Context: an optimization exercise on an open-source flow, tuned for small area. The choices shown serve that exercise and are no tape-out recipe. RTL that was checked went through simulation tests only; none was proved equivalent to the original. Some runs may be left out. An edit can pass the tests and still lose a function that they never use. For runs 3 and 4, only the layout was checked, not whether the RTL still works.

==> flow/constraint.sdc <==
create_clock -name core_clock -period 10.0 [get_ports {CLK}]
set_input_delay 2.0000 -clock core_clock [delete_from_list [all_inputs] [get_ports {CLK}]]
set_output_delay 2.0000 -clock core_clock [all_outputs]
set_load 0.01 [all_outputs]
==> flow/design.v <==
`timescale 1ns / 1ps
module Adjust(CLK, RST, ButtonMode, ButtonDigit, ButtonValue, Editing, Digit, IncrementDigit);
	input CLK, RST;
	input ButtonMode; 
	input ButtonDigit;
	input ButtonValue;
	output reg Editing;
	output reg[2:0] Digit;
	output wire IncrementDigit;
	wire ButtonModePressed, ButtonDigitPressed, ButtonValuePressed;
	ButtonHandler B1(.CLK(CLK), .Button(ButtonMode), .Pulse(ButtonModePressed));
	ButtonHandler B2(.CLK(CLK), .Button(ButtonDigit), .Pulse(ButtonDigitPressed));																		   
	ButtonHandler B3(.CLK(CLK), .Button(ButtonValue), .Pulse(IncrementDigit));
	always @ (posedge CLK or posedge RST) begin
		if(RST) begin
			Editing <= 1'b0;
			Digit <= 3'b001;
		end else begin
			if(ButtonModePressed) begin
				Editing <= ~Editing;
				Digit <= 3'b001;
			end
			if(ButtonDigitPressed) begin
				Digit <= {Digit[1:0], Digit[2]};
			end
		end
	end
endmodule
module ButtonHandler(CLK, Button, Pulse);
	input CLK;
	input Button;
	output Pulse;
	reg SyncPress;
	reg Latch;
	reg[8:0] Count;
	wire Max;
	assign Max = &Count;
	always @ (posedge CLK) begin
		SyncPress <= Button;
	end
	always @ (posedge CLK) begin
		if(~SyncPress) begin
			Latch <= 1'b0;
		end else begin
			if(Pulse) begin
				Latch <= 1'b1;
			end else begin
				Latch <= Latch;
			end
		end
	end
	always @ (posedge CLK) begin
		if(~SyncPress) begin
			Count <= 0;
		end else begin
			Count <= Count + 1'b1;
		end
	end
	assign Pulse = ~Latch & SyncPress & Max;
endmodule
`timescale 1ns/1ps
module SecondTick(CLK, RST, Tick);
	input CLK;
	input RST;
	output reg Tick;
	parameter CLOCKSPEED = 32768;
	reg[15:0] Counter;
	always @ (posedge CLK or posedge RST) begin
		if(RST) begin
			Tick <= 1'b0;
			Counter <= 16'd0;
		end else begin
			Counter <= Counter + 1;
			if(Counter == CLOCKSPEED) begin
				Tick <= 1'b1;
				Counter <= 16'd0;
			end else begin
				Tick <= 1'b0;
			end
		end
	end
endmodule
`timescale 1ns/1ps
module SecondsMinutesDigits(CLK, RST, InTick, EditEnable, Increment, OutTick, MSD, LSD);
	input CLK;
	input RST;
	input InTick;
	input EditEnable;
	input Increment;
	output reg OutTick;
	output reg[3:0] MSD;
	output reg[3:0] LSD;
	always @ (posedge CLK or posedge RST) begin
		if(RST) begin
			OutTick <= 1'b0;
			MSD <= 4'b0000;
			LSD <= 4'b0000;
		end else if(InTick || (EditEnable && Increment)) begin
			LSD <= LSD + 1'b1;
			if(LSD == 4'b1001) begin
				LSD <= 4'b0000;
				MSD <= MSD + 1'b1;
				if(MSD == 4'b0101) begin
					LSD <= 4'b0000;
					MSD <= 4'b0000;
					OutTick <= 1'b1;
				end
			end
		end else begin
			OutTick <= 1'b0;
		end
	end
endmodule
`timescale 1ns/1ps
module HoursDigits(CLK, RST, InTick, EditEnable, Increment, MSD, LSD);
	input CLK;
	input RST;
	input InTick;
	input EditEnable;
	input Increment;
	output reg[3:0] MSD;
	output reg[3:0] LSD;
	always @ (posedge CLK or posedge RST) begin
		if(RST) begin
			MSD <= 4'b0000;
			LSD <= 4'b0000;
		end else if(InTick || (EditEnable && Increment)) begin
			LSD <= LSD + 1'b1;
			if(MSD == 4'b0010 && LSD == 4'b0011) begin
				MSD <= 4'b0000;
				LSD <= 4'b0000;
			end
			if(LSD == 4'b1001) begin
				LSD <= 4'b0000;
				MSD <= MSD + 1'b1;
			end
		end else begin
		end
	end
endmodule
`timescale 1ns/1ps
module SevenSegmentDriver(CLK, RST, HourMSD, HourLSD, MinMSD, MinLSD, SecMSD, SecLSD, DigitEnable, DigitValue);
	input CLK;
	input RST;
	input[3:0] HourMSD, HourLSD, MinMSD, MinLSD, SecMSD, SecLSD;
	output reg[5:0] DigitEnable;
	output[6:0] DigitValue;
	wire Pulse;
	reg[3:0] BCDValue;
	Pulse333Hz P1(.CLK(CLK), .RST(RST), .PulseOut(Pulse));
	SevenSegmentROM S1(.Address(BCDValue), .Data(DigitValue));
	reg[2:0] Count;
	always @ (posedge CLK or posedge RST) begin
		if(RST) begin
			Count <= 3'b000;
		end else begin
			if(Pulse) begin
				Count <= Count + 1'b1;
				if(Count == 3'b101) begin
					Count <= 3'b000;
				end
			end
		end
	end
	always @ (Count or SecLSD or SecMSD or MinLSD or MinMSD or HourLSD or HourMSD) begin
		case(Count)
			3'b000: begin DigitEnable = 6'b000001; BCDValue = SecLSD; end
			3'b001: begin DigitEnable = 6'b000010; BCDValue = SecMSD; end
			3'b010: begin DigitEnable = 6'b000100; BCDValue = MinLSD; end
			3'b011: begin DigitEnable = 6'b001000; BCDValue = MinMSD; end
			3'b100: begin DigitEnable = 6'b010000; BCDValue = HourLSD; end
			3'b101: begin DigitEnable = 6'b100000; BCDValue = HourMSD; end
			3'b110: begin DigitEnable = 6'b000000; BCDValue = SecLSD; end
			3'b111: begin DigitEnable = 6'b000000; BCDValue = SecLSD; end
		endcase
	end
endmodule
module Pulse333Hz(CLK, RST, PulseOut);
	input CLK;
	input RST;
	output reg PulseOut;
	reg[6:0] Count;
	always @ (posedge CLK or posedge RST) begin
		if(RST) begin
			Count <= 7'd0;
			PulseOut <= 1'b0;
		end else begin
			Count <= Count + 1'b1;
			if(Count == 98) begin
				Count <= 7'd0;
				PulseOut <= 1'b1;
			end else begin
				PulseOut <= 1'b0;
			end
		end
	end
endmodule
module SevenSegmentROM(Address, Data);
	input[3:0] Address;
	output reg [6:0] Data;
	always @ (Address) begin
		case(Address)
			4'b0000: Data = 7'b0000001;
			4'b0001: Data = 7'b1001111;
			4'b0010: Data = 7'b0010010;
			4'b0011: Data = 7'b0000110;
			4'b0100: Data = 7'b1001100;
			4'b0101: Data = 7'b0100100;
			4'b0110: Data = 7'b0100000;
			4'b0111: Data = 7'b0001111;
			4'b1000: Data = 7'b0000000;
			4'b1001: Data = 7'b0000100;
			default: Data = 7'b1111111;
		endcase
	end
endmodule
`timescale 1ns/1ps
module Clock(CLK, RST, ButtonMode, ButtonDigit, ButtonValue, DigitEnable, DigitValue);
	input CLK;
	input RST;
	input ButtonMode, ButtonDigit, ButtonValue;
	output[5:0] DigitEnable;
	output[6:0] DigitValue;
	wire SecondTick;
	wire MinuteTick;
	wire HourTick;
	wire[3:0] SecMSD, SecLSD, MinMSD, MinLSD, HourMSD, HourLSD;
	wire[2:0] ActiveDigit;
	wire IncrementDigit;
	wire GlobalPause;
	wire[2:0] EnableEdit;
	SecondTick T1(	.CLK(CLK),
					.RST(RST),
					.Tick(SecondTick));
	Adjust A1(	.CLK(CLK),
				.RST(RST),
				.ButtonMode(ButtonMode),
				.ButtonDigit(ButtonDigit),
				.ButtonValue(ButtonValue),
				.Editing(GlobalPause),
				.Digit(ActiveDigit),
				.IncrementDigit(IncrementDigit));
	SecondsMinutesDigits S1(	.CLK(CLK),
								.RST(RST),
								.InTick(SecondTick & ~GlobalPause),
								.EditEnable(ActiveDigit[0] & GlobalPause),
								.Increment(IncrementDigit),
								.OutTick(MinuteTick),
								.MSD(SecMSD),
								.LSD(SecLSD));
	SecondsMinutesDigits S2(	.CLK(CLK),
								.RST(RST),
								.InTick(MinuteTick & ~GlobalPause),
								.EditEnable(ActiveDigit[1] & GlobalPause),
								.Increment(IncrementDigit),
								.OutTick(HourTick),
								.MSD(MinMSD),
								.LSD(MinLSD));
	HoursDigits H1(	.CLK(CLK),
					.RST(RST),
					.InTick(HourTick & ~GlobalPause),
					.EditEnable(ActiveDigit[2] & GlobalPause),
					.Increment(IncrementDigit),
					.MSD(HourMSD),
					.LSD(HourLSD));
	SevenSegmentDriver S3(	.CLK(CLK),
							.RST(RST),
							.HourMSD(HourMSD),
							.HourLSD(HourLSD),
							.MinMSD(MinMSD),
							.MinLSD(MinLSD),
							.SecMSD(SecMSD),
							.SecLSD(SecLSD),
							.DigitEnable(DigitEnable),
							.DigitValue(DigitValue));
endmodule
==> flow/config.mk <==
export PLATFORM = sky130hd
export DESIGN_NAME = Clock
export DESIGN_NICKNAME = Clock
export VERILOG_FILES = /design/flow/design.v
export SDC_FILE = /design/flow/constraint.sdc
export NUM_CORES = 4
export LEC_CHECK = 0
export CAP_MARGIN = 20
export CORE_MARGIN = 2
export CORE_UTILIZATION = 40
export SLEW_MARGIN = 20
==> flow/run.sh <==
#!/bin/bash
# synth_recipe.tcl (not shown) runs the flow's synth.tcl, then flattens the netlist and writes it again
# the make line also repeats each setting of config.mk as NAME=value (left out here)
make -C /OpenROAD-flow-scripts/flow DESIGN_CONFIG=/design/flow/config.mk WORK_HOME=/design/flow/orfs CLKGATE_MAP_FILE= SYNTH_SCRIPT=/design/flow/synth_recipe.tcl finish
==> impl_metrics.env, run 1 <==
export IMPL_utilization_pct=45.5
export IMPL_buffers=18
export IMPL_grt_use_total_pct=14.2
export IMPL_htreeDepth=3
export IMPL_cp_arrival_ns=3.71
export IMPL_path_buf_inv=1
export IMPL_wl_met1_um=3830
export IMPL_synth_area_um2=4450
export IMPL_nets=494
export IMPL_place_ws_ns=4.71
export IMPL_clock_skew_ns=0.0122
export IMPL_layout_commonest_cell="dfrtp_1"
export IMPL_top_register="T1.Counter"
export IMPL_criticalPathCategory="reg -> out"
export IMPL_num_clock_buffers=10
export IMPL_netlist_top_cells_area="dfrtp_1, dfxtp_1, xnor2_1"
export IMPL_core_um2=10800
export IMPL_crit_required_ns=8.00
export IMPL_slowest_delay_ns=0.56
export IMPL_grt_ovfl_total=0
export IMPL_synth_warnings=8
export IMPL_routed_via_density=5.11
export IMPL_n_all_inverters=24
export IMPL_reg2reg_slack_ns=7.43
export IMPL_grt_pass1_wl_um=13700
export IMPL_avgSynthCellArea_um2=9.94
export IMPL_hold_viol=0
export IMPL_holdWs_ns=0.445
export IMPL_die_w_um=110
export IMPL_area_growth_pct=10.8
export IMPL_wl_per_cell_um=12.5
export IMPL_synth_edf_count=0
export IMPL_comb_multi_input_count=324
export IMPL_fin_crit_sh_pct=57.1
export IMPL_status="finished clean"
export IMPL_synth_top_family_by_area="simple AND/OR/NAND/NOR gates"
export IMPL_min_path_type="reg -> reg"
export IMPL_final_area_um2=4940
export IMPL_cp_startpoint="S3.Count[0]"
export IMPL_synth_nets=474
export IMPL_clkTransAtPathRegs_ns=0.09
export IMPL_cts_tree="built"
export IMPL_grtUsageMet1_pct=19.0
export IMPL_crit_chain="and2_1 -> ha_1 -> or3b_1 -> o31ai_1 -> a221o_1 -> and2_1 -> ha_1 -> o21ai_0 -> mux2_2 -> a22oi_1 -> clkdlybuf4s50_1"
export IMPL_top_usage_layer="met2"
export IMPL_antenna_found_initial=0
export IMPL_dr_max_layer_used="met4"
export IMPL_gr_usage_met2_pct=22.4
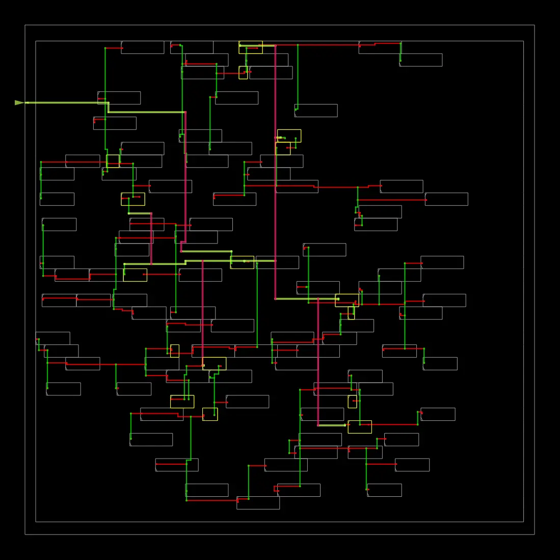
(run_1/clock_nets.png)
Clock Latency Late Sink: 0.36 ns
FF+latch count: 91

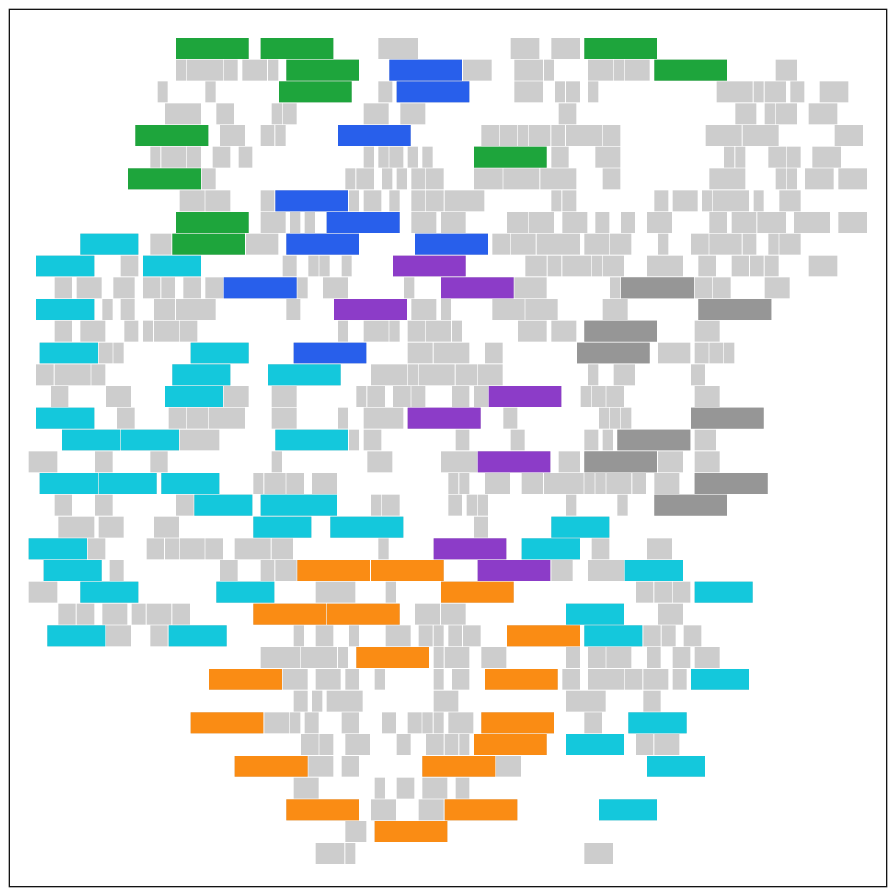
(run_1/blocks.png)
legend:
  blue:
    scope: S2
    sequential_cells: 9
    where: top middle
  purple:
    scope: H1
    sequential_cells: 8
    where: middle
  green:
    scope: S3
    sequential_cells: 11
  orange:
    scope: T1
    sequential_cells: 17
    where: bottom middle
  cyan:
    scope: A1
    sequential_cells: 37

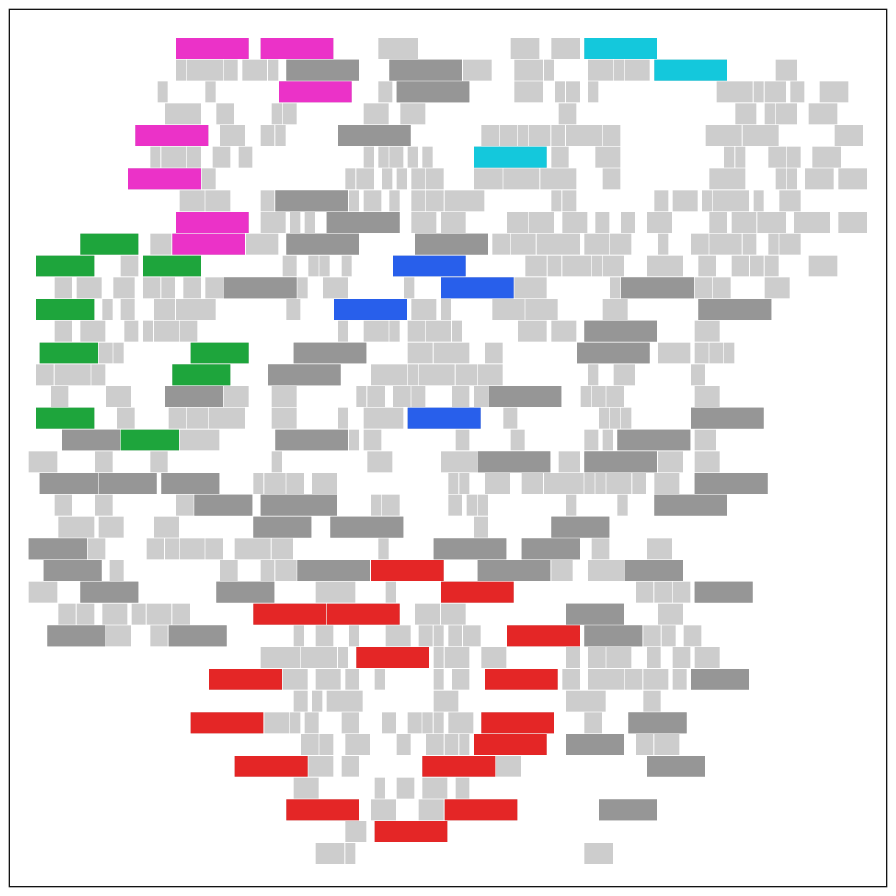
(run_1/ff_map.png)
legend:
  green:
    netlist_name: A1.B2.Count
    sequential_cells: 9
    where: left middle
  cyan:
    netlist_name: S3.Count
    sequential_cells: 3
  blue:
    netlist_name: H1.LSD
    sequential_cells: 4
  magenta:
    netlist_name: S3.P1.Count
    sequential_cells: 7
    where: top left
  red:
    netlist_name: T1.Counter
    sequential_cells: 16
    where: bottom middle

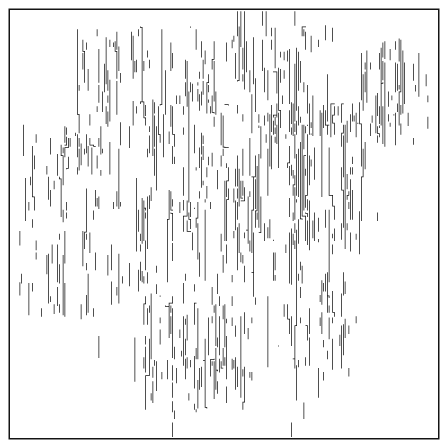
(run_1/m2.png)
main direction: vertical
nets with wire on the layer: 411
wire length on this layer: 3510 µm
longest straight run: 31.6 µm

## Run 2: files that changed since run 1, shown whole
==> flow/design.v <==
`timescale 1ns / 1ps
module Adjust(CLK, RST, ButtonMode, ButtonDigit, ButtonValue, Editing, Digit, IncrementDigit);
	input CLK, RST;
	input ButtonMode; 
	input ButtonDigit;
	input ButtonValue;
	output reg Editing;
	output[2:0] Digit;
	output wire IncrementDigit;
	wire ButtonModePressed, ButtonDigitPressed;
	reg[1:0] Sel;
	ButtonHandler B1(.CLK(CLK), .Button(ButtonMode), .Pulse(ButtonModePressed));
	ButtonHandler B2(.CLK(CLK), .Button(ButtonDigit), .Pulse(ButtonDigitPressed));
	ButtonHandler B3(.CLK(CLK), .Button(ButtonValue), .Pulse(IncrementDigit));
	assign Digit = {Sel[1], Sel[0] & ~Sel[1], ~Sel[0]};
	always @ (posedge CLK or posedge RST) begin
		if(RST) begin
			Editing <= 1'b0;
			Sel <= 2'b00;
		end else begin
			if(ButtonModePressed) begin
				Editing <= ~Editing;
				Sel <= 2'b00;
			end
			if(ButtonDigitPressed) begin
				Sel <= {Sel[0] & ~Sel[1], ~Sel[1]};
			end
		end
	end
endmodule
module ButtonHandler(CLK, Button, Pulse);
	input CLK;
	input Button;
	output Pulse;
	reg[9:0] Run;
	assign Pulse = ~Run[9] & ~Run[8] & Run[6] & Run[5] & Run[4] & Run[3] & ~Run[0];
	always @ (posedge CLK) begin
		if(~Button) begin
			Run <= 10'd0;
		end else if(Pulse) begin
			Run <= 10'h3FF;
		end else begin
			Run <= {Run[8:0], ~(Run[9] ^ Run[2])};
		end
	end
endmodule
`timescale 1ns/1ps
module SecondTick(CLK, RST, Pulse, Tick);
	input CLK;
	input RST;
	output Pulse;
	output Tick;
	reg [6:0] A;
	reg [8:0] B;
	wire EndA = (A[5:0] == 6'b000100);
	wire EndB = ~B[7] & (B[5:0] == 6'b111000);
	assign Pulse = EndA;
	assign Tick = EndA & EndB;
	always @ (posedge CLK or posedge RST) begin
		if(RST) begin
			A <= 7'd64;
			B <= 9'd56;
		end else begin
			A <= {A[5:3], A[2] & ~EndA, A[1:0], A[6] ^ A[0]};
			B <= {B[7:0], (B[8] ^ B[3]) ^ EndB};
		end
	end
endmodule
`timescale 1ns/1ps
module SecondsMinutesDigits(CLK, RST, InTick, EditEnable, Increment, OutTick, MSD, LSD);
	input CLK;
	input RST;
	input InTick;
	input EditEnable;
	input Increment;
	output reg OutTick;
	output reg[2:0] MSD;
	output reg[3:0] LSD;
	wire Inc = InTick | (EditEnable & Increment);
	always @ (posedge CLK) begin
		if(Inc) begin
			if(LSD == 4'd9 && MSD == 3'd5)
				OutTick <= 1'b1;
		end else begin
			OutTick <= 1'b0;
		end
	end
	always @ (posedge CLK or posedge RST) begin
		if(RST) begin
			MSD <= 3'd0;
			LSD <= 4'd0;
		end else if(Inc) begin
			if(LSD == 4'd9) begin
				LSD <= 4'd0;
				MSD <= (MSD == 3'd5) ? 3'd0 : MSD + 1'b1;
			end else begin
				LSD <= LSD + 1'b1;
			end
		end
	end
endmodule
`timescale 1ns/1ps
module HoursDigits(CLK, RST, InTick, EditEnable, Increment, MSD, LSD);
	input CLK;
	input RST;
	input InTick;
	input EditEnable;
	input Increment;
	output reg[1:0] MSD;
	output reg[3:0] LSD;
	always @ (posedge CLK or posedge RST) begin
		if(RST) begin
			MSD <= 2'd0;
			LSD <= 4'd0;
		end else if(InTick || (EditEnable && Increment)) begin
			if(MSD == 2'd2 && LSD == 4'd3) begin
				MSD <= 2'd0;
				LSD <= 4'd0;
			end else if(LSD == 4'd9) begin
				LSD <= 4'd0;
				MSD <= MSD + 1'b1;
			end else begin
				LSD <= LSD + 1'b1;
			end
		end
	end
endmodule
`timescale 1ns/1ps
module SevenSegmentDriver(CLK, RST, Pulse, HourMSD, HourLSD, MinMSD, MinLSD, SecMSD, SecLSD, DigitEnable, DigitValue);
	input CLK;
	input RST;
	input Pulse;
	input[1:0] HourMSD;
	input[2:0] MinMSD, SecMSD;
	input[3:0] HourLSD, MinLSD, SecLSD;
	output[5:0] DigitEnable;
	output[6:0] DigitValue;
	reg[2:0] C;
	always @ (posedge CLK or posedge RST) begin
		if(RST) begin
			C <= 3'b000;
		end else if(Pulse) begin
			C <= {C[1:0], ~C[2]};
		end
	end
	assign DigitEnable[0] = ~C[2] & ~C[0];
	assign DigitEnable[1] =  C[0] & ~C[1];
	assign DigitEnable[2] =  C[1] & ~C[2];
	assign DigitEnable[3] =  C[2] &  C[0];
	assign DigitEnable[4] =  C[1] & ~C[0];
	assign DigitEnable[5] =  C[2] & ~C[1];
	wire[3:0] BCDValue =
		({4{DigitEnable[0]}} & SecLSD) |
		({4{DigitEnable[1]}} & {1'b0, SecMSD}) |
		({4{DigitEnable[2]}} & MinLSD) |
		({4{DigitEnable[3]}} & {1'b0, MinMSD}) |
		({4{DigitEnable[4]}} & HourLSD) |
		({4{DigitEnable[5]}} & {2'b00, HourMSD});
	SevenSegmentROM S1(.Address(BCDValue), .Data(DigitValue));
endmodule
module SevenSegmentROM(Address, Data);
	input[3:0] Address;
	output reg [6:0] Data;
	always @ (Address) begin
		case(Address)
			4'b0000: Data = 7'b0000001;
			4'b0001: Data = 7'b1001111;
			4'b0010: Data = 7'b0010010;
			4'b0011: Data = 7'b0000110;
			4'b0100: Data = 7'b1001100;
			4'b0101: Data = 7'b0100100;
			4'b0110: Data = 7'b0100000;
			4'b0111: Data = 7'b0001111;
			4'b1000: Data = 7'b0000000;
			4'b1001: Data = 7'b0000100;
			default: Data = 7'bxxxxxxx;
		endcase
	end
endmodule
`timescale 1ns/1ps
module Clock(CLK, RST, ButtonMode, ButtonDigit, ButtonValue, DigitEnable, DigitValue);
	input CLK;
	input RST;
	input ButtonMode, ButtonDigit, ButtonValue;
	output[5:0] DigitEnable;
	output[6:0] DigitValue;
	wire ScanPulse;
	wire SecondTick;
	wire MinuteTick;
	wire HourTick;
	wire[3:0] SecLSD, MinLSD, HourLSD;
	wire[2:0] SecMSD, MinMSD;
	wire[1:0] HourMSD;
	wire[2:0] ActiveDigit;
	wire IncrementDigit;
	wire GlobalPause;
	SecondTick T1(	.CLK(CLK),
					.RST(RST),
					.Pulse(ScanPulse),
					.Tick(SecondTick));
	Adjust A1(	.CLK(CLK),
				.RST(RST),
				.ButtonMode(ButtonMode),
				.ButtonDigit(ButtonDigit),
				.ButtonValue(ButtonValue),
				.Editing(GlobalPause),
				.Digit(ActiveDigit),
				.IncrementDigit(IncrementDigit));
	SecondsMinutesDigits S1(	.CLK(CLK),
								.RST(RST),
								.InTick(SecondTick & ~GlobalPause),
								.EditEnable(ActiveDigit[0] & GlobalPause),
								.Increment(IncrementDigit),
								.OutTick(MinuteTick),
								.MSD(SecMSD),
								.LSD(SecLSD));
	SecondsMinutesDigits S2(	.CLK(CLK),
								.RST(RST),
								.InTick(MinuteTick & ~GlobalPause),
								.EditEnable(ActiveDigit[1] & GlobalPause),
								.Increment(IncrementDigit),
								.OutTick(HourTick),
								.MSD(MinMSD),
								.LSD(MinLSD));
	HoursDigits H1(	.CLK(CLK),
					.RST(RST),
					.InTick(HourTick & ~GlobalPause),
					.EditEnable(ActiveDigit[2] & GlobalPause),
					.Increment(IncrementDigit),
					.MSD(HourMSD),
					.LSD(HourLSD));
	SevenSegmentDriver S3(	.CLK(CLK),
							.RST(RST),
							.Pulse(ScanPulse),
							.HourMSD(HourMSD),
							.HourLSD(HourLSD),
							.MinMSD(MinMSD),
							.MinLSD(MinLSD),
							.SecMSD(SecMSD),
							.SecLSD(SecLSD),
							.DigitEnable(DigitEnable),
							.DigitValue(DigitValue));
endmodule
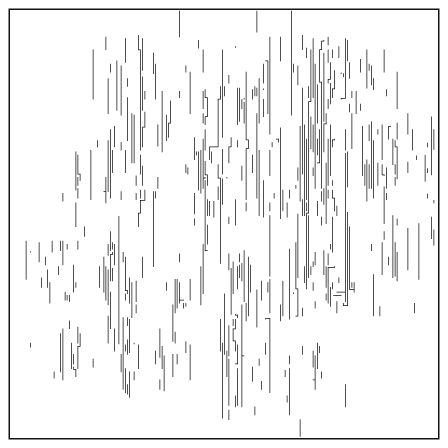
(run_2/m2.png)
wire length on this layer: 2250 µm
nets with wire on the layer: 263
longest straight run: 31.6 µm
share of all routed wire: 43%
main direction: vertical

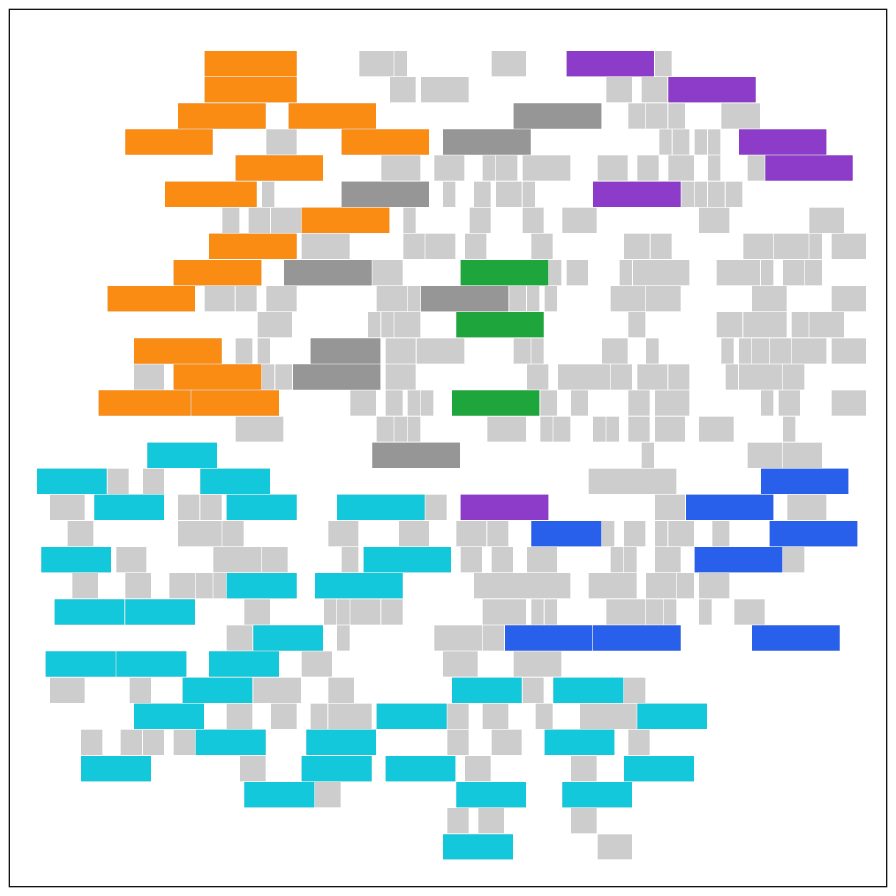
(run_2/blocks.png)
legend:
  blue:
    scope: S2
    sequential_cells: 8
    where: right middle
  purple:
    scope: H1
    sequential_cells: 6
    where: top right
  cyan:
    scope: A1
    sequential_cells: 33
  green:
    scope: S3
    sequential_cells: 3
  orange:
    scope: T1
    sequential_cells: 16
    where: top left

==> run 2 against run 1 <==
Net effect:
- wire length down 32%
- synthesized area down 32%
- non-clock buffer count unchanged
- maximum frequency up 15%
- design area down 29%
- register-to-register slack better by 0.81 ns
- critical path depth down 4
- synthesized cell count down 38%
- sequential cell count down 17
- die area down 31%
- highest routed layer unchanged
==> impl_metrics.env, run 2 <==
export IMPL_status="finished clean"
export IMPL_synth_warnings=7
export IMPL_synth_nets=285
export IMPL_hold_viol=0
export IMPL_core_um2=7330
export IMPL_num_clock_buffers=12
export IMPL_fin_crit_sh_pct=49.5
export IMPL_clk_latency_ns=0.34
export IMPL_comb_multi_input_count=183
export IMPL_holdWs_ns=0.362
export IMPL_wl_per_cell_um=13.0
export IMPL_seq_cell_count=74
export IMPL_reg2reg_slack_ns=8.24
export IMPL_dr_max_layer_used="met4"
export IMPL_avgSynthCellArea_um2=11.0
export IMPL_htreeDepth=3
export IMPL_place_ws_ns=5.42
export IMPL_slowest_delay_ns=0.55
export IMPL_yosysUniqueCellTypes=53
export IMPL_n_all_inverters=13
export IMPL_netlist_top_cells_area="dfrtp_1, dfxtp_1, o21a_1"
export IMPL_cts_sinks=74
export IMPL_final_area_um2=3500
export IMPL_die_w_um=91.3
export IMPL_clock_skew_ns=0.0121
export IMPL_synth_top_family_by_area="simple AND/OR/NAND/NOR gates"
export IMPL_min_path_type="reg -> reg"
export IMPL_nets=307
export IMPL_cts_tree="built"
export IMPL_crit_required_ns=8.00
export IMPL_clkTransAtPathRegs_ns=0.08
export IMPL_path_buf_inv=1
export IMPL_synth_area_um2=3050
export IMPL_cp_startpoint="S3.C[2]"
export IMPL_crit_chain="and2_1 -> a22o_1 -> or3_1 -> ha_1 -> or2_2 -> a21oi_1 -> clkdlybuf4s50_1"
export IMPL_wl_met1_um=2790
export IMPL_top_usage_layer="met1"
export IMPL_grt_pass1_wl_um=9230
export IMPL_synth_edf_count=0
export IMPL_gr_usage_met2_pct=19.6
export IMPL_grt_use_total_pct=14.0
export IMPL_num_vias=1985
export IMPL_buffers=18
export IMPL_criticalPathCategory="reg -> out"
export IMPL_layout_commonest_cell="dfrtp_1"
export IMPL_utilization_pct=47.7
export IMPL_grt_ovfl_total=0
export IMPL_reg2reg_depth=4
==> run 2 -> run 3 <==
--- a/flow/design.v
+++ b/flow/design.v
@@ -35,11 +35,8 @@
 	reg[9:0] Run;
-	assign Pulse = ~Run[9] & ~Run[8] & Run[6] & Run[5] & Run[4] & Run[3] & ~Run[0];
+	wire[9:0] S = Run ^ 10'd682;
+	assign Pulse = (S & 10'd255) == 10'd127;
+	wire[9:0] N = ~Button ? 10'd726 :
+		({S[8:0], ~(S[9] ^ S[2])} | ({10{Pulse}} & 10'd257));
 	always @ (posedge CLK) begin
-		if(~Button) begin
-			Run <= 10'd0;
-		end else if(Pulse) begin
-			Run <= 10'h3FF;
-		end else begin
-			Run <= {Run[8:0], ~(Run[9] ^ Run[2])};
-		end
+		Run <= N ^ 10'd682;
 	end
@@ -54,4 +51,4 @@
 	reg [8:0] B;
-	wire EndA = (A[5:0] == 6'b000100);
-	wire EndB = ~B[7] & (B[5:0] == 6'b111000);
+	wire EndA = (A & 7'd61) == (7'd64 & 7'd61);
+	wire EndB = (B & 9'd415) == (9'd28 & 9'd415);
 	assign Pulse = EndA;
@@ -60,7 +57,7 @@
 		if(RST) begin
-			A <= 7'd64;
-			B <= 9'd56;
-		end else begin
-			A <= {A[5:3], A[2] & ~EndA, A[1:0], A[6] ^ A[0]};
-			B <= {B[7:0], (B[8] ^ B[3]) ^ EndB};
+			A <= 7'd72;
+			B <= 9'd28;
+		end else begin
+			A <= {A[5:0], A[6] ^ A[5]} ^ ({7{EndA}} & 7'd16);
+			B <= {B[7:0], B[8] ^ B[4]} ^ ({9{EndB}} & 9'd1);
 		end
@@ -79,9 +76,6 @@
 	wire Inc = InTick | (EditEnable & Increment);
+	wire Carry = Inc & LSD[0] & LSD[3];
+	wire Roll = Carry & MSD[0] & MSD[2];
 	always @ (posedge CLK) begin
-		if(Inc) begin
-			if(LSD == 4'd9 && MSD == 3'd5)
-				OutTick <= 1'b1;
-		end else begin
-			OutTick <= 1'b0;
-		end
+		OutTick <= Inc & (Roll | OutTick);
 	end
@@ -91,9 +85,10 @@
 			LSD <= 4'd0;
-		end else if(Inc) begin
-			if(LSD == 4'd9) begin
-				LSD <= 4'd0;
-				MSD <= (MSD == 3'd5) ? 3'd0 : MSD + 1'b1;
-			end else begin
-				LSD <= LSD + 1'b1;
-			end
+		end else begin
+			LSD[0] <= LSD[0] ^ Inc;
+			LSD[1] <= LSD[1] ^ (Inc & LSD[0] & ~LSD[3]);
+			LSD[2] <= LSD[2] ^ (Inc & LSD[0] & LSD[1]);
+			LSD[3] <= LSD[3] ^ (Inc & LSD[0] & (LSD[3] | (LSD[1] & LSD[2])));
+			MSD[0] <= MSD[0] ^ Carry;
+			MSD[1] <= MSD[1] ^ (Carry & MSD[0] & ~MSD[2]);
+			MSD[2] <= MSD[2] ^ (Carry & MSD[0] & (MSD[1] | MSD[2]));
 		end
@@ -110,2 +105,4 @@
 	output reg[3:0] LSD;
+	wire Inc = InTick | (EditEnable & Increment);
+	wire Carry = Inc & LSD[0] & LSD[3];
 	always @ (posedge CLK or posedge RST) begin
@@ -114,12 +111,9 @@
 			LSD <= 4'd0;
-		end else if(InTick || (EditEnable && Increment)) begin
-			if(MSD == 2'd2 && LSD == 4'd3) begin
-				MSD <= 2'd0;
-				LSD <= 4'd0;
-			end else if(LSD == 4'd9) begin
-				LSD <= 4'd0;
-				MSD <= MSD + 1'b1;
-			end else begin
-				LSD <= LSD + 1'b1;
-			end
+		end else begin
+			LSD[0] <= LSD[0] ^ Inc;
+			LSD[1] <= LSD[1] ^ (Inc & LSD[0] & ~LSD[3]);
+			LSD[2] <= LSD[2] ^ (Inc & LSD[0] & LSD[1] & ~MSD[1]);
+			LSD[3] <= LSD[3] ^ (Inc & LSD[0] & (LSD[3] | (LSD[1] & LSD[2])));
+			MSD[0] <= MSD[0] ^ Carry;
+			MSD[1] <= MSD[1] ? ~(Inc & LSD[0] & LSD[1]) : (Carry & MSD[0]);
 		end
@@ -162,18 +156,11 @@
 	input[3:0] Address;
-	output reg [6:0] Data;
-	always @ (Address) begin
-		case(Address)
-			4'b0000: Data = 7'b0000001;
-			4'b0001: Data = 7'b1001111;
-			4'b0010: Data = 7'b0010010;
-			4'b0011: Data = 7'b0000110;
-			4'b0100: Data = 7'b1001100;
-			4'b0101: Data = 7'b0100100;
-			4'b0110: Data = 7'b0100000;
-			4'b0111: Data = 7'b0001111;
-			4'b1000: Data = 7'b0000000;
-			4'b1001: Data = 7'b0000100;
-			default: Data = 7'bxxxxxxx;
-		endcase
-	end
+	output[6:0] Data;
+	wire[3:0] a = Address;
+  assign Data[6] = ~((a[3]) | (a[2]&a[0]) | (~a[2]&~a[0]) | (a[1]));
+  assign Data[5] = ~((~a[2]) | (a[1]&a[0]) | (~a[1]&~a[0]));
+  assign Data[4] = ~((a[2]) | (a[0]) | (~a[1]));
+  assign Data[3] = ~((a[3]) | (~a[2]&a[1]) | (~a[2]&~a[0]) | (a[2]&~a[1]&a[0]) | (a[1]&~a[0]));
+  assign Data[2] = ~((~a[2]&~a[0]) | (a[1]&~a[0]));
+  assign Data[1] = ~((a[3]) | (a[2]&~a[0]) | (a[2]&~a[1]) | (~a[1]&~a[0]));
+  assign Data[0] = ~((a[3]) | (~a[2]&a[1]) | (a[1]&~a[0]) | (a[2]&~a[1]));
 endmodule
--- a/flow/config.mk
+++ b/flow/config.mk
@@ -9,3 +9,6 @@
 export CORE_MARGIN = 2
-export CORE_UTILIZATION = 40
+export CORE_UTILIZATION = 65
+export CTS_BUF_LIST = sky130_fd_sc_hd__clkbuf_4
+export CTS_CLUSTER_DIAMETER = 60
+export CTS_CLUSTER_SIZE = 30
 export SLEW_MARGIN = 20
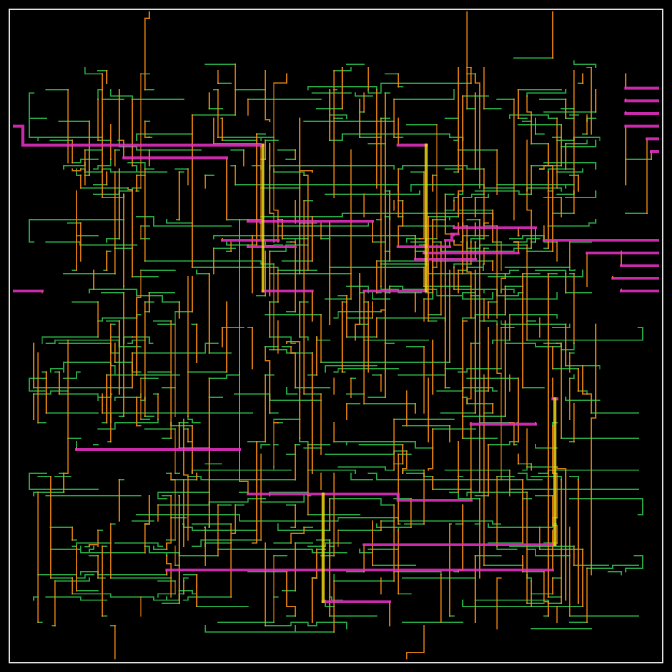
(run_3/layers.png)
legend:
  orange:
    layer: M2
    wire_length: 2110 µm
  magenta:
    layer: M3
    wire_length: 281 µm
  yellow:
    layer: M4
    wire_length: 58.5 µm
  green:
    layer: M1
    wire_length: 2000 µm

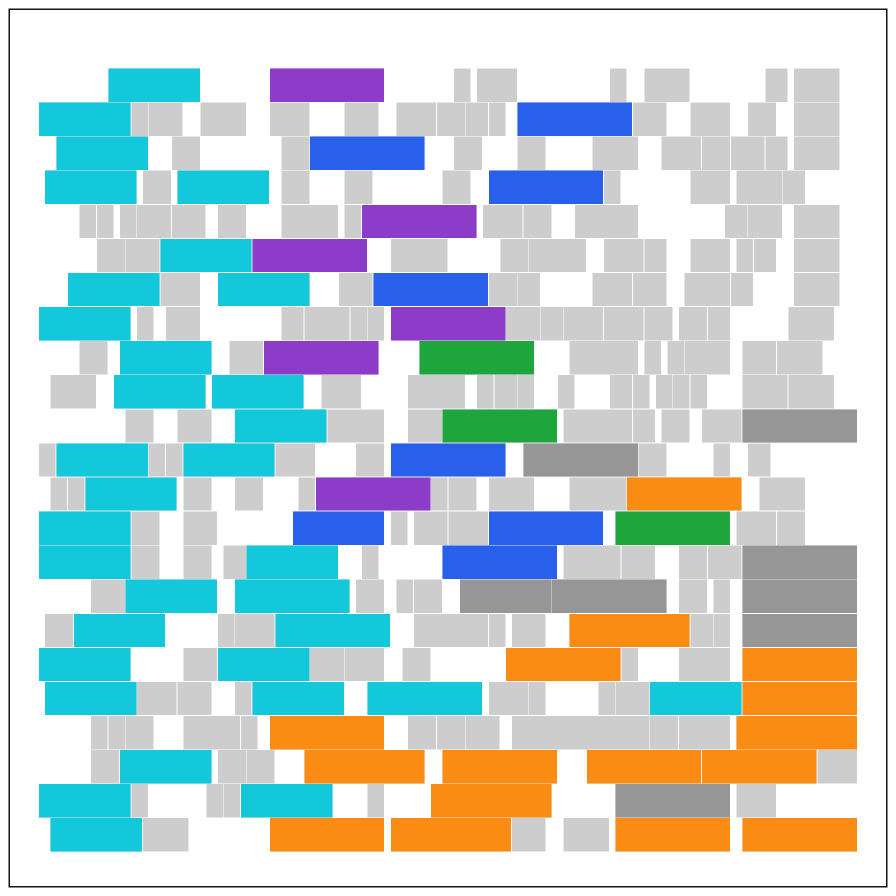
(run_3/blocks.png)
legend:
  green:
    scope: S3
    sequential_cells: 3
  cyan:
    scope: A1
    sequential_cells: 33
    where: a vertical strip on the left
  blue:
    scope: S2
    sequential_cells: 8
  orange:
    scope: T1
    sequential_cells: 16
  purple:
    scope: H1
    sequential_cells: 6

==> run 3 against run 2 <==
Net effect:
- still clean
- register-to-register slack worse by 0.79 ns
- die area is 41% lower
- final cell count is 20% lower
- clock-buffer cell count is 1 lower
- wire length is 15% lower
- critical path depth is 1 lower
- clock skew is 0.0010 ns higher
- first-iteration DRC count is 60% higher
- maximum frequency is 5.3% higher
- critical path type unchanged
- critical endpoint unchanged
- highest routed layer unchanged
==> impl_metrics.env, run 3 <==
export IMPL_grt_pass1_wl_um=7620
export IMPL_final_area_um2=3150
export IMPL_n_all_inverters=9
export IMPL_clkTransAtPathRegs_ns=0.12
export IMPL_grt_use_total_pct=20.4
export IMPL_wl_per_cell_um=13.8
export IMPL_place_ws_ns=5.76
export IMPL_slowest_delay_ns=0.62
export IMPL_grt_ovfl_total=0
export IMPL_wl_met1_um=2000
export IMPL_top_usage_layer="met2"
export IMPL_status="finished clean"
export IMPL_die_w_um=69.9
export IMPL_synth_top_family_by_area="simple AND/OR/NAND/NOR gates"
export IMPL_synth_warnings=6
export IMPL_num_vias=1755
export IMPL_path_buf_inv=2
export IMPL_crit_chain="inv_4 -> a221oi_2 -> o21ai_2 -> or4b_1 -> o21ai_1 -> clkdlybuf4s50_1"
export IMPL_yosysUniqueCellTypes=52
export IMPL_min_path_type="reg -> reg"
export IMPL_gr_usage_met2_pct=31.6
export IMPL_utilization_pct=77.2
export IMPL_clock_skew_ns=0.0131
export IMPL_layout_commonest_cell="dfrtp_1"
export IMPL_buffers=18
export IMPL_htreeDepth=3
export IMPL_synth_edf_count=0
export IMPL_avgSynthCellArea_um2=11.5
export IMPL_fin_crit_sh_pct=47.0
export IMPL_cts_tree="built"
export IMPL_netlist_top_cells_area="dfrtp_1, dfxtp_1, dfstp_2"
export IMPL_synth_nets=256
export IMPL_nets=278
export IMPL_core_um2=4090
export IMPL_dr_max_layer_used="met4"
export IMPL_reg2reg_slack_ns=7.45
export IMPL_cts_sinks=74
==> run 3 -> run 4 <==
--- a/flow/config.mk
+++ b/flow/config.mk
@@ -9,6 +9,3 @@
 export CORE_MARGIN = 2
-export CORE_UTILIZATION = 65
-export CTS_BUF_LIST = sky130_fd_sc_hd__clkbuf_4
-export CTS_CLUSTER_DIAMETER = 60
-export CTS_CLUSTER_SIZE = 30
+export CORE_UTILIZATION = 40
 export SLEW_MARGIN = 20
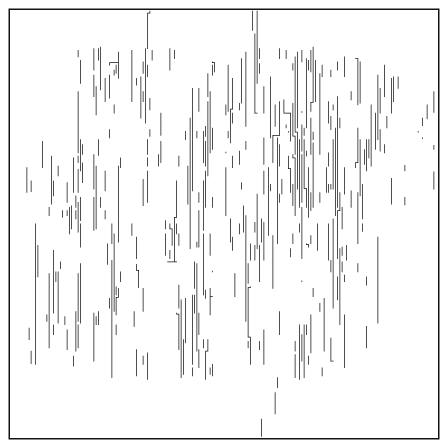
(run_4/m2.png)
longest straight run: 28.9 µm
main direction: vertical
nets with wire on the layer: 217

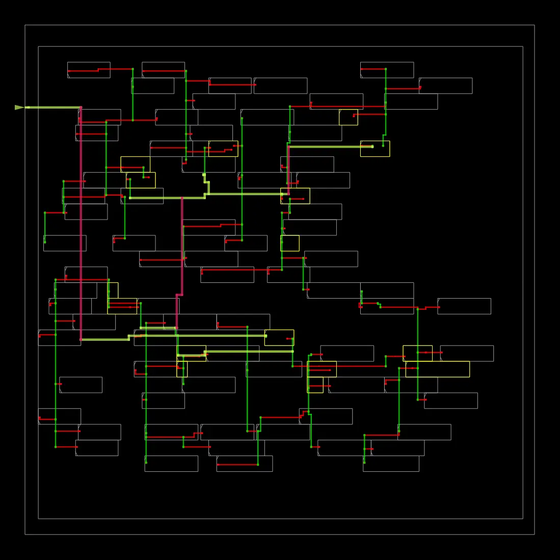
(run_4/clock_nets.png)
clock sink count: 74
# clk buffers: 10
CTS buffer count: 9

==> run 4 against run 3 <==
Net effect:
- still clean
- die area up 59%
- sequential cell count unchanged
- setup slack better by 0.067 ns
- worst hold slack worse by 0.013 ns
- synthesized area unchanged
- clock skew down 0.0035 ns
- design area up 4.0%
==> impl_metrics.env, run 4 <==
export IMPL_reg2reg_slack_ns=7.62
export IMPL_min_path_type="reg -> reg"
export IMPL_die_w_um=88.0
export IMPL_synth_edf_count=0
export IMPL_num_vias=1679
export IMPL_utilization_pct=48.0
export IMPL_layout_commonest_cell="dfrtp_1"
export IMPL_grt_ovfl_total=0
export IMPL_place_ws_ns=5.72
export IMPL_synth_top_family_by_area="simple AND/OR/NAND/NOR gates"
export IMPL_nets=278
export IMPL_avgSynthCellArea_um2=11.5
export IMPL_top_usage_layer="met2"
export IMPL_htreeDepth=3
export IMPL_wl_met1_um=2300
export IMPL_fin_crit_sh_pct=46.4
export IMPL_status="finished clean"
export IMPL_path_buf_inv=2
export IMPL_dr_max_layer_used="met4"
export IMPL_n_all_inverters=9
export IMPL_synth_warnings=6
export IMPL_netlist_top_cells_area="dfrtp_1, dfxtp_1, dfstp_2"
==> run 4 -> run 5 <==
--- a/flow/design.v
+++ b/flow/design.v
@@ -158,9 +158,9 @@
 	wire[3:0] a = Address;
-  assign Data[6] = ~((a[3]) | (a[2]&a[0]) | (~a[2]&~a[0]) | (a[1]));
-  assign Data[5] = ~((~a[2]) | (a[1]&a[0]) | (~a[1]&~a[0]));
-  assign Data[4] = ~((a[2]) | (a[0]) | (~a[1]));
-  assign Data[3] = ~((a[3]) | (~a[2]&a[1]) | (~a[2]&~a[0]) | (a[2]&~a[1]&a[0]) | (a[1]&~a[0]));
-  assign Data[2] = ~((~a[2]&~a[0]) | (a[1]&~a[0]));
-  assign Data[1] = ~((a[3]) | (a[2]&~a[0]) | (a[2]&~a[1]) | (~a[1]&~a[0]));
-  assign Data[0] = ~((a[3]) | (~a[2]&a[1]) | (a[1]&~a[0]) | (a[2]&~a[1]));
+  assign Data[6] = ((a[2]&~a[1]&~a[0]) | (~a[3]&~a[2]&~a[1]&a[0]));
+  assign Data[5] = ((a[2]&~a[1]&a[0]) | (a[2]&a[1]&~a[0]));
+  assign Data[4] = ((~a[2]&a[1]&~a[0]));
+  assign Data[3] = ((a[2]&~a[1]&~a[0]) | (a[2]&a[1]&a[0]) | (~a[3]&~a[2]&~a[1]&a[0]));
+  assign Data[2] = ((a[0]) | (a[2]&~a[1]));
+  assign Data[1] = ((~a[2]&a[1]) | (a[1]&a[0]) | (~a[3]&~a[2]&a[0]));
+  assign Data[0] = ((a[2]&a[1]&a[0]) | (~a[3]&~a[2]&~a[1]));
 endmodule
--- a/flow/config.mk
+++ b/flow/config.mk
@@ -9,3 +9,6 @@
 export CORE_MARGIN = 2
-export CORE_UTILIZATION = 40
+export CORE_UTILIZATION = 65
+export CTS_BUF_LIST = sky130_fd_sc_hd__clkbuf_4
+export CTS_CLUSTER_DIAMETER = 60
+export CTS_CLUSTER_SIZE = 30
 export SLEW_MARGIN = 20
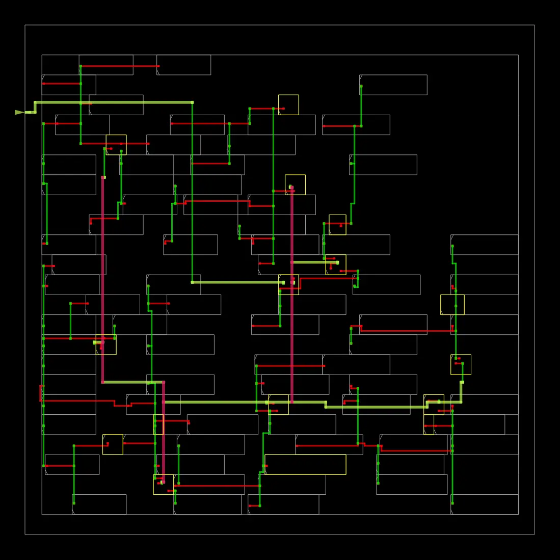
(run_5/clock_nets.png)
Clock Latency Late Sink: 0.40 ns
FF+latch count: 74
clock skew: 0.0115 ns

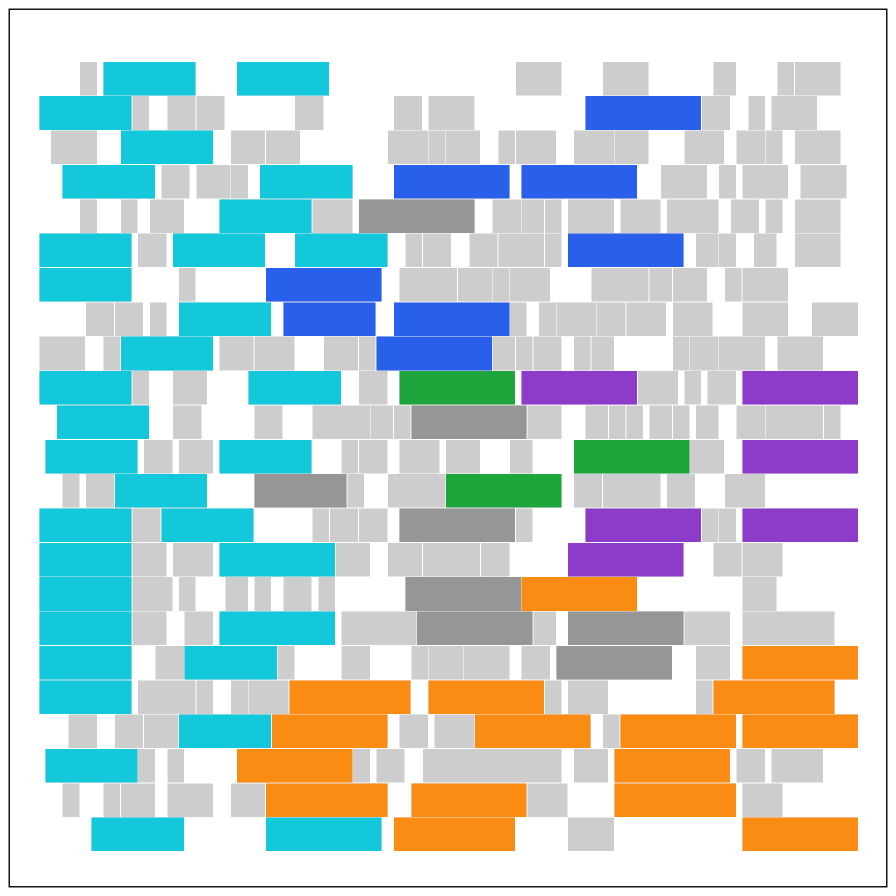
(run_5/blocks.png)
legend:
  cyan:
    scope: A1
    sequential_cells: 33
    where: a vertical strip on the left
  orange:
    scope: T1
    sequential_cells: 16
  blue:
    scope: S2
    sequential_cells: 8
  green:
    scope: S3
    sequential_cells: 3
  purple:
    scope: H1
    sequential_cells: 6
    where: right middle
not colored: 8

==> run 5 against run 4 <==
Net effect:
- die area down 38%
- register-to-register slack worse by 0.08 ns
- via count is 4.1% higher
- sequential share of layout area rose by 2.6 points
- critical endpoint unchanged
- highest routed layer unchanged
==> impl_metrics.env, run 5 <==
export IMPL_num_clock_buffers=11
export IMPL_reg2reg_slack_ns=7.54
export IMPL_utilization_pct=76.9
export IMPL_dp_hpwl_um=3240
export IMPL_nets=277
export IMPL_io_buffers=17
export IMPL_layout_commonest_cell="dfrtp_1"
export IMPL_netlist_top_cells_area="dfrtp_1, dfxtp_1, dfstp_2"
export IMPL_wl_met1_um=1940
export IMPL_n_all_inverters=10
export IMPL_path_buf_inv=2
export IMPL_synth_top_family_by_area="simple AND/OR/NAND/NOR gates"
export IMPL_yosys_area_share_adder_pct=2.70
export IMPL_place_gp_congestion=0.776
export IMPL_wl_met3_um=203
export IMPL_status="finished clean"
export IMPL_top_usage_layer="met2"
export IMPL_cts_sinks=74
export IMPL_num_vias=1748
export IMPL_dr_max_layer_used="met4"
export IMPL_post_cts_repair_setup_buffers=0
export IMPL_fin_crit_sh_pct=45.7
export IMPL_report_final_setup_viol=0
export IMPL_synth_edf_count=0
export IMPL_synth_warnings=6
export IMPL_seq_share_pct=54.4
export IMPL_numCtsBuffers=9
export IMPL_place_ws_ns=5.91
export IMPL_root_buffer="clkbuf_4"
export IMPL_grt_ovfl_total=0
export IMPL_avgSynthCellArea_um2=11.4
export IMPL_die_w_um=69.4
export IMPL_clockNetworkAreaShare_pct=4.33
export IMPL_min_path_type="reg -> reg"
export IMPL_htreeDepth=3
==> run 5 -> run 6 <==
==> flow/flow/run.sh (new file) <==
#!/bin/bash
# Own layout flow: the standard flow (standard.sh, unchanged synthesis) with three
# layout settings changed:
#  - port buffers are buf_1 (the standard flow picks a larger delay buffer);
#  - clock tree without dummy load cells, built from clkbuf_4;
#  - power recovery after global routing (downsizes gates with slack to spare).
set -euo pipefail
bash standard.sh \
  "BUFFER_PORTS_ARGS=-buffer_cell sky130_fd_sc_hd__buf_1" \
  "CTS_ARGS=-sink_clustering_enable -repair_clock_nets -dont_use_dummy_load -buf_list sky130_fd_sc_hd__clkbuf_4 -sink_clustering_size 30 -sink_clustering_max_diameter 60" \
  "RECOVER_POWER=100" \
  finish > standard_flow.log 2>&1
==> flow/standard.sh (new file) <==
#!/bin/bash
# synth_recipe.tcl (not shown) runs the flow's synth.tcl, then flattens the netlist and writes it again
# the make line also repeats each setting of config.mk as NAME=value (left out here)
make -C /OpenROAD-flow-scripts/flow DESIGN_CONFIG=/design/flow/config.mk WORK_HOME=/design/flow/orfs CLKGATE_MAP_FILE= SYNTH_SCRIPT=/design/flow/synth_recipe.tcl "${@:-finish}"
removed: flow/run.sh
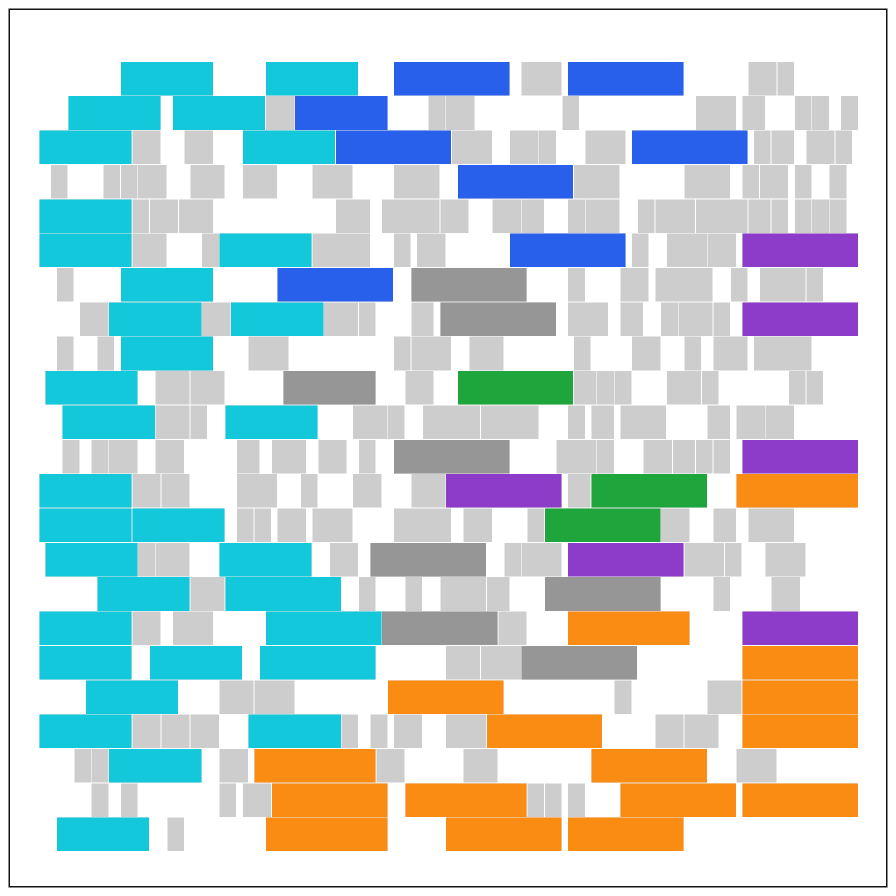
(run_6/blocks.png)
legend:
  purple:
    scope: H1
    sequential_cells: 6
    where: right middle
  cyan:
    scope: A1
    sequential_cells: 33
    where: a vertical strip on the left
  green:
    scope: S3
    sequential_cells: 3
  blue:
    scope: S2
    sequential_cells: 8
    where: top middle
  orange:
    scope: T1
    sequential_cells: 16
not colored: 8

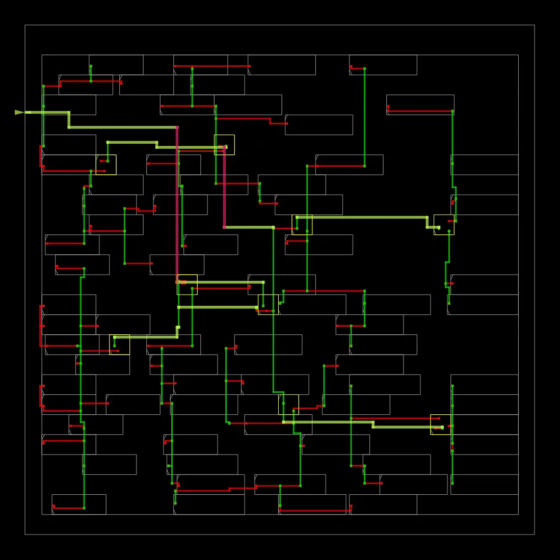
(run_6/clock_nets.png)
clock skew: 0.0374 ns
Clock Latency Late Sink: 0.39 ns
# clk buffers: 9

==> run 6 against run 5 <==
Net effect:
- the layout now fails its checks (capacitance limit, slew limit)
- sequential cell count unchanged
- non-clock buffer count stayed put
- maximum frequency rose by 7.0%
- die area did not move
- via count fell by 2.9%
- worst hold slack worse by 0.017 ns
==> impl_metrics.env, run 6 <==
export IMPL_fin_crit_sh_pct=42.7
export IMPL_rr_endpoint="S1.MSD[1]"
export IMPL_ctsHoldBuffers=0
export IMPL_crit_chain="inv_1 -> a221oi_1 -> o21ai_0 -> o21ai_0 -> nand2_1 -> buf_1"
export IMPL_synth_area_um2=2780
export IMPL_place_gp_congestion=0.800
export IMPL_wl_met1_um=2020
export IMPL_layout_commonest_cell="dfrtp_1"
export IMPL_synth_warnings=6
export IMPL_synth_top_family_by_area="simple AND/OR/NAND/NOR gates"
export IMPL_seq_share_pct=58.4
export IMPL_io_buffers=17
export IMPL_buffers=18
export IMPL_async_reset_ff_share_pct=56.8
export IMPL_dp_hpwl_um=3040
export IMPL_cts_sinks=74
export IMPL_core_um2=4060
export IMPL_top_usage_layer="met2"
export IMPL_die_w_um=69.4
export IMPL_nets=277
export IMPL_htreeDepth=3
export IMPL_numCtsBuffers=9
export IMPL_drv_cap=1
export IMPL_utilization_pct=71.6
export IMPL_regArea_um2=1700
export IMPL_seq_cell_count=74
export IMPL_netlist_top_cells_area="dfrtp_1, dfxtp_1, dfstp_2"
export IMPL_place_ws_ns=6.31
export IMPL_path_buf_inv=2
export IMPL_avgSynthCellArea_um2=11.4
export IMPL_synth_common_cells="dfrtp_1, nand2_1, dfxtp_1"
export IMPL_report_final_setup_viol=0
export IMPL_wl_um=4250
export IMPL_synth_edf_count=0
export IMPL_hold_end="T1.B[4]"
export IMPL_failed_checks="capacitance limit, slew limit"
export IMPL_finalMaxSlewViolations=43
export IMPL_drive_gt1_share_pct=6.44
export IMPL_post_cts_repair_setup_buffers=0
export IMPL_dr_max_layer_used="met4"
export IMPL_status="complete, but fails checks"
export IMPL_reg2reg_slack_ns=7.22
export IMPL_grt_max_degree=43
export IMPL_yosysSeqAreaShare_pct=61.2
export IMPL_dp_cells=305
export IMPL_min_path_type="reg -> reg"
export IMPL_grt_ovfl_total=0
export IMPL_yosys_area_share_adder_pct=2.70
export IMPL_n_all_inverters=10
export IMPL_num_vias=1698
export IMPL_wl_met3_um=182
==> run 6 -> run 7 <==
==> flow/flow/run.sh (replaced) <==
#!/bin/bash
# Own layout flow: the standard flow (standard.sh, unchanged synthesis) with two
# layout settings changed:
#  - port buffers are buf_1 (the standard flow picks a larger delay buffer);
#  - clock tree without dummy load cells, built from clkbuf_4;
set -euo pipefail
bash standard.sh \
  "BUFFER_PORTS_ARGS=-buffer_cell sky130_fd_sc_hd__buf_1" \
  "CTS_ARGS=-sink_clustering_enable -repair_clock_nets -dont_use_dummy_load -buf_list sky130_fd_sc_hd__clkbuf_4 -sink_clustering_size 30 -sink_clustering_max_diameter 60" \
  finish > standard_flow.log 2>&1
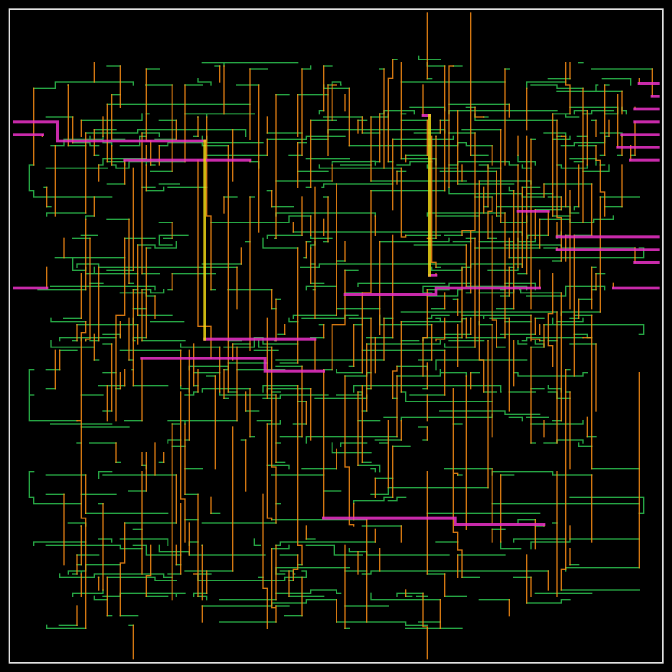
(run_7/layers.png)
legend:
  orange:
    layer: M2
    wire_length: 2030 µm
  yellow:
    layer: M4
    wire_length: 38.1 µm
  magenta:
    layer: M3
    wire_length: 172 µm
  green:
    layer: M1
    wire_length: 2010 µm

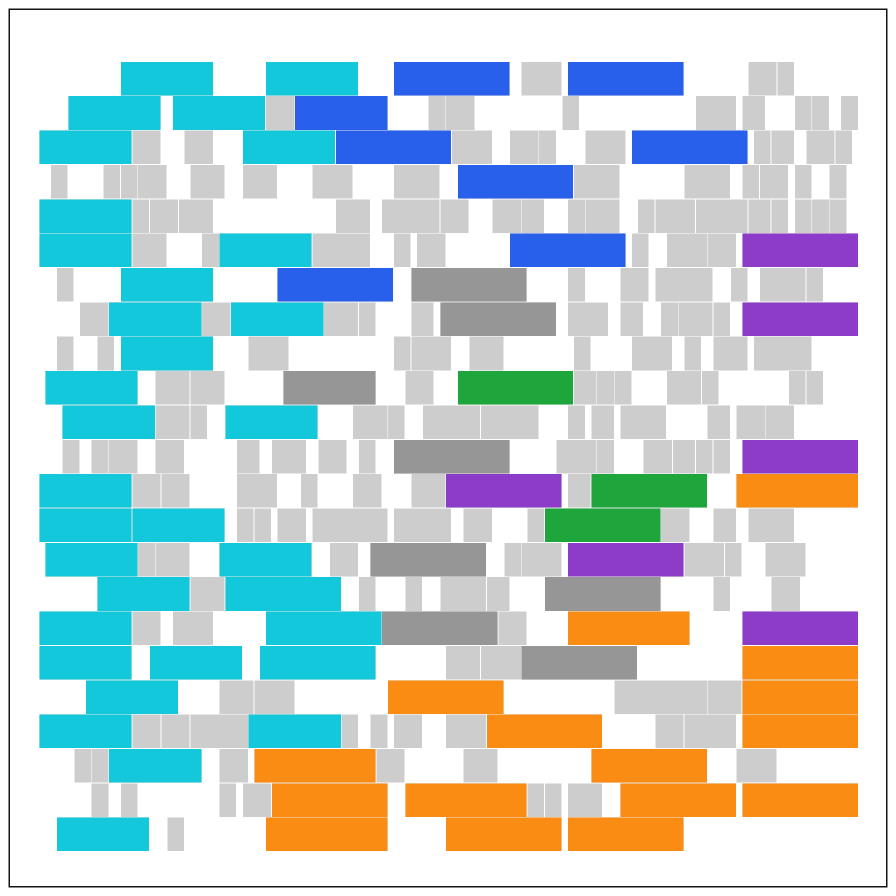
(run_7/blocks.png)
legend:
  cyan:
    scope: A1
    sequential_cells: 33
    where: a vertical strip on the left
  blue:
    scope: S2
    sequential_cells: 8
    where: top middle
  green:
    scope: S3
    sequential_cells: 3
  orange:
    scope: T1
    sequential_cells: 16
  purple:
    scope: H1
    sequential_cells: 6
    where: right middle

==> run 7 against run 6 <==
Net effect:
- now clean on timing, DRC and antenna
- via count decreased by 0.94%
- clock-buffer cell count unchanged
- largest cell class unchanged
- worst hold slack worse by 0.0032 ns
- sequential share of layout area fell by 0.79 points
==> impl_metrics.env, run 7 <==
export IMPL_status="finished clean"
export IMPL_path_buf_inv=1
export IMPL_synth_area_um2=2780
export IMPL_drive_gt1_share_pct=10.6
export IMPL_yosys_area_share_adder_pct=2.70
export IMPL_synth_warnings=6
export IMPL_rr_endpoint="S1.MSD[1]"
export IMPL_numCtsBuffers=9
export IMPL_num_clock_buffers=9
export IMPL_synth_common_cells="dfrtp_1, nand2_1, dfxtp_1"
export IMPL_cp_max_fo=10
export IMPL_grt_ovfl_total=0
export IMPL_regArea_um2=1700
export IMPL_layout_commonest_cell="dfrtp_1"
export IMPL_netlist_top_cells_area="dfrtp_1, dfxtp_1, dfstp_2"
export IMPL_hold_end="T1.B[4]"
export IMPL_buffers=18
export IMPL_wl_met1_um=2010
export IMPL_seq_cell_count=74
export IMPL_report_final_setup_viol=0
export IMPL_dp_cells=305
export IMPL_finalMaxSlewViolations=0
export IMPL_synth_top_area_share_pct=33.3
export IMPL_crit_chain="nor2b_2 -> a22o_1 -> or3_4 -> o21ai_1 -> nand2_1 -> buf_1"
export IMPL_wl_um=4250
export IMPL_dp_hpwl_um=3040
export IMPL_avgSynthCellArea_um2=11.4
export IMPL_htreeDepth=3
export IMPL_min_path_type="reg -> reg"
export IMPL_top_usage_layer="met2"
export IMPL_place_ws_ns=6.31
export IMPL_synth_top_family_by_area="simple AND/OR/NAND/NOR gates"
export IMPL_nets=277
export IMPL_die_w_um=69.4
export IMPL_ctsHoldBuffers=0
export IMPL_post_cts_repair_setup_buffers=0
export IMPL_fin_crit_sh_pct=41.0
export IMPL_yosysSeqAreaShare_pct=61.2
export IMPL_clock_skew_ns=0.0377
export IMPL_cts_sinks=74
export IMPL_n_all_inverters=10
export IMPL_grt_max_degree=43
export IMPL_synth_edf_count=0
export IMPL_io_buffers=17
export IMPL_final_antenna_net_count=0
export IMPL_utilization_pct=72.6
export IMPL_seq_share_pct=57.6
==> run 7 -> run 8 <==
--- a/flow/config.mk
+++ b/flow/config.mk
@@ -9,6 +9,3 @@
 export CORE_MARGIN = 2
-export CORE_UTILIZATION = 65
-export CTS_BUF_LIST = sky130_fd_sc_hd__clkbuf_4
-export CTS_CLUSTER_DIAMETER = 60
-export CTS_CLUSTER_SIZE = 30
+export CORE_UTILIZATION = 80
 export SLEW_MARGIN = 20
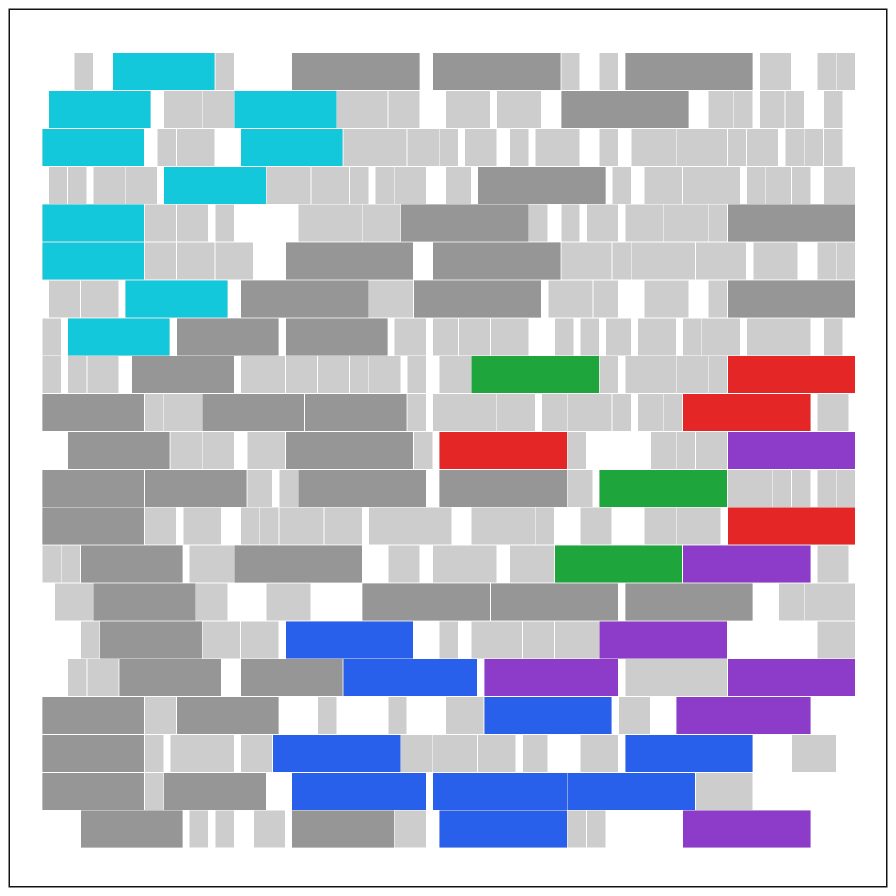
(run_8/ff_map.png)
legend:
  green:
    netlist_name: S3.C
    sequential_cells: 3
  red:
    netlist_name: H1.LSD
    sequential_cells: 4
    where: right middle
  cyan:
    netlist_name: A1.B3.Run
    sequential_cells: 10
    where: top left
  blue:
    netlist_name: T1.B
    sequential_cells: 9
    where: bottom middle
  purple:
    netlist_name: T1.A
    sequential_cells: 7
    where: bottom right

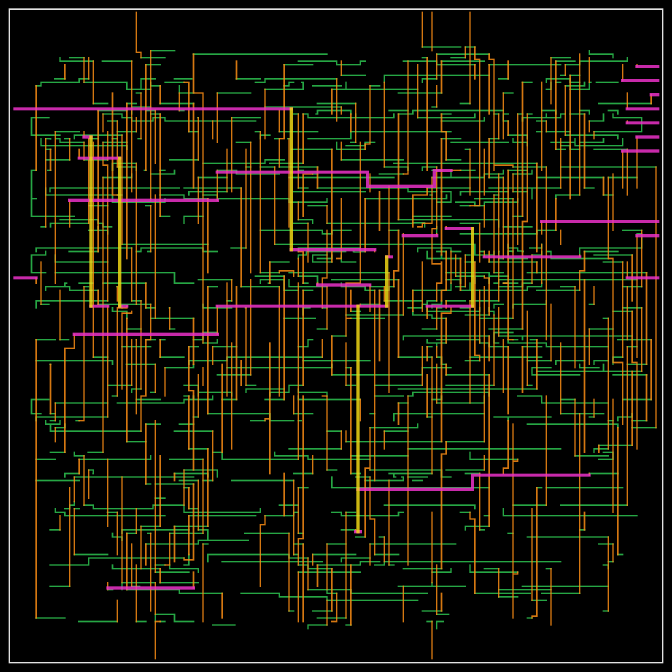
(run_8/layers.png)
legend:
  green:
    layer: M1
    wire_length: 2030 µm
  yellow:
    layer: M4
    wire_length: 78.2 µm
  magenta:
    layer: M3
    wire_length: 204 µm
  orange:
    layer: M2
    wire_length: 2280 µm

==> run 8 against run 7 <==
Net effect:
- still clean on timing, DRC and antenna
- worst hold slack better by 0.011 ns
- clock skew grew 0.00055 ns
- core utilization grew 16 points
- first-iteration DRC count rose by 46%
- maximum frequency is essentially flat
- critical endpoint is now DigitValue[5]
- highest routed layer unchanged
==> impl_metrics.env, run 8 <==
export IMPL_htreeDepth=3
export IMPL_dp_hpwl_um=3300
export IMPL_timing_final_ws_setup_ns=5.90
export IMPL_wl_met1_um=2030
export IMPL_grt_ovfl_total=0
export IMPL_met2WireLength_um=2280
export IMPL_ctsHoldBuffers=0
export IMPL_io_buffers=17
export IMPL_numCtsBuffers=9
export IMPL_seq_cell_count=74
export IMPL_path_buf_inv=2
export IMPL_nets=277
export IMPL_seq_share_pct=57.7
export IMPL_clock_skew_ns=0.0383
export IMPL_top_usage_layer="met2"
export IMPL_rr_startpoint="T1.A[0]"
export IMPL_rr_endpoint="S1.MSD[1]"
export IMPL_grt_max_degree=43
export IMPL_fin_crit_sh_pct=41.0
export IMPL_synth_top_family_by_area="simple AND/OR/NAND/NOR gates"
export IMPL_finalMaxSlewViolations=0
export IMPL_yosys_area_share_adder_pct=2.70
export IMPL_hold_end="T1.B[6]"
export IMPL_n_all_inverters=10
export IMPL_netlist_top_cells_area="dfrtp_1, dfxtp_1, dfstp_2"
export IMPL_synth_top_area_share_pct=33.3
export IMPL_cts_sinks=74
export IMPL_buffers=18
export IMPL_die_w_um=62.9
export IMPL_place_ws_ns=6.32
export IMPL_dp_cells=301
export IMPL_synth_edf_count=0
export IMPL_utilization_pct=88.2
export IMPL_min_path_type="reg -> reg"
export IMPL_avgSynthCellArea_um2=11.4
export IMPL_drive_gt1_share_pct=10.6
export IMPL_synth_area_um2=2780
export IMPL_num_clock_buffers=9
export IMPL_status="finished clean"
export IMPL_wl_um=4590
export IMPL_crit_chain="inv_2 -> a221oi_1 -> o21ai_1 -> xnor2_1 -> and2_1 -> buf_1"
==> run 8 -> run 9 <==
--- a/flow/flow/run.sh
+++ b/flow/flow/run.sh
@@ -8,3 +8,3 @@
   "BUFFER_PORTS_ARGS=-buffer_cell sky130_fd_sc_hd__buf_1" \
-  "CTS_ARGS=-sink_clustering_enable -repair_clock_nets -dont_use_dummy_load -buf_list sky130_fd_sc_hd__clkbuf_4 -sink_clustering_size 30 -sink_clustering_max_diameter 60" \
+  "CTS_ARGS=-sink_clustering_enable -repair_clock_nets -dont_use_dummy_load -buf_list sky130_fd_sc_hd__clkbuf_8 -sink_clustering_size 40 -sink_clustering_max_diameter 100" \
   finish > standard_flow.log 2>&1
--- a/flow/config.mk
+++ b/flow/config.mk
@@ -9,3 +9,6 @@
 export CORE_MARGIN = 2
-export CORE_UTILIZATION = 80
+export CORE_UTILIZATION = 65
+export CTS_BUF_LIST = sky130_fd_sc_hd__clkbuf_4
+export CTS_CLUSTER_DIAMETER = 60
+export CTS_CLUSTER_SIZE = 30
 export SLEW_MARGIN = 20
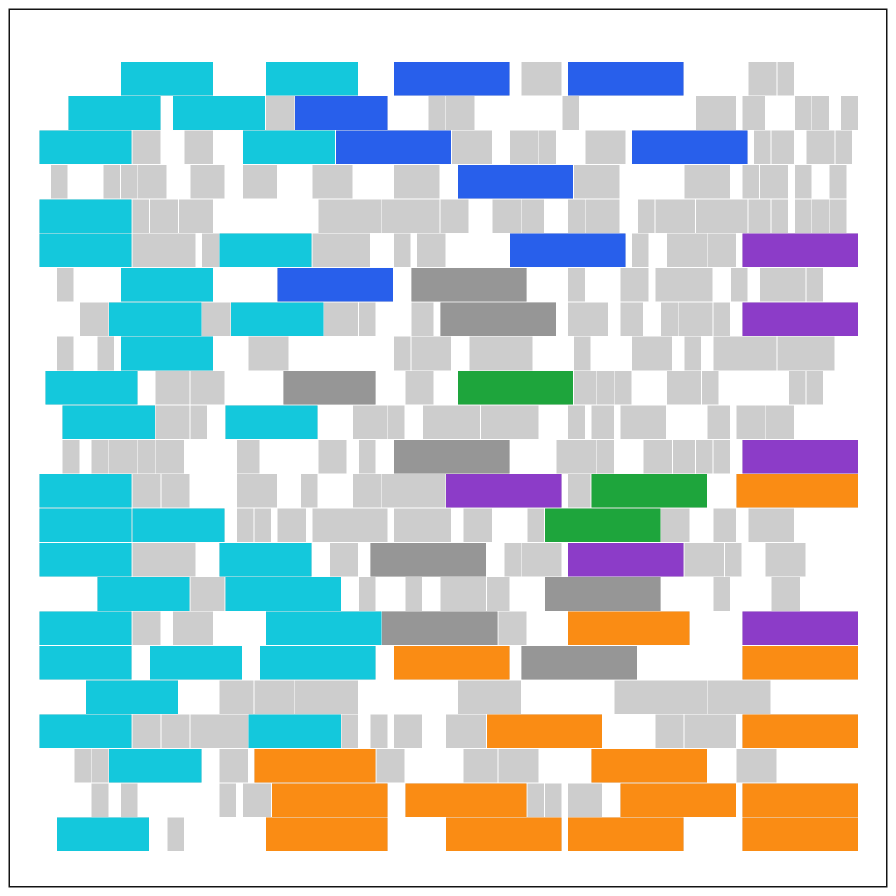
(run_9/blocks.png)
legend:
  orange:
    scope: T1
    sequential_cells: 16
  purple:
    scope: H1
    sequential_cells: 6
    where: right middle
  blue:
    scope: S2
    sequential_cells: 8
    where: top middle
  green:
    scope: S3
    sequential_cells: 3
  cyan:
    scope: A1
    sequential_cells: 33
    where: a vertical strip on the left

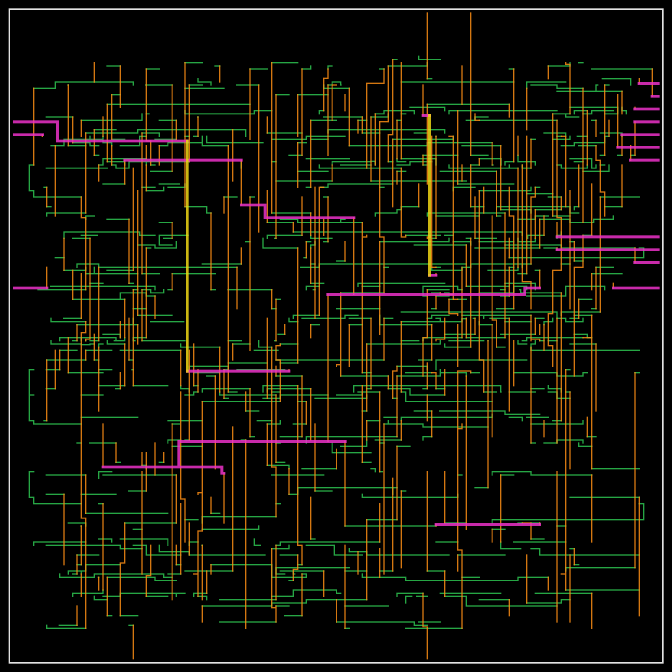
(run_9/layers.png)
legend:
  magenta:
    layer: M3
    wire_length: 181 µm
  green:
    layer: M1
    wire_length: 2000 µm
  orange:
    layer: M2
    wire_length: 2080 µm
  yellow:
    layer: M4
    wire_length: 41.5 µm

==> run 9 against run 8 <==
Net effect:
- first-iteration DRC count shrank 55%
- worst hold slack lost 0.011 ns
==> impl_metrics.env, run 9 <==
export IMPL_seq_cell_count=74
export IMPL_clock_skew_ns=0.0251
export IMPL_dp_cells=305
export IMPL_rr_endpoint="S1.MSD[1]"
export IMPL_wl_met1_um=2000
export IMPL_yosys_area_share_adder_pct=2.70
export IMPL_synth_edf_count=0
export IMPL_nets=277
export IMPL_rr_startpoint="T1.A[0]"
export IMPL_crit_chain="nor2b_2 -> a22o_1 -> or3_4 -> o21ai_1 -> nand2_1 -> buf_1"
export IMPL_top_usage_layer="met2"
export IMPL_num_clock_buffers=9
export IMPL_status="finished clean"
export IMPL_hold_end="T1.B[6]"
export IMPL_synth_top_area_share_pct=33.3
export IMPL_synth_top_family_by_area="simple AND/OR/NAND/NOR gates"
export IMPL_htreeDepth=3
export IMPL_buffers=18
export IMPL_avgSynthCellArea_um2=11.4
export IMPL_timing_final_ws_setup_ns=5.96
export IMPL_grt_max_degree=43
export IMPL_fin_crit_sh_pct=40.4
==> run 9 -> run 10 <==
--- a/flow/flow/run.sh
+++ b/flow/flow/run.sh
@@ -8,3 +8,3 @@
   "BUFFER_PORTS_ARGS=-buffer_cell sky130_fd_sc_hd__buf_1" \
-  "CTS_ARGS=-sink_clustering_enable -repair_clock_nets -dont_use_dummy_load -buf_list sky130_fd_sc_hd__clkbuf_8 -sink_clustering_size 40 -sink_clustering_max_diameter 100" \
+  "CTS_ARGS=-sink_clustering_enable -repair_clock_nets -dont_use_dummy_load -buf_list sky130_fd_sc_hd__clkbuf_16 -sink_clustering_size 80 -sink_clustering_max_diameter 200" \
   finish > standard_flow.log 2>&1
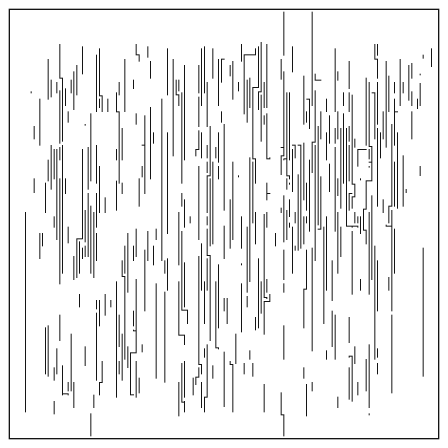
(run_10/m2.png)
nets with wire on the layer: 232
longest straight run: 32.3 µm
share of all routed wire: 49%

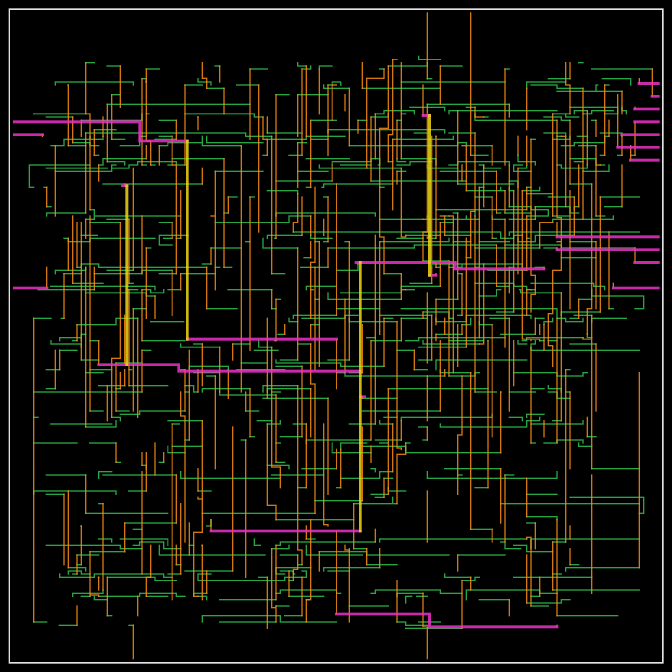
(run_10/layers.png)
legend:
  yellow:
    layer: M4
    wire_length: 85.7 µm
  magenta:
    layer: M3
    wire_length: 182 µm
  orange:
    layer: M2
    wire_length: 2220 µm
  green:
    layer: M1
    wire_length: 2020 µm

==> run 10 against run 9 <==
Net effect:
- still clean
- die area stayed put
- core utilization is 2.5 points higher
- via count is 1.1% higher
- clock-buffer cell count stayed put
- worst hold slack worse by 0.0022 ns
- wire length is 4.7% higher
- synthesized area stayed put
- critical path depth stayed put
- sequential share of layout area is 1.8 points lower
- design area is 3.4% higher
- largest cell class unchanged
==> impl_metrics.env, run 10 <==
export IMPL_synth_top_family_by_area="simple AND/OR/NAND/NOR gates"
export IMPL_synth_top_area_share_pct=33.3
export IMPL_crit_chain="nor2b_2 -> a22o_1 -> or3_4 -> o21ai_1 -> nand2_1 -> buf_1"
export IMPL_timing_final_ws_setup_ns=5.96
export IMPL_dp_cells=305
export IMPL_top_usage_layer="met2"
export IMPL_rr_startpoint="T1.A[0]"
export IMPL_die_w_um=69.4
export IMPL_nets=277
export IMPL_wl_met1_um=2020
export IMPL_rr_endpoint="S1.MSD[1]"
export IMPL_fin_crit_ns=4.04
export IMPL_seq_cell_count=74
export IMPL_synthMuxAreaShare_pct=1.44
export IMPL_synth_edf_count=0
export IMPL_status="finished clean"
export IMPL_num_clock_buffers=9
export IMPL_yosys_area_share_adder_pct=2.70
export IMPL_hold_end="T1.B[6]"
export IMPL_regArea_um2=1700
export IMPL_grt_max_degree=43
export IMPL_post_dp_cell_area_um2=2880
export IMPL_grt_pass1_wl_um=8070
export IMPL_clkTransAtPathRegs_ns=0.05
export IMPL_buffers=18
export IMPL_cp_max_fo=10
export IMPL_fin_crit_sh_pct=40.4
==> run 10 -> run 11 <==
==> flow/flow/run.sh (replaced) <==
#!/bin/bash
# Own layout flow, built on the standard flow (standard.sh):
#  1. Synthesis: the standard synthesis script (synth_recipe.tcl, unchanged
#     registers and names) with the ABC mapping script replaced by an area-oriented
#     one (flow/abc_map.script: two rounds of dch + amap, no buffering/upsizing).
#     ORFS's scripts are copied to scripts_abc/ and only abc_area.script differs.
#  2. Layout: the standard flow from floorplan on, with port buffers of buf_1
#     (the standard flow picks a larger delay buffer) and a clock tree of clkbuf_4
#     without dummy load cells.
# Each step's full output goes to its own log file here (synth.log, layout.log),
# beside ORFS's own logs under orfs/logs.
set -euo pipefail
W=$PWD
rm -rf "$W/scripts_abc"
cp -r "$FLOW_HOME/scripts" "$W/scripts_abc"
cp "$W/flow/abc_map.script" "$W/scripts_abc/abc_area.script"
bash standard.sh "SCRIPTS_DIR=$W/scripts_abc" "ABC_AREA=1" synth > synth.log 2>&1
bash standard.sh \
  "BUFFER_PORTS_ARGS=-buffer_cell sky130_fd_sc_hd__buf_1" \
  "CTS_ARGS=-sink_clustering_enable -repair_clock_nets -dont_use_dummy_load -buf_list sky130_fd_sc_hd__clkbuf_4 -sink_clustering_size 30 -sink_clustering_max_diameter 60" \
  finish > layout.log 2>&1
==> flow/flow/abc_map.script (new file) <==
strash
dch
amap
strash
dch
amap
topo
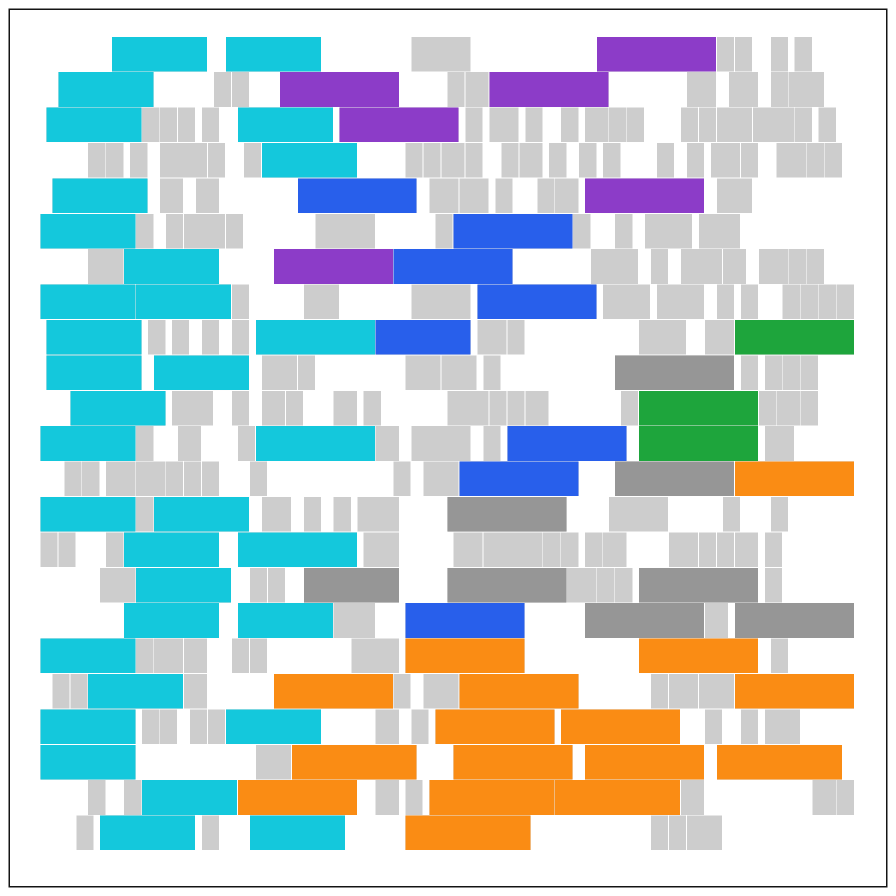
(run_11/blocks.png)
legend:
  green:
    scope: S3
    sequential_cells: 3
  blue:
    scope: S2
    sequential_cells: 8
  orange:
    scope: T1
    sequential_cells: 16
  purple:
    scope: H1
    sequential_cells: 6
    where: top middle
  cyan:
    scope: A1
    sequential_cells: 33
    where: a vertical strip on the left

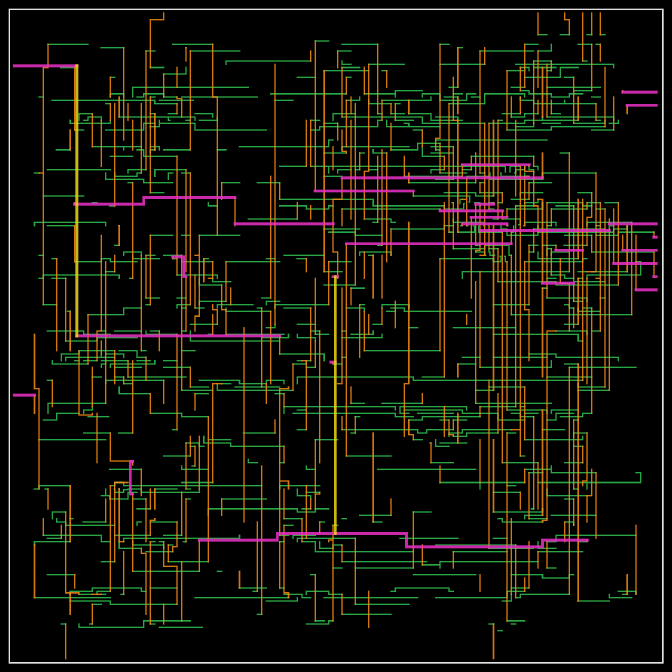
(run_11/layers.png)
legend:
  magenta:
    layer: M3
    wire_length: 220 µm
  yellow:
    layer: M4
    wire_length: 54.4 µm
  orange:
    layer: M2
    wire_length: 2060 µm
  green:
    layer: M1
    wire_length: 1950 µm

==> run 11 against run 10 <==
Net effect:
- core utilization is 4.8 points lower
- via count is 3.2% higher
- design area fell by 9.6%
- die area shrank 5.8%
- sequential share of layout area increased by 5.8 points
- clock-buffer cell count did not move
- wire length fell by 5.1%
- setup slack got worse by 0.73 ns
- first-iteration DRC count rose to 2.6 times the previous value
==> impl_metrics.env, run 11 <==
export IMPL_reg2reg_depth=11
export IMPL_num_vias=1764
export IMPL_dp_cells=321
export IMPL_cp_slowest_cell="a2111oi_0"
export IMPL_synth_top_family_by_area="simple AND/OR/NAND/NOR gates"
export IMPL_wl_met3_um=219
export IMPL_crit_chain="clkinv_1 -> nor2_1 -> a22o_1 -> a2111oi_0 -> nand2_1 -> o32ai_1 -> o21bai_1 -> buf_1"
export IMPL_slew_headroom_pct=43.2
export IMPL_fillers=298
export IMPL_regArea_um2=1700
export IMPL_synth_top_area_share_pct=35.5
export IMPL_final_area_um2=2810
export IMPL_nets=293
export IMPL_holdWs_ns=0.357
export IMPL_hold_end="T1.B[6]"
export IMPL_post_dp_cell_area_um2=2740
export IMPL_die_w_um=67.3
export IMPL_crit_required_ns=8.00
export IMPL_grt_pass1_wl_um=7160
export IMPL_wl_met1_um=1950
export IMPL_n_antenna_cell=0
export IMPL_status="finished clean"
export IMPL_synth_xor_area_share_pct=1.34
export IMPL_cp_max_fo=5
export IMPL_cts_sinks=74
export IMPL_grt_max_degree=43
export IMPL_rr_endpoint="S1.MSD[1]"
export IMPL_clk_latency_ns=0.39
export IMPL_seq_cell_count=74
export IMPL_grtUsageMet1_pct=26.4
export IMPL_fin_crit_sh_pct=47.7
export IMPL_yosys_area_share_adder_pct=2.88
export IMPL_n_all_inverters=31
export IMPL_top_usage_layer="met2"
export IMPL_num_clock_buffers=9
export IMPL_clkTransAtPathRegs_ns=0.09
export IMPL_rr_startpoint="T1.B[3]"
export IMPL_synth_edf_count=0
export IMPL_timing_final_ws_setup_ns=5.23
export IMPL_synth_compound_area_share_pct=10.4
export IMPL_multiInputGateArea_um2=791
export IMPL_buffers=18
export IMPL_fin_crit_ns=4.77
export IMPL_drtPass1Iterations=7
export IMPL_initialDrtViolationCount=211
export IMPL_drive_gt1_share_pct=5.36
export IMPL_layout_commonest_cell="nor2_1"
export IMPL_synthMuxAreaShare_pct=0
==> run 11 -> run 12 <==
--- a/flow/flow/run.sh
+++ b/flow/flow/run.sh
@@ -4,3 +4,4 @@
 #     registers and names) with the ABC mapping script replaced by an area-oriented
-#     one (flow/abc_map.script: two rounds of dch + amap, no buffering/upsizing).
+#     one (flow/abc_map.script: two rounds of dch + amap, no buffering/upsizing),
+#     and without the adder-extraction step (ADDER_MAP_FILE empty).
 #     ORFS's scripts are copied to scripts_abc/ and only abc_area.script differs.
@@ -16,3 +17,3 @@
 cp "$W/flow/abc_map.script" "$W/scripts_abc/abc_area.script"
-bash standard.sh "SCRIPTS_DIR=$W/scripts_abc" "ABC_AREA=1" synth > synth.log 2>&1
+bash standard.sh "SCRIPTS_DIR=$W/scripts_abc" "ABC_AREA=1" "ADDER_MAP_FILE=" synth > synth.log 2>&1
 bash standard.sh \
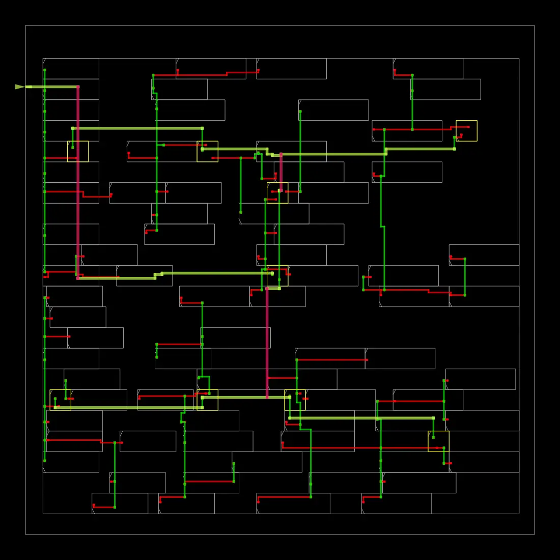
(run_12/clock_nets.png)
clock skew: 0.0328 ns

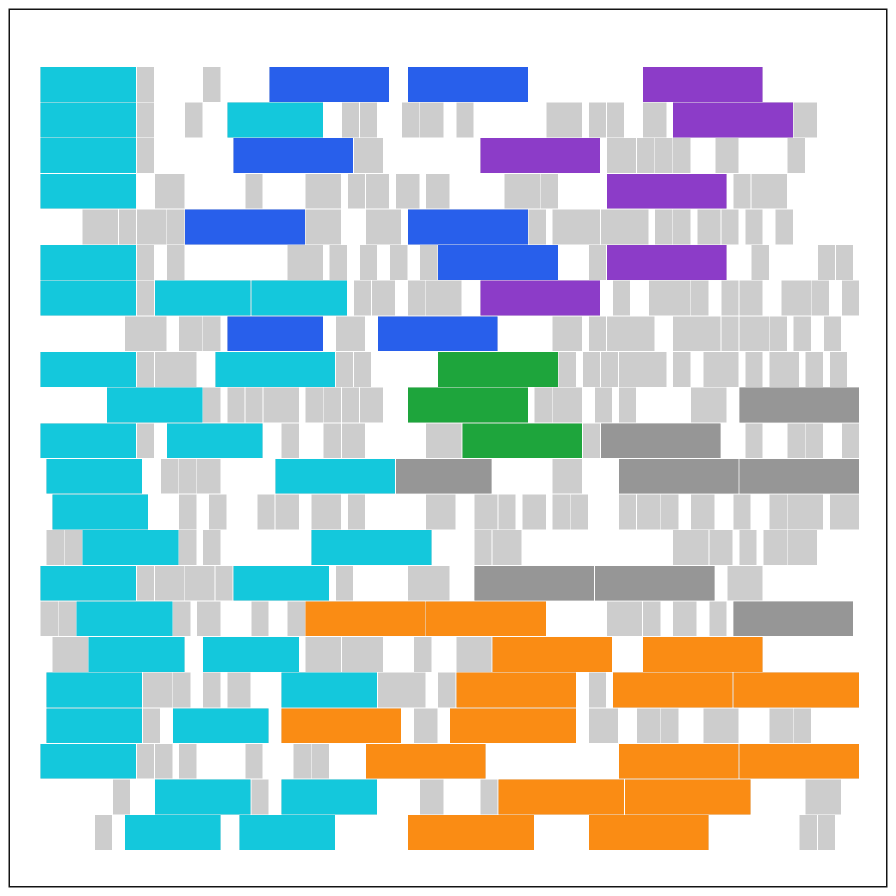
(run_12/blocks.png)
legend:
  purple:
    scope: H1
    sequential_cells: 6
    where: top right
  green:
    scope: S3
    sequential_cells: 3
  blue:
    scope: S2
    sequential_cells: 8
    where: top middle
  cyan:
    scope: A1
    sequential_cells: 33
  orange:
    scope: T1
    sequential_cells: 16
not colored: 8

==> run 12 against run 11 <==
Net effect:
- design area down 1.3%
- final cell count unchanged
- critical endpoint unchanged
- still clean
- synthesized area fell by 1.3%
- setup slack improved by 0.42 ns
- largest cell class unchanged
==> impl_metrics.env, run 12 <==
export IMPL_status="finished clean"
export IMPL_layout_commonest_cell="nor2_1"
export IMPL_ioPinCount=18
export IMPL_rsz0062_at_grt="false"
export IMPL_reg2reg_depth=9
export IMPL_num_clock_buffers=9
export IMPL_multiInputGateArea_um2=771
export IMPL_num_vias=1801
export IMPL_cp_max_fo=5
export IMPL_top_usage_layer="met2"
export IMPL_die_w_um=66.9
export IMPL_grt_max_degree=43
export IMPL_synth_xor_area_share_pct=1.02
export IMPL_yosysTopAreaCell="dfrtp_1"
export IMPL_wl_um=4180
export IMPL_synth_compound_area_share_pct=12.2
export IMPL_fin_crit_sh_pct=43.5
export IMPL_wl_met1_um=1950
export IMPL_n_all_inverters=27
export IMPL_post_dp_cell_area_um2=2700
export IMPL_n_antenna_cell=0
export IMPL_crit_chain="clkinv_1 -> nor2_1 -> a222oi_1 -> nand2_1 -> a211oi_1 -> nor2b_1 -> o21a_1 -> or2_0 -> buf_1"
export IMPL_fillers=288
export IMPL_rr_endpoint="S1.MSD[1]"
export IMPL_grtUsageMet1_pct=27.2
export IMPL_grt_pass1_wl_um=7180
export IMPL_synth_top_area_share_pct=36.0
export IMPL_max_freq_ghz=0.230
export IMPL_timing_final_ws_setup_ns=5.65
export IMPL_report_final_setup_viol=0
export IMPL_multi_input_area_share_pct=27.8
export IMPL_holdWs_ns=0.354
export IMPL_nets=289
export IMPL_cp_slowest_cell="dfrtp_1"
export IMPL_seq_cell_count=74
export IMPL_largest_class="registers"
export IMPL_fin_crit_ns=4.35
export IMPL_synth_edf_count=0
export IMPL_initialDrtViolationCount=180
export IMPL_cts_buffer_depth=2
export IMPL_yosys_area_share_adder_pct=0
export IMPL_final_area_um2=2770
export IMPL_clk_latency_ns=0.39
export IMPL_synth_top_family_by_area="simple AND/OR/NAND/NOR gates"
export IMPL_wl_met3_um=264
export IMPL_hold_end="T1.B[7]"
export IMPL_regArea_um2=1700
export IMPL_slew_headroom_pct=56.9
export IMPL_dp_cells=321
export IMPL_drtPass1Iterations=5
export IMPL_cts_sinks=74
==> run 12 -> run 13 <==
--- a/flow/design.v
+++ b/flow/design.v
@@ -35,8 +35,8 @@
 	reg[9:0] Run;
-	wire[9:0] S = Run ^ 10'd682;
-	assign Pulse = (S & 10'd255) == 10'd127;
-	wire[9:0] N = ~Button ? 10'd726 :
-		({S[8:0], ~(S[9] ^ S[2])} | ({10{Pulse}} & 10'd257));
+	wire[9:0] S = Run ^ 10'd661;
+	assign Pulse = (S & 10'd759) == 10'd517;
+	wire[9:0] N = ~Button ? 10'd362 :
+		({S[8:0], S[9] ^ S[2]} & ~({10{Pulse}} & 10'd10));
 	always @ (posedge CLK) begin
-		Run <= N ^ 10'd682;
+		Run <= N ^ 10'd661;
 	end
@@ -52,3 +52,3 @@
 	wire EndA = (A & 7'd61) == (7'd64 & 7'd61);
-	wire EndB = (B & 9'd415) == (9'd28 & 9'd415);
+	wire EndB = (B[6:0] == 7'd7);
 	assign Pulse = EndA;
@@ -58,6 +58,6 @@
 			A <= 7'd72;
-			B <= 9'd28;
+			B <= 9'd7;
 		end else begin
 			A <= {A[5:0], A[6] ^ A[5]} ^ ({7{EndA}} & 7'd16);
-			B <= {B[7:0], B[8] ^ B[4]} ^ ({9{EndB}} & 9'd1);
+			B <= {B[7:0], B[8] ^ B[4]} ^ ({9{EndB}} & 9'd128);
 		end
--- a/flow/flow/run.sh
+++ b/flow/flow/run.sh
@@ -20,3 +20,3 @@
   "BUFFER_PORTS_ARGS=-buffer_cell sky130_fd_sc_hd__buf_1" \
-  "CTS_ARGS=-sink_clustering_enable -repair_clock_nets -dont_use_dummy_load -buf_list sky130_fd_sc_hd__clkbuf_4 -sink_clustering_size 30 -sink_clustering_max_diameter 60" \
+  "CTS_ARGS=-sink_clustering_enable -repair_clock_nets -dont_use_dummy_load -buf_list sky130_fd_sc_hd__clkbuf_8 -sink_clustering_size 40 -sink_clustering_max_diameter 100 -sink_buffer_max_cap_derate 1.0" \
   finish > layout.log 2>&1
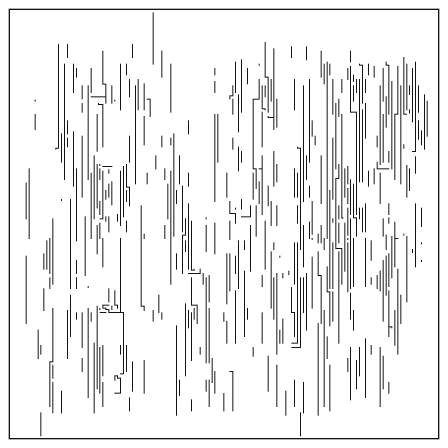
(run_13/m2.png)
nets with wire on the layer: 247
wire length on this layer: 1960 µm

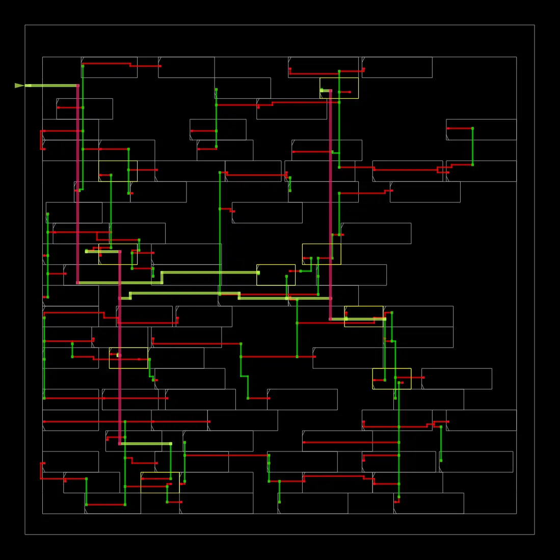
(run_13/clock_nets.png)
clock skew: 0.0190 ns
Clock Latency Late Sink: 0.34 ns

==> run 13 against run 12 <==
Net effect:
- clock-buffer cell count did not move
- non-clock buffer count did not move
- die area fell by 0.37%
- setup slack got worse by 0.25 ns
- still clean on timing, DRC and antenna
- synthesized cell count fell by 1.6%
- wire length rose by 4.0%
- first-iteration DRC count fell by 12%
- critical path depth did not move
- final cell count fell by 1.2%
==> impl_metrics.env, run 13 <==
export IMPL_status="finished clean"
export IMPL_layout_commonest_cell="nand2_1"
export IMPL_cts_sinks=74
export IMPL_post_cts_repair_setup_buffers=0
export IMPL_rr_endpoint="S1.MSD[2]"
export IMPL_max_freq_ghz=0.218
export IMPL_num_clock_buffers=9
export IMPL_syn_inst=251
export IMPL_yosys_area_share_adder_pct=0
export IMPL_rsz0062_at_grt="false"
export IMPL_nets=285
export IMPL_fin_crit_ns=4.59
export IMPL_synth_top_family_by_area="simple AND/OR/NAND/NOR gates"
export IMPL_drtPass1Iterations=4
export IMPL_post_dp_cell_area_um2=2690
export IMPL_report_final_setup_viol=0
export IMPL_cts_buffer_depth=2
export IMPL_multiInputGateArea_um2=757
export IMPL_synth_top_area_share_pct=36.2
export IMPL_regArea_um2=1700
export IMPL_synth_compound_area_share_pct=13.5
export IMPL_synth_edf_count=0
export IMPL_holdCritStartpoint="T1.B[0]"
export IMPL_cp_slowest_cell="dfrtp_1"
export IMPL_dp_cells=317
export IMPL_num_vias=1787
export IMPL_timing_final_ws_setup_ns=5.41
export IMPL_synth_xor_area_share_pct=0.342
export IMPL_holdWs_ns=0.350
export IMPL_largest_class="registers"
export IMPL_top_usage_layer="met2"
export IMPL_n_all_inverters=28
export IMPL_wl_met1_um=2120
export IMPL_n_antenna_cell=0
export IMPL_crit_chain="clkinv_1 -> nor2_1 -> a222oi_1 -> o21ai_0 -> a221oi_1 -> clkinv_1 -> o32ai_1 -> o21bai_1 -> buf_1"
export IMPL_ioPinCount=18
export IMPL_initialDrtViolationCount=159
export IMPL_wl_met3_um=189
export IMPL_hold_end="T1.B[1]"
export IMPL_die_w_um=66.8
export IMPL_fin_crit_sh_pct=45.9
export IMPL_reg2reg_slack_ns=7.87
export IMPL_slew_headroom_pct=66.5
export IMPL_final_antenna_net_count=0
export IMPL_grtUsageMet1_pct=29.9
export IMPL_grt_max_degree=43
export IMPL_grt_pass1_wl_um=7580
export IMPL_multi_input_area_share_pct=26.9
==> run 13 -> run 14 <==
--- a/flow/flow/run.sh
+++ b/flow/flow/run.sh
@@ -20,3 +20,3 @@
   "BUFFER_PORTS_ARGS=-buffer_cell sky130_fd_sc_hd__buf_1" \
-  "CTS_ARGS=-sink_clustering_enable -repair_clock_nets -dont_use_dummy_load -buf_list sky130_fd_sc_hd__clkbuf_8 -sink_clustering_size 40 -sink_clustering_max_diameter 100 -sink_buffer_max_cap_derate 1.0" \
+  "CTS_ARGS=-repair_clock_nets -dont_use_dummy_load -buf_list sky130_fd_sc_hd__clkbuf_4" \
   finish > layout.log 2>&1
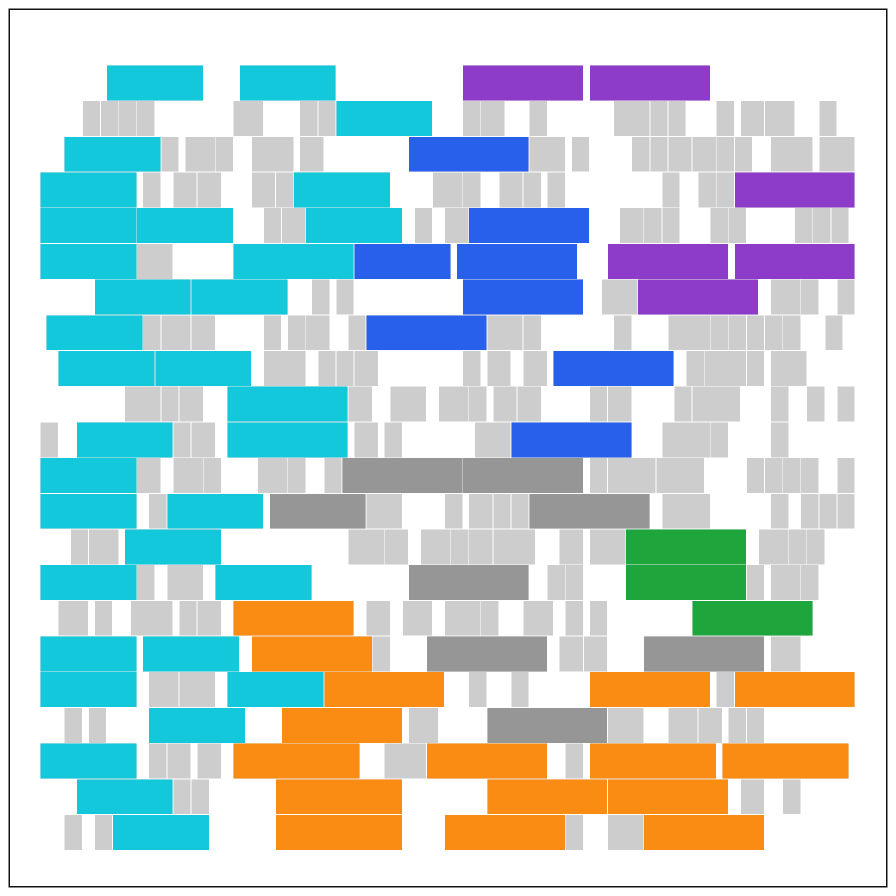
(run_14/blocks.png)
legend:
  green:
    scope: S3
    sequential_cells: 3
  blue:
    scope: S2
    sequential_cells: 8
  orange:
    scope: T1
    sequential_cells: 16
  cyan:
    scope: A1
    sequential_cells: 33
    where: a vertical strip on the left
  purple:
    scope: H1
    sequential_cells: 6
    where: top right

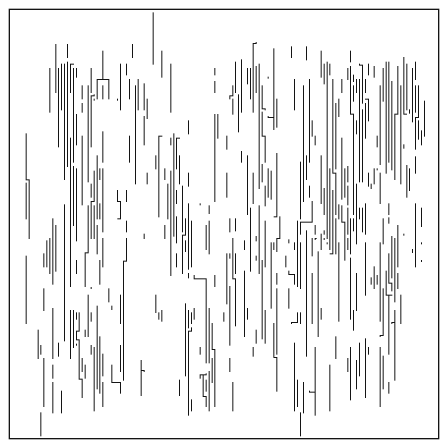
(run_14/m2.png)
main direction: vertical
share of all routed wire: 47%
nets with wire on the layer: 243
wire length on this layer: 1950 µm

==> run 14 against run 13 <==
Net effect:
- still clean on timing, DRC and antenna
- global-route usage decreased by 0.77 points
- via count decreased by 1.7%
- sequential share of layout area is 1.2 points higher
- core utilization is 1.5 points lower
- synthesized area stayed put
- maximum frequency shrank 1.0%
- first-iteration DRC count is 5.7% higher
- non-clock buffer count unchanged
==> impl_metrics.env, run 14 <==
export IMPL_status="finished clean"
export IMPL_holdCritStartpoint="T1.B[0]"
export IMPL_multi_input_area_share_pct=27.4
export IMPL_reg2reg_slack_ns=7.86
export IMPL_crit_chain="clkinv_1 -> nor2_1 -> a222oi_1 -> o21ai_0 -> a221oi_1 -> clkinv_1 -> o32ai_1 -> o21bai_1 -> buf_1"
export IMPL_syn_inst=251
export IMPL_n_all_inverters=28
export IMPL_initialDrtViolationCount=168
export IMPL_worstSetupStartpointType="register"
export IMPL_place_ws_ns=5.75
export IMPL_synth_edf_count=0
export IMPL_grt_max_degree=43
export IMPL_num_clock_buffers=9
export IMPL_timing_final_ws_setup_ns=5.36
export IMPL_cp_slowest_cell="dfrtp_1"
export IMPL_rr_endpoint="S1.MSD[2]"
export IMPL_drtPass1Iterations=6
export IMPL_multiInputGateArea_um2=757
export IMPL_clk_latency_ns=0.39
export IMPL_synth_top_family_by_area="simple AND/OR/NAND/NOR gates"
export IMPL_synth_compound_area_share_pct=13.5
export IMPL_wl_met3_um=186
export IMPL_synthSimpleGateAreaFrac_pct=15.7
export IMPL_synth_xor_area_share_pct=0.342
export IMPL_ioPinCount=18
export IMPL_largest_class="registers"
export IMPL_post_cts_repair_setup_buffers=0
export IMPL_clkTransAtPathRegs_ns=0.11
export IMPL_final_antenna_net_count=0
export IMPL_wl_met1_um=2000
export IMPL_dp_cells=317
export IMPL_report_final_setup_viol=0
export IMPL_final_nonclk_buf_share_pct=2.59
export IMPL_post_dp_cell_area_um2=2690
export IMPL_top_usage_layer="met2"
export IMPL_synth_top_area_share_pct=36.2
export IMPL_holdWs_ns=0.347
export IMPL_layout_commonest_cell="nand2_1"
export IMPL_n_antenna_cell=0
export IMPL_nets=285
export IMPL_clock_skew_ns=0.0264
export IMPL_regArea_um2=1700
export IMPL_rsz0062_at_grt="false"
export IMPL_num_vias=1757
export IMPL_utilization_pct=74.2
==> run 14 -> run 15 <==
--- a/flow/flow/run.sh
+++ b/flow/flow/run.sh
@@ -20,3 +20,3 @@
   "BUFFER_PORTS_ARGS=-buffer_cell sky130_fd_sc_hd__buf_1" \
-  "CTS_ARGS=-repair_clock_nets -dont_use_dummy_load -buf_list sky130_fd_sc_hd__clkbuf_4" \
+  "CTS_ARGS=-sink_clustering_enable -sink_clustering_levels 1 -sink_clustering_size 40 -sink_clustering_max_diameter 150 -repair_clock_nets -dont_use_dummy_load -buf_list sky130_fd_sc_hd__clkbuf_8" \
   finish > layout.log 2>&1
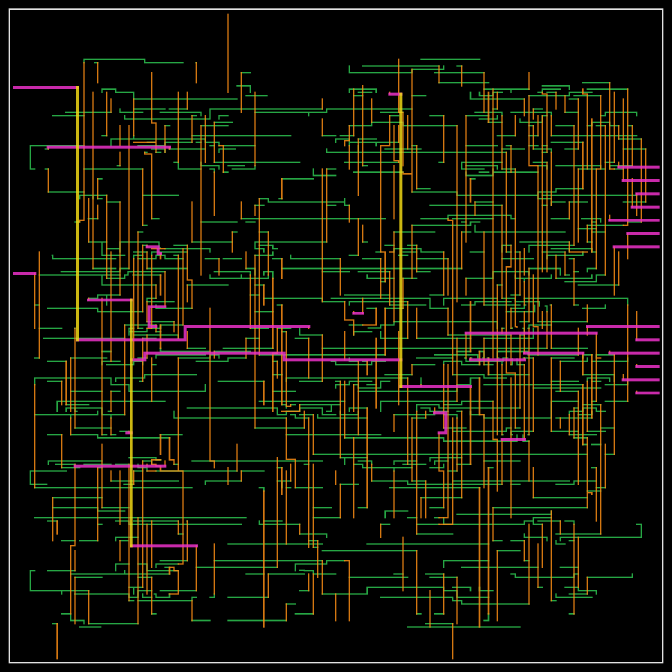
(run_15/layers.png)
legend:
  magenta:
    layer: M3
    wire_length: 189 µm
  orange:
    layer: M2
    wire_length: 1960 µm
  yellow:
    layer: M4
    wire_length: 80.9 µm
  green:
    layer: M1
    wire_length: 2120 µm

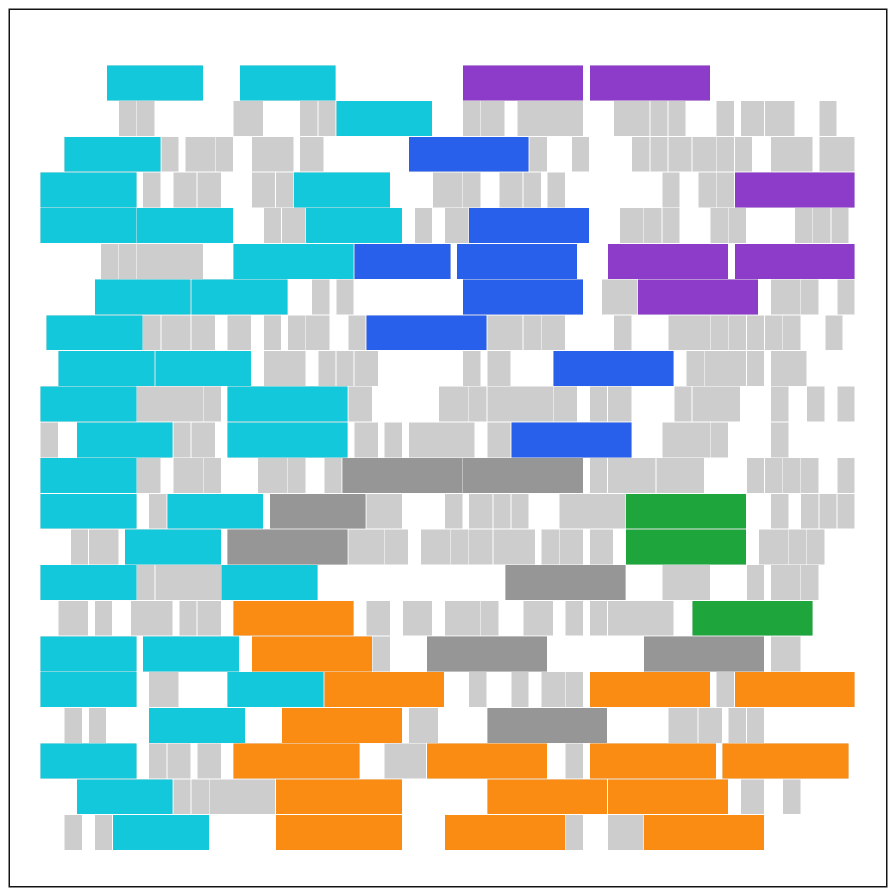
(run_15/blocks.png)
legend:
  blue:
    scope: S2
    sequential_cells: 8
  purple:
    scope: H1
    sequential_cells: 6
    where: top right
  cyan:
    scope: A1
    sequential_cells: 33
    where: a vertical strip on the left
  orange:
    scope: T1
    sequential_cells: 16
  green:
    scope: S3
    sequential_cells: 3
not colored: 8

==> run 15 against run 14 <==
Net effect:
- still clean
- design area grew 2.0%
- sequential share of layout area is 1.2 points lower
- core utilization is 1.5 points higher
==> impl_metrics.env, run 15 <==
export IMPL_worstSetupStartpointType="register"
export IMPL_synth_top_family_by_area="simple AND/OR/NAND/NOR gates"
export IMPL_crit_chain="clkinv_1 -> nor2_1 -> a222oi_1 -> o21ai_0 -> a221oi_1 -> clkinv_1 -> o32ai_1 -> o21bai_1 -> buf_1"
export IMPL_multi_input_area_share_pct=26.9
export IMPL_multiInputGateArea_um2=757
export IMPL_synth_top_area_share_pct=36.2
export IMPL_timing_final_ws_setup_ns=5.41
export IMPL_rr_endpoint="S1.MSD[2]"
export IMPL_num_clock_buffers=9
export IMPL_nets=285
export IMPL_n_antenna_cell=0
export IMPL_initialDrtViolationCount=159
export IMPL_dp_cells=317
export IMPL_utilization_pct=75.8
export IMPL_reg2reg_slack_ns=7.87
export IMPL_grt_max_degree=43
export IMPL_wl_met1_um=2120
export IMPL_syn_inst=251
export IMPL_clock_skew_ns=0.0190
export IMPL_wl_met3_um=189
export IMPL_cp_slowest_cell="dfrtp_1"
export IMPL_num_vias=1787
export IMPL_status="finished clean"
export IMPL_n_all_inverters=28
export IMPL_top_usage_layer="met2"
export IMPL_rsz0062_at_grt="false"
export IMPL_holdWs_ns=0.350
export IMPL_layout_commonest_cell="nand2_1"
export IMPL_largest_class="registers"
export IMPL_report_final_setup_viol=0
export IMPL_holdCritStartpoint="T1.B[0]"
export IMPL_place_ws_ns=5.75
export IMPL_ioPinCount=18
export IMPL_synth_compound_area_share_pct=13.5
export IMPL_synth_xor_area_share_pct=0.342
export IMPL_post_dp_cell_area_um2=2690
export IMPL_clkTransAtPathRegs_ns=0.08
export IMPL_post_cts_repair_setup_buffers=0
==> run 15 -> run 16 <==
--- a/flow/design.v
+++ b/flow/design.v
@@ -103,17 +103,18 @@
 	input Increment;
-	output reg[1:0] MSD;
-	output reg[3:0] LSD;
+	output[1:0] MSD;
+	output[3:0] LSD;
+	reg[3:0] Code;
+	reg Ten;
 	wire Inc = InTick | (EditEnable & Increment);
-	wire Carry = Inc & LSD[0] & LSD[3];
-	always @ (posedge CLK or posedge RST) begin
-		if(RST) begin
-			MSD <= 2'd0;
-			LSD <= 4'd0;
-		end else begin
-			LSD[0] <= LSD[0] ^ Inc;
-			LSD[1] <= LSD[1] ^ (Inc & LSD[0] & ~LSD[3]);
-			LSD[2] <= LSD[2] ^ (Inc & LSD[0] & LSD[1] & ~MSD[1]);
-			LSD[3] <= LSD[3] ^ (Inc & LSD[0] & (LSD[3] | (LSD[1] & LSD[2])));
-			MSD[0] <= MSD[0] ^ Carry;
-			MSD[1] <= MSD[1] ? ~(Inc & LSD[0] & LSD[1]) : (Carry & MSD[0]);
+	wire Nine = Code[3] & Code[0] & ~Code[1] & ~Code[2];
+	wire Wrap = (Code[3] & Code[2] & Code[0]) | (Nine & ~Ten);
+	assign LSD = Code;
+	assign MSD = {Code[3] & (Code[2] | Code[1]), Ten};
+	always @ (posedge CLK or posedge RST) begin
+		if(RST) begin
+			Code <= 4'd0;
+			Ten <= 1'b0;
+		end else if(Inc) begin
+			Code <= Wrap ? 4'd0 : Code + 1'b1;
+			if(Nine) Ten <= ~Ten;
 		end
@@ -158,9 +159,9 @@
 	wire[3:0] a = Address;
-  assign Data[6] = ((a[2]&~a[1]&~a[0]) | (~a[3]&~a[2]&~a[1]&a[0]));
-  assign Data[5] = ((a[2]&~a[1]&a[0]) | (a[2]&a[1]&~a[0]));
-  assign Data[4] = ((~a[2]&a[1]&~a[0]));
-  assign Data[3] = ((a[2]&~a[1]&~a[0]) | (a[2]&a[1]&a[0]) | (~a[3]&~a[2]&~a[1]&a[0]));
-  assign Data[2] = ((a[0]) | (a[2]&~a[1]));
-  assign Data[1] = ((~a[2]&a[1]) | (a[1]&a[0]) | (~a[3]&~a[2]&a[0]));
-  assign Data[0] = ((a[2]&a[1]&a[0]) | (~a[3]&~a[2]&~a[1]));
+  assign Data[6] = ((~a[3]&a[2]&~a[1]&~a[0]) | (~a[3]&~a[2]&~a[1]&a[0]) | (a[3]&a[1]&a[0]));
+  assign Data[5] = ((~a[3]&a[2]&~a[1]&a[0]) | (a[2]&a[1]&~a[0]));
+  assign Data[4] = ((~a[3]&~a[2]&a[1]&~a[0]) | (a[3]&a[2]&~a[0]));
+  assign Data[3] = ((a[2]&a[1]&a[0]) | (~a[3]&a[2]&~a[1]&~a[0]) | (~a[3]&~a[2]&~a[1]&a[0]) | (a[3]&a[1]&a[0]));
+  assign Data[2] = ((a[0]) | (~a[3]&a[2]&~a[1]));
+  assign Data[1] = ((~a[3]&~a[2]&a[1]) | (a[3]&a[2]) | (a[1]&a[0]) | (~a[3]&~a[2]&a[0]));
+  assign Data[0] = ((a[3]&a[1]) | (a[2]&a[1]&a[0]) | (~a[3]&~a[2]&~a[1]));
 endmodule
--- a/flow/flow/run.sh
+++ b/flow/flow/run.sh
@@ -20,3 +20,3 @@
   "BUFFER_PORTS_ARGS=-buffer_cell sky130_fd_sc_hd__buf_1" \
-  "CTS_ARGS=-sink_clustering_enable -sink_clustering_levels 1 -sink_clustering_size 40 -sink_clustering_max_diameter 150 -repair_clock_nets -dont_use_dummy_load -buf_list sky130_fd_sc_hd__clkbuf_8" \
+  "CTS_ARGS=-repair_clock_nets -dont_use_dummy_load -buf_list sky130_fd_sc_hd__clkbuf_4" \
   finish > layout.log 2>&1
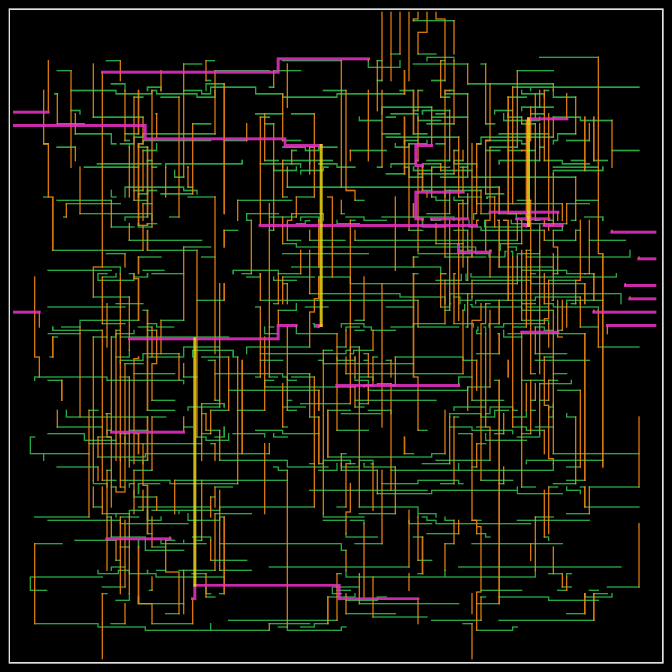
(run_16/layers.png)
legend:
  orange:
    layer: M2
    wire_length: 2040 µm
  yellow:
    layer: M4
    wire_length: 54.4 µm
  green:
    layer: M1
    wire_length: 2090 µm
  magenta:
    layer: M3
    wire_length: 223 µm

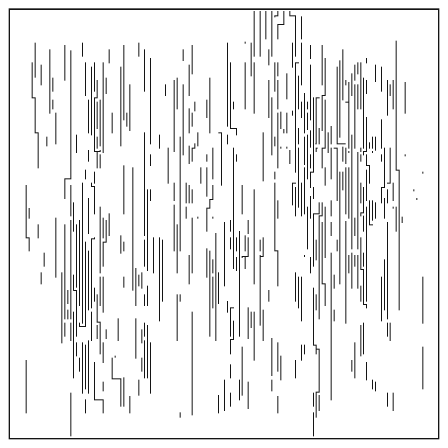
(run_16/m2.png)
nets with wire on the layer: 244
wire length on this layer: 2040 µm
main direction: vertical
longest straight run: 22.8 µm
share of all routed wire: 46%

==> run 16 against run 15 <==
Net effect:
- design area down 2.7%
- worst hold slack better by 0.015 ns
- synthesized cell count shrank 1.2%
- core utilization decreased by 2.0 points
- clock-buffer cell count unchanged
- critical path depth increased by 1
- non-clock buffer count unchanged
==> impl_metrics.env, run 16 <==
export IMPL_clock_skew_ns=0.0276
export IMPL_initialDrtViolationCount=183
export IMPL_syn_inst=248
export IMPL_place_gp_congestion=0.883
export IMPL_numCtsBuffers=9
export IMPL_synth_top_area_share_pct=35.5
export IMPL_utilization_pct=73.7
export IMPL_multiInputGateArea_um2=786
export IMPL_synth_top_family_by_area="simple AND/OR/NAND/NOR gates"
export IMPL_synthSimpleGateAreaFrac_pct=17.7
export IMPL_wl_met1_um=2090
export IMPL_wl_met3_um=222
export IMPL_top_usage_layer="met2"
export IMPL_post_dp_cell_area_um2=2670
export IMPL_holdCritStartpoint="T1.B[7]"
export IMPL_rsz0062_at_grt="false"
export IMPL_fin_crit_ns=4.45
export IMPL_cp_slowest_cell="a222oi_1"
export IMPL_ioPinCount=18
export IMPL_finalMaxSlewViolations=0
export IMPL_cts_buffer_depth=2
export IMPL_worstSetupStartpointType="register"
export IMPL_min_path_type="reg -> reg"
export IMPL_fin_tns_setup_ns=0
export IMPL_whs_path_depth=0
export IMPL_n_all_inverters=22
export IMPL_cp_startpoint="S3.C[1]"
export IMPL_post_cts_repair_setup_buffers=0
export IMPL_clkTransAtPathRegs_ns=0.11
export IMPL_multi_input_area_share_pct=28.7
export IMPL_report_final_setup_viol=0
export IMPL_rr_endpoint="S1.MSD[1]"
export IMPL_crit_chain="clkinv_1 -> nor2_1 -> a222oi_1 -> clkinv_1 -> nor2_1 -> nor2_1 -> a21oi_1 -> o21a_1 -> or2_0 -> buf_1"
export IMPL_largest_class="registers"
export IMPL_reg2reg_slack_ns=7.58
export IMPL_timing_final_ws_setup_ns=5.55
export IMPL_place_ws_ns=5.97
export IMPL_num_clock_buffers=9
export IMPL_endpoint_kind="primary output"
export IMPL_path_delay_family="compound AO/OA/AOI/OAI gates"
export IMPL_holdWs_ns=0.365
export IMPL_synth_xor_area_share_pct=0.345
export IMPL_num_vias=1796
export IMPL_status="finished clean"
export IMPL_dp_cells=314
export IMPL_cts_tree="built"
export IMPL_synth_compound_area_share_pct=12.9
export IMPL_nets=282

re-timing with driven ports:
The results above use ideal ports. As a check the final layouts listed here were re-extracted and re-timed, cells and wires unchanged.
Step 1: set_driving_cell puts a clkbuf_16 on CLK and a buf_2 on each other input, an assumption about the parent block.
Step 2 moves the port delays by t, midway between the first and last clock arrival at a register: inputs arrive t later, outputs are due t later. That takes back most of the time a late clock gives input paths.
Three values: no drivers, after step 1, after step 2; two values: the first two.
| run | t (ns) | slack for setup (ns) | hold WS [ns] | worst setup path at the end | pins driven straight from the clock port |
|---|---|---|---|---|---|
| run 1 | 0.386 | 4.291 / 4.261 / 4.646 | 0.445 / 0.445 / 0.445 | register to output | 1 |
| run 2 | 0.365 | 5.046 / 5.018 / 5.384 | 0.362 / 0.362 / 0.362 | register to output | 1 |
| run 3 | 0.420 | 5.296 / 5.272 / 5.692 | 0.364 / 0.364 / 0.364 | register to output | 1 |
| run 4 | 0.363 | 5.363 / 5.334 / 5.697 | 0.351 / 0.351 / 0.351 | register to output | 1 |
| run 5 | 0.420 | 5.433 / 5.409 / 5.830 | 0.370 / 0.370 / 0.370 | register to output | 1 |
| run 6 | 0.403 | 5.733 / 5.709 / 5.984 | 0.353 / 0.353 / 0.353 | input, reset recovery | 1 |
| run 7 | 0.400 | 5.897 / 5.872 / 6.272 | 0.350 / 0.350 / 0.350 | register to output | 1 |
| run 8 | 0.419 | 5.899 / 5.876 / 6.295 | 0.361 / 0.361 / 0.361 | register to output | 1 |
| run 9 | 0.348 | 5.956 / 5.930 / 6.278 | 0.350 / 0.350 / 0.350 | register to output | 1 |
| run 10 | 0.349 | 5.962 / 5.930 / 6.279 | 0.347 / 0.347 / 0.347 | register to output | 1 |
| run 11 | 0.411 | 5.233 / 5.208 / 5.620 | 0.357 / 0.357 / 0.357 | register to output | 1 |
| run 12 | 0.402 | 5.654 / 5.629 / 6.032 | 0.354 / 0.354 / 0.354 | register to output | 1 |
| run 13 | 0.355 | 5.407 / 5.381 / 5.736 | 0.350 / 0.350 / 0.350 | register to output | 1 |
| run 14 | 0.401 | 5.360 / 5.336 / 5.737 | 0.347 / 0.347 / 0.347 | register to output | 1 |
| run 15 | 0.355 | 5.407 / 5.381 / 5.736 | 0.350 / 0.350 / 0.350 | register to output | 1 |
| run 16 | 0.423 | 5.551 / 5.527 / 5.950 | 0.365 / 0.365 / 0.365 | register to output | 1 |
The worst setup slack also covers recovery checks on asynchronous resets.
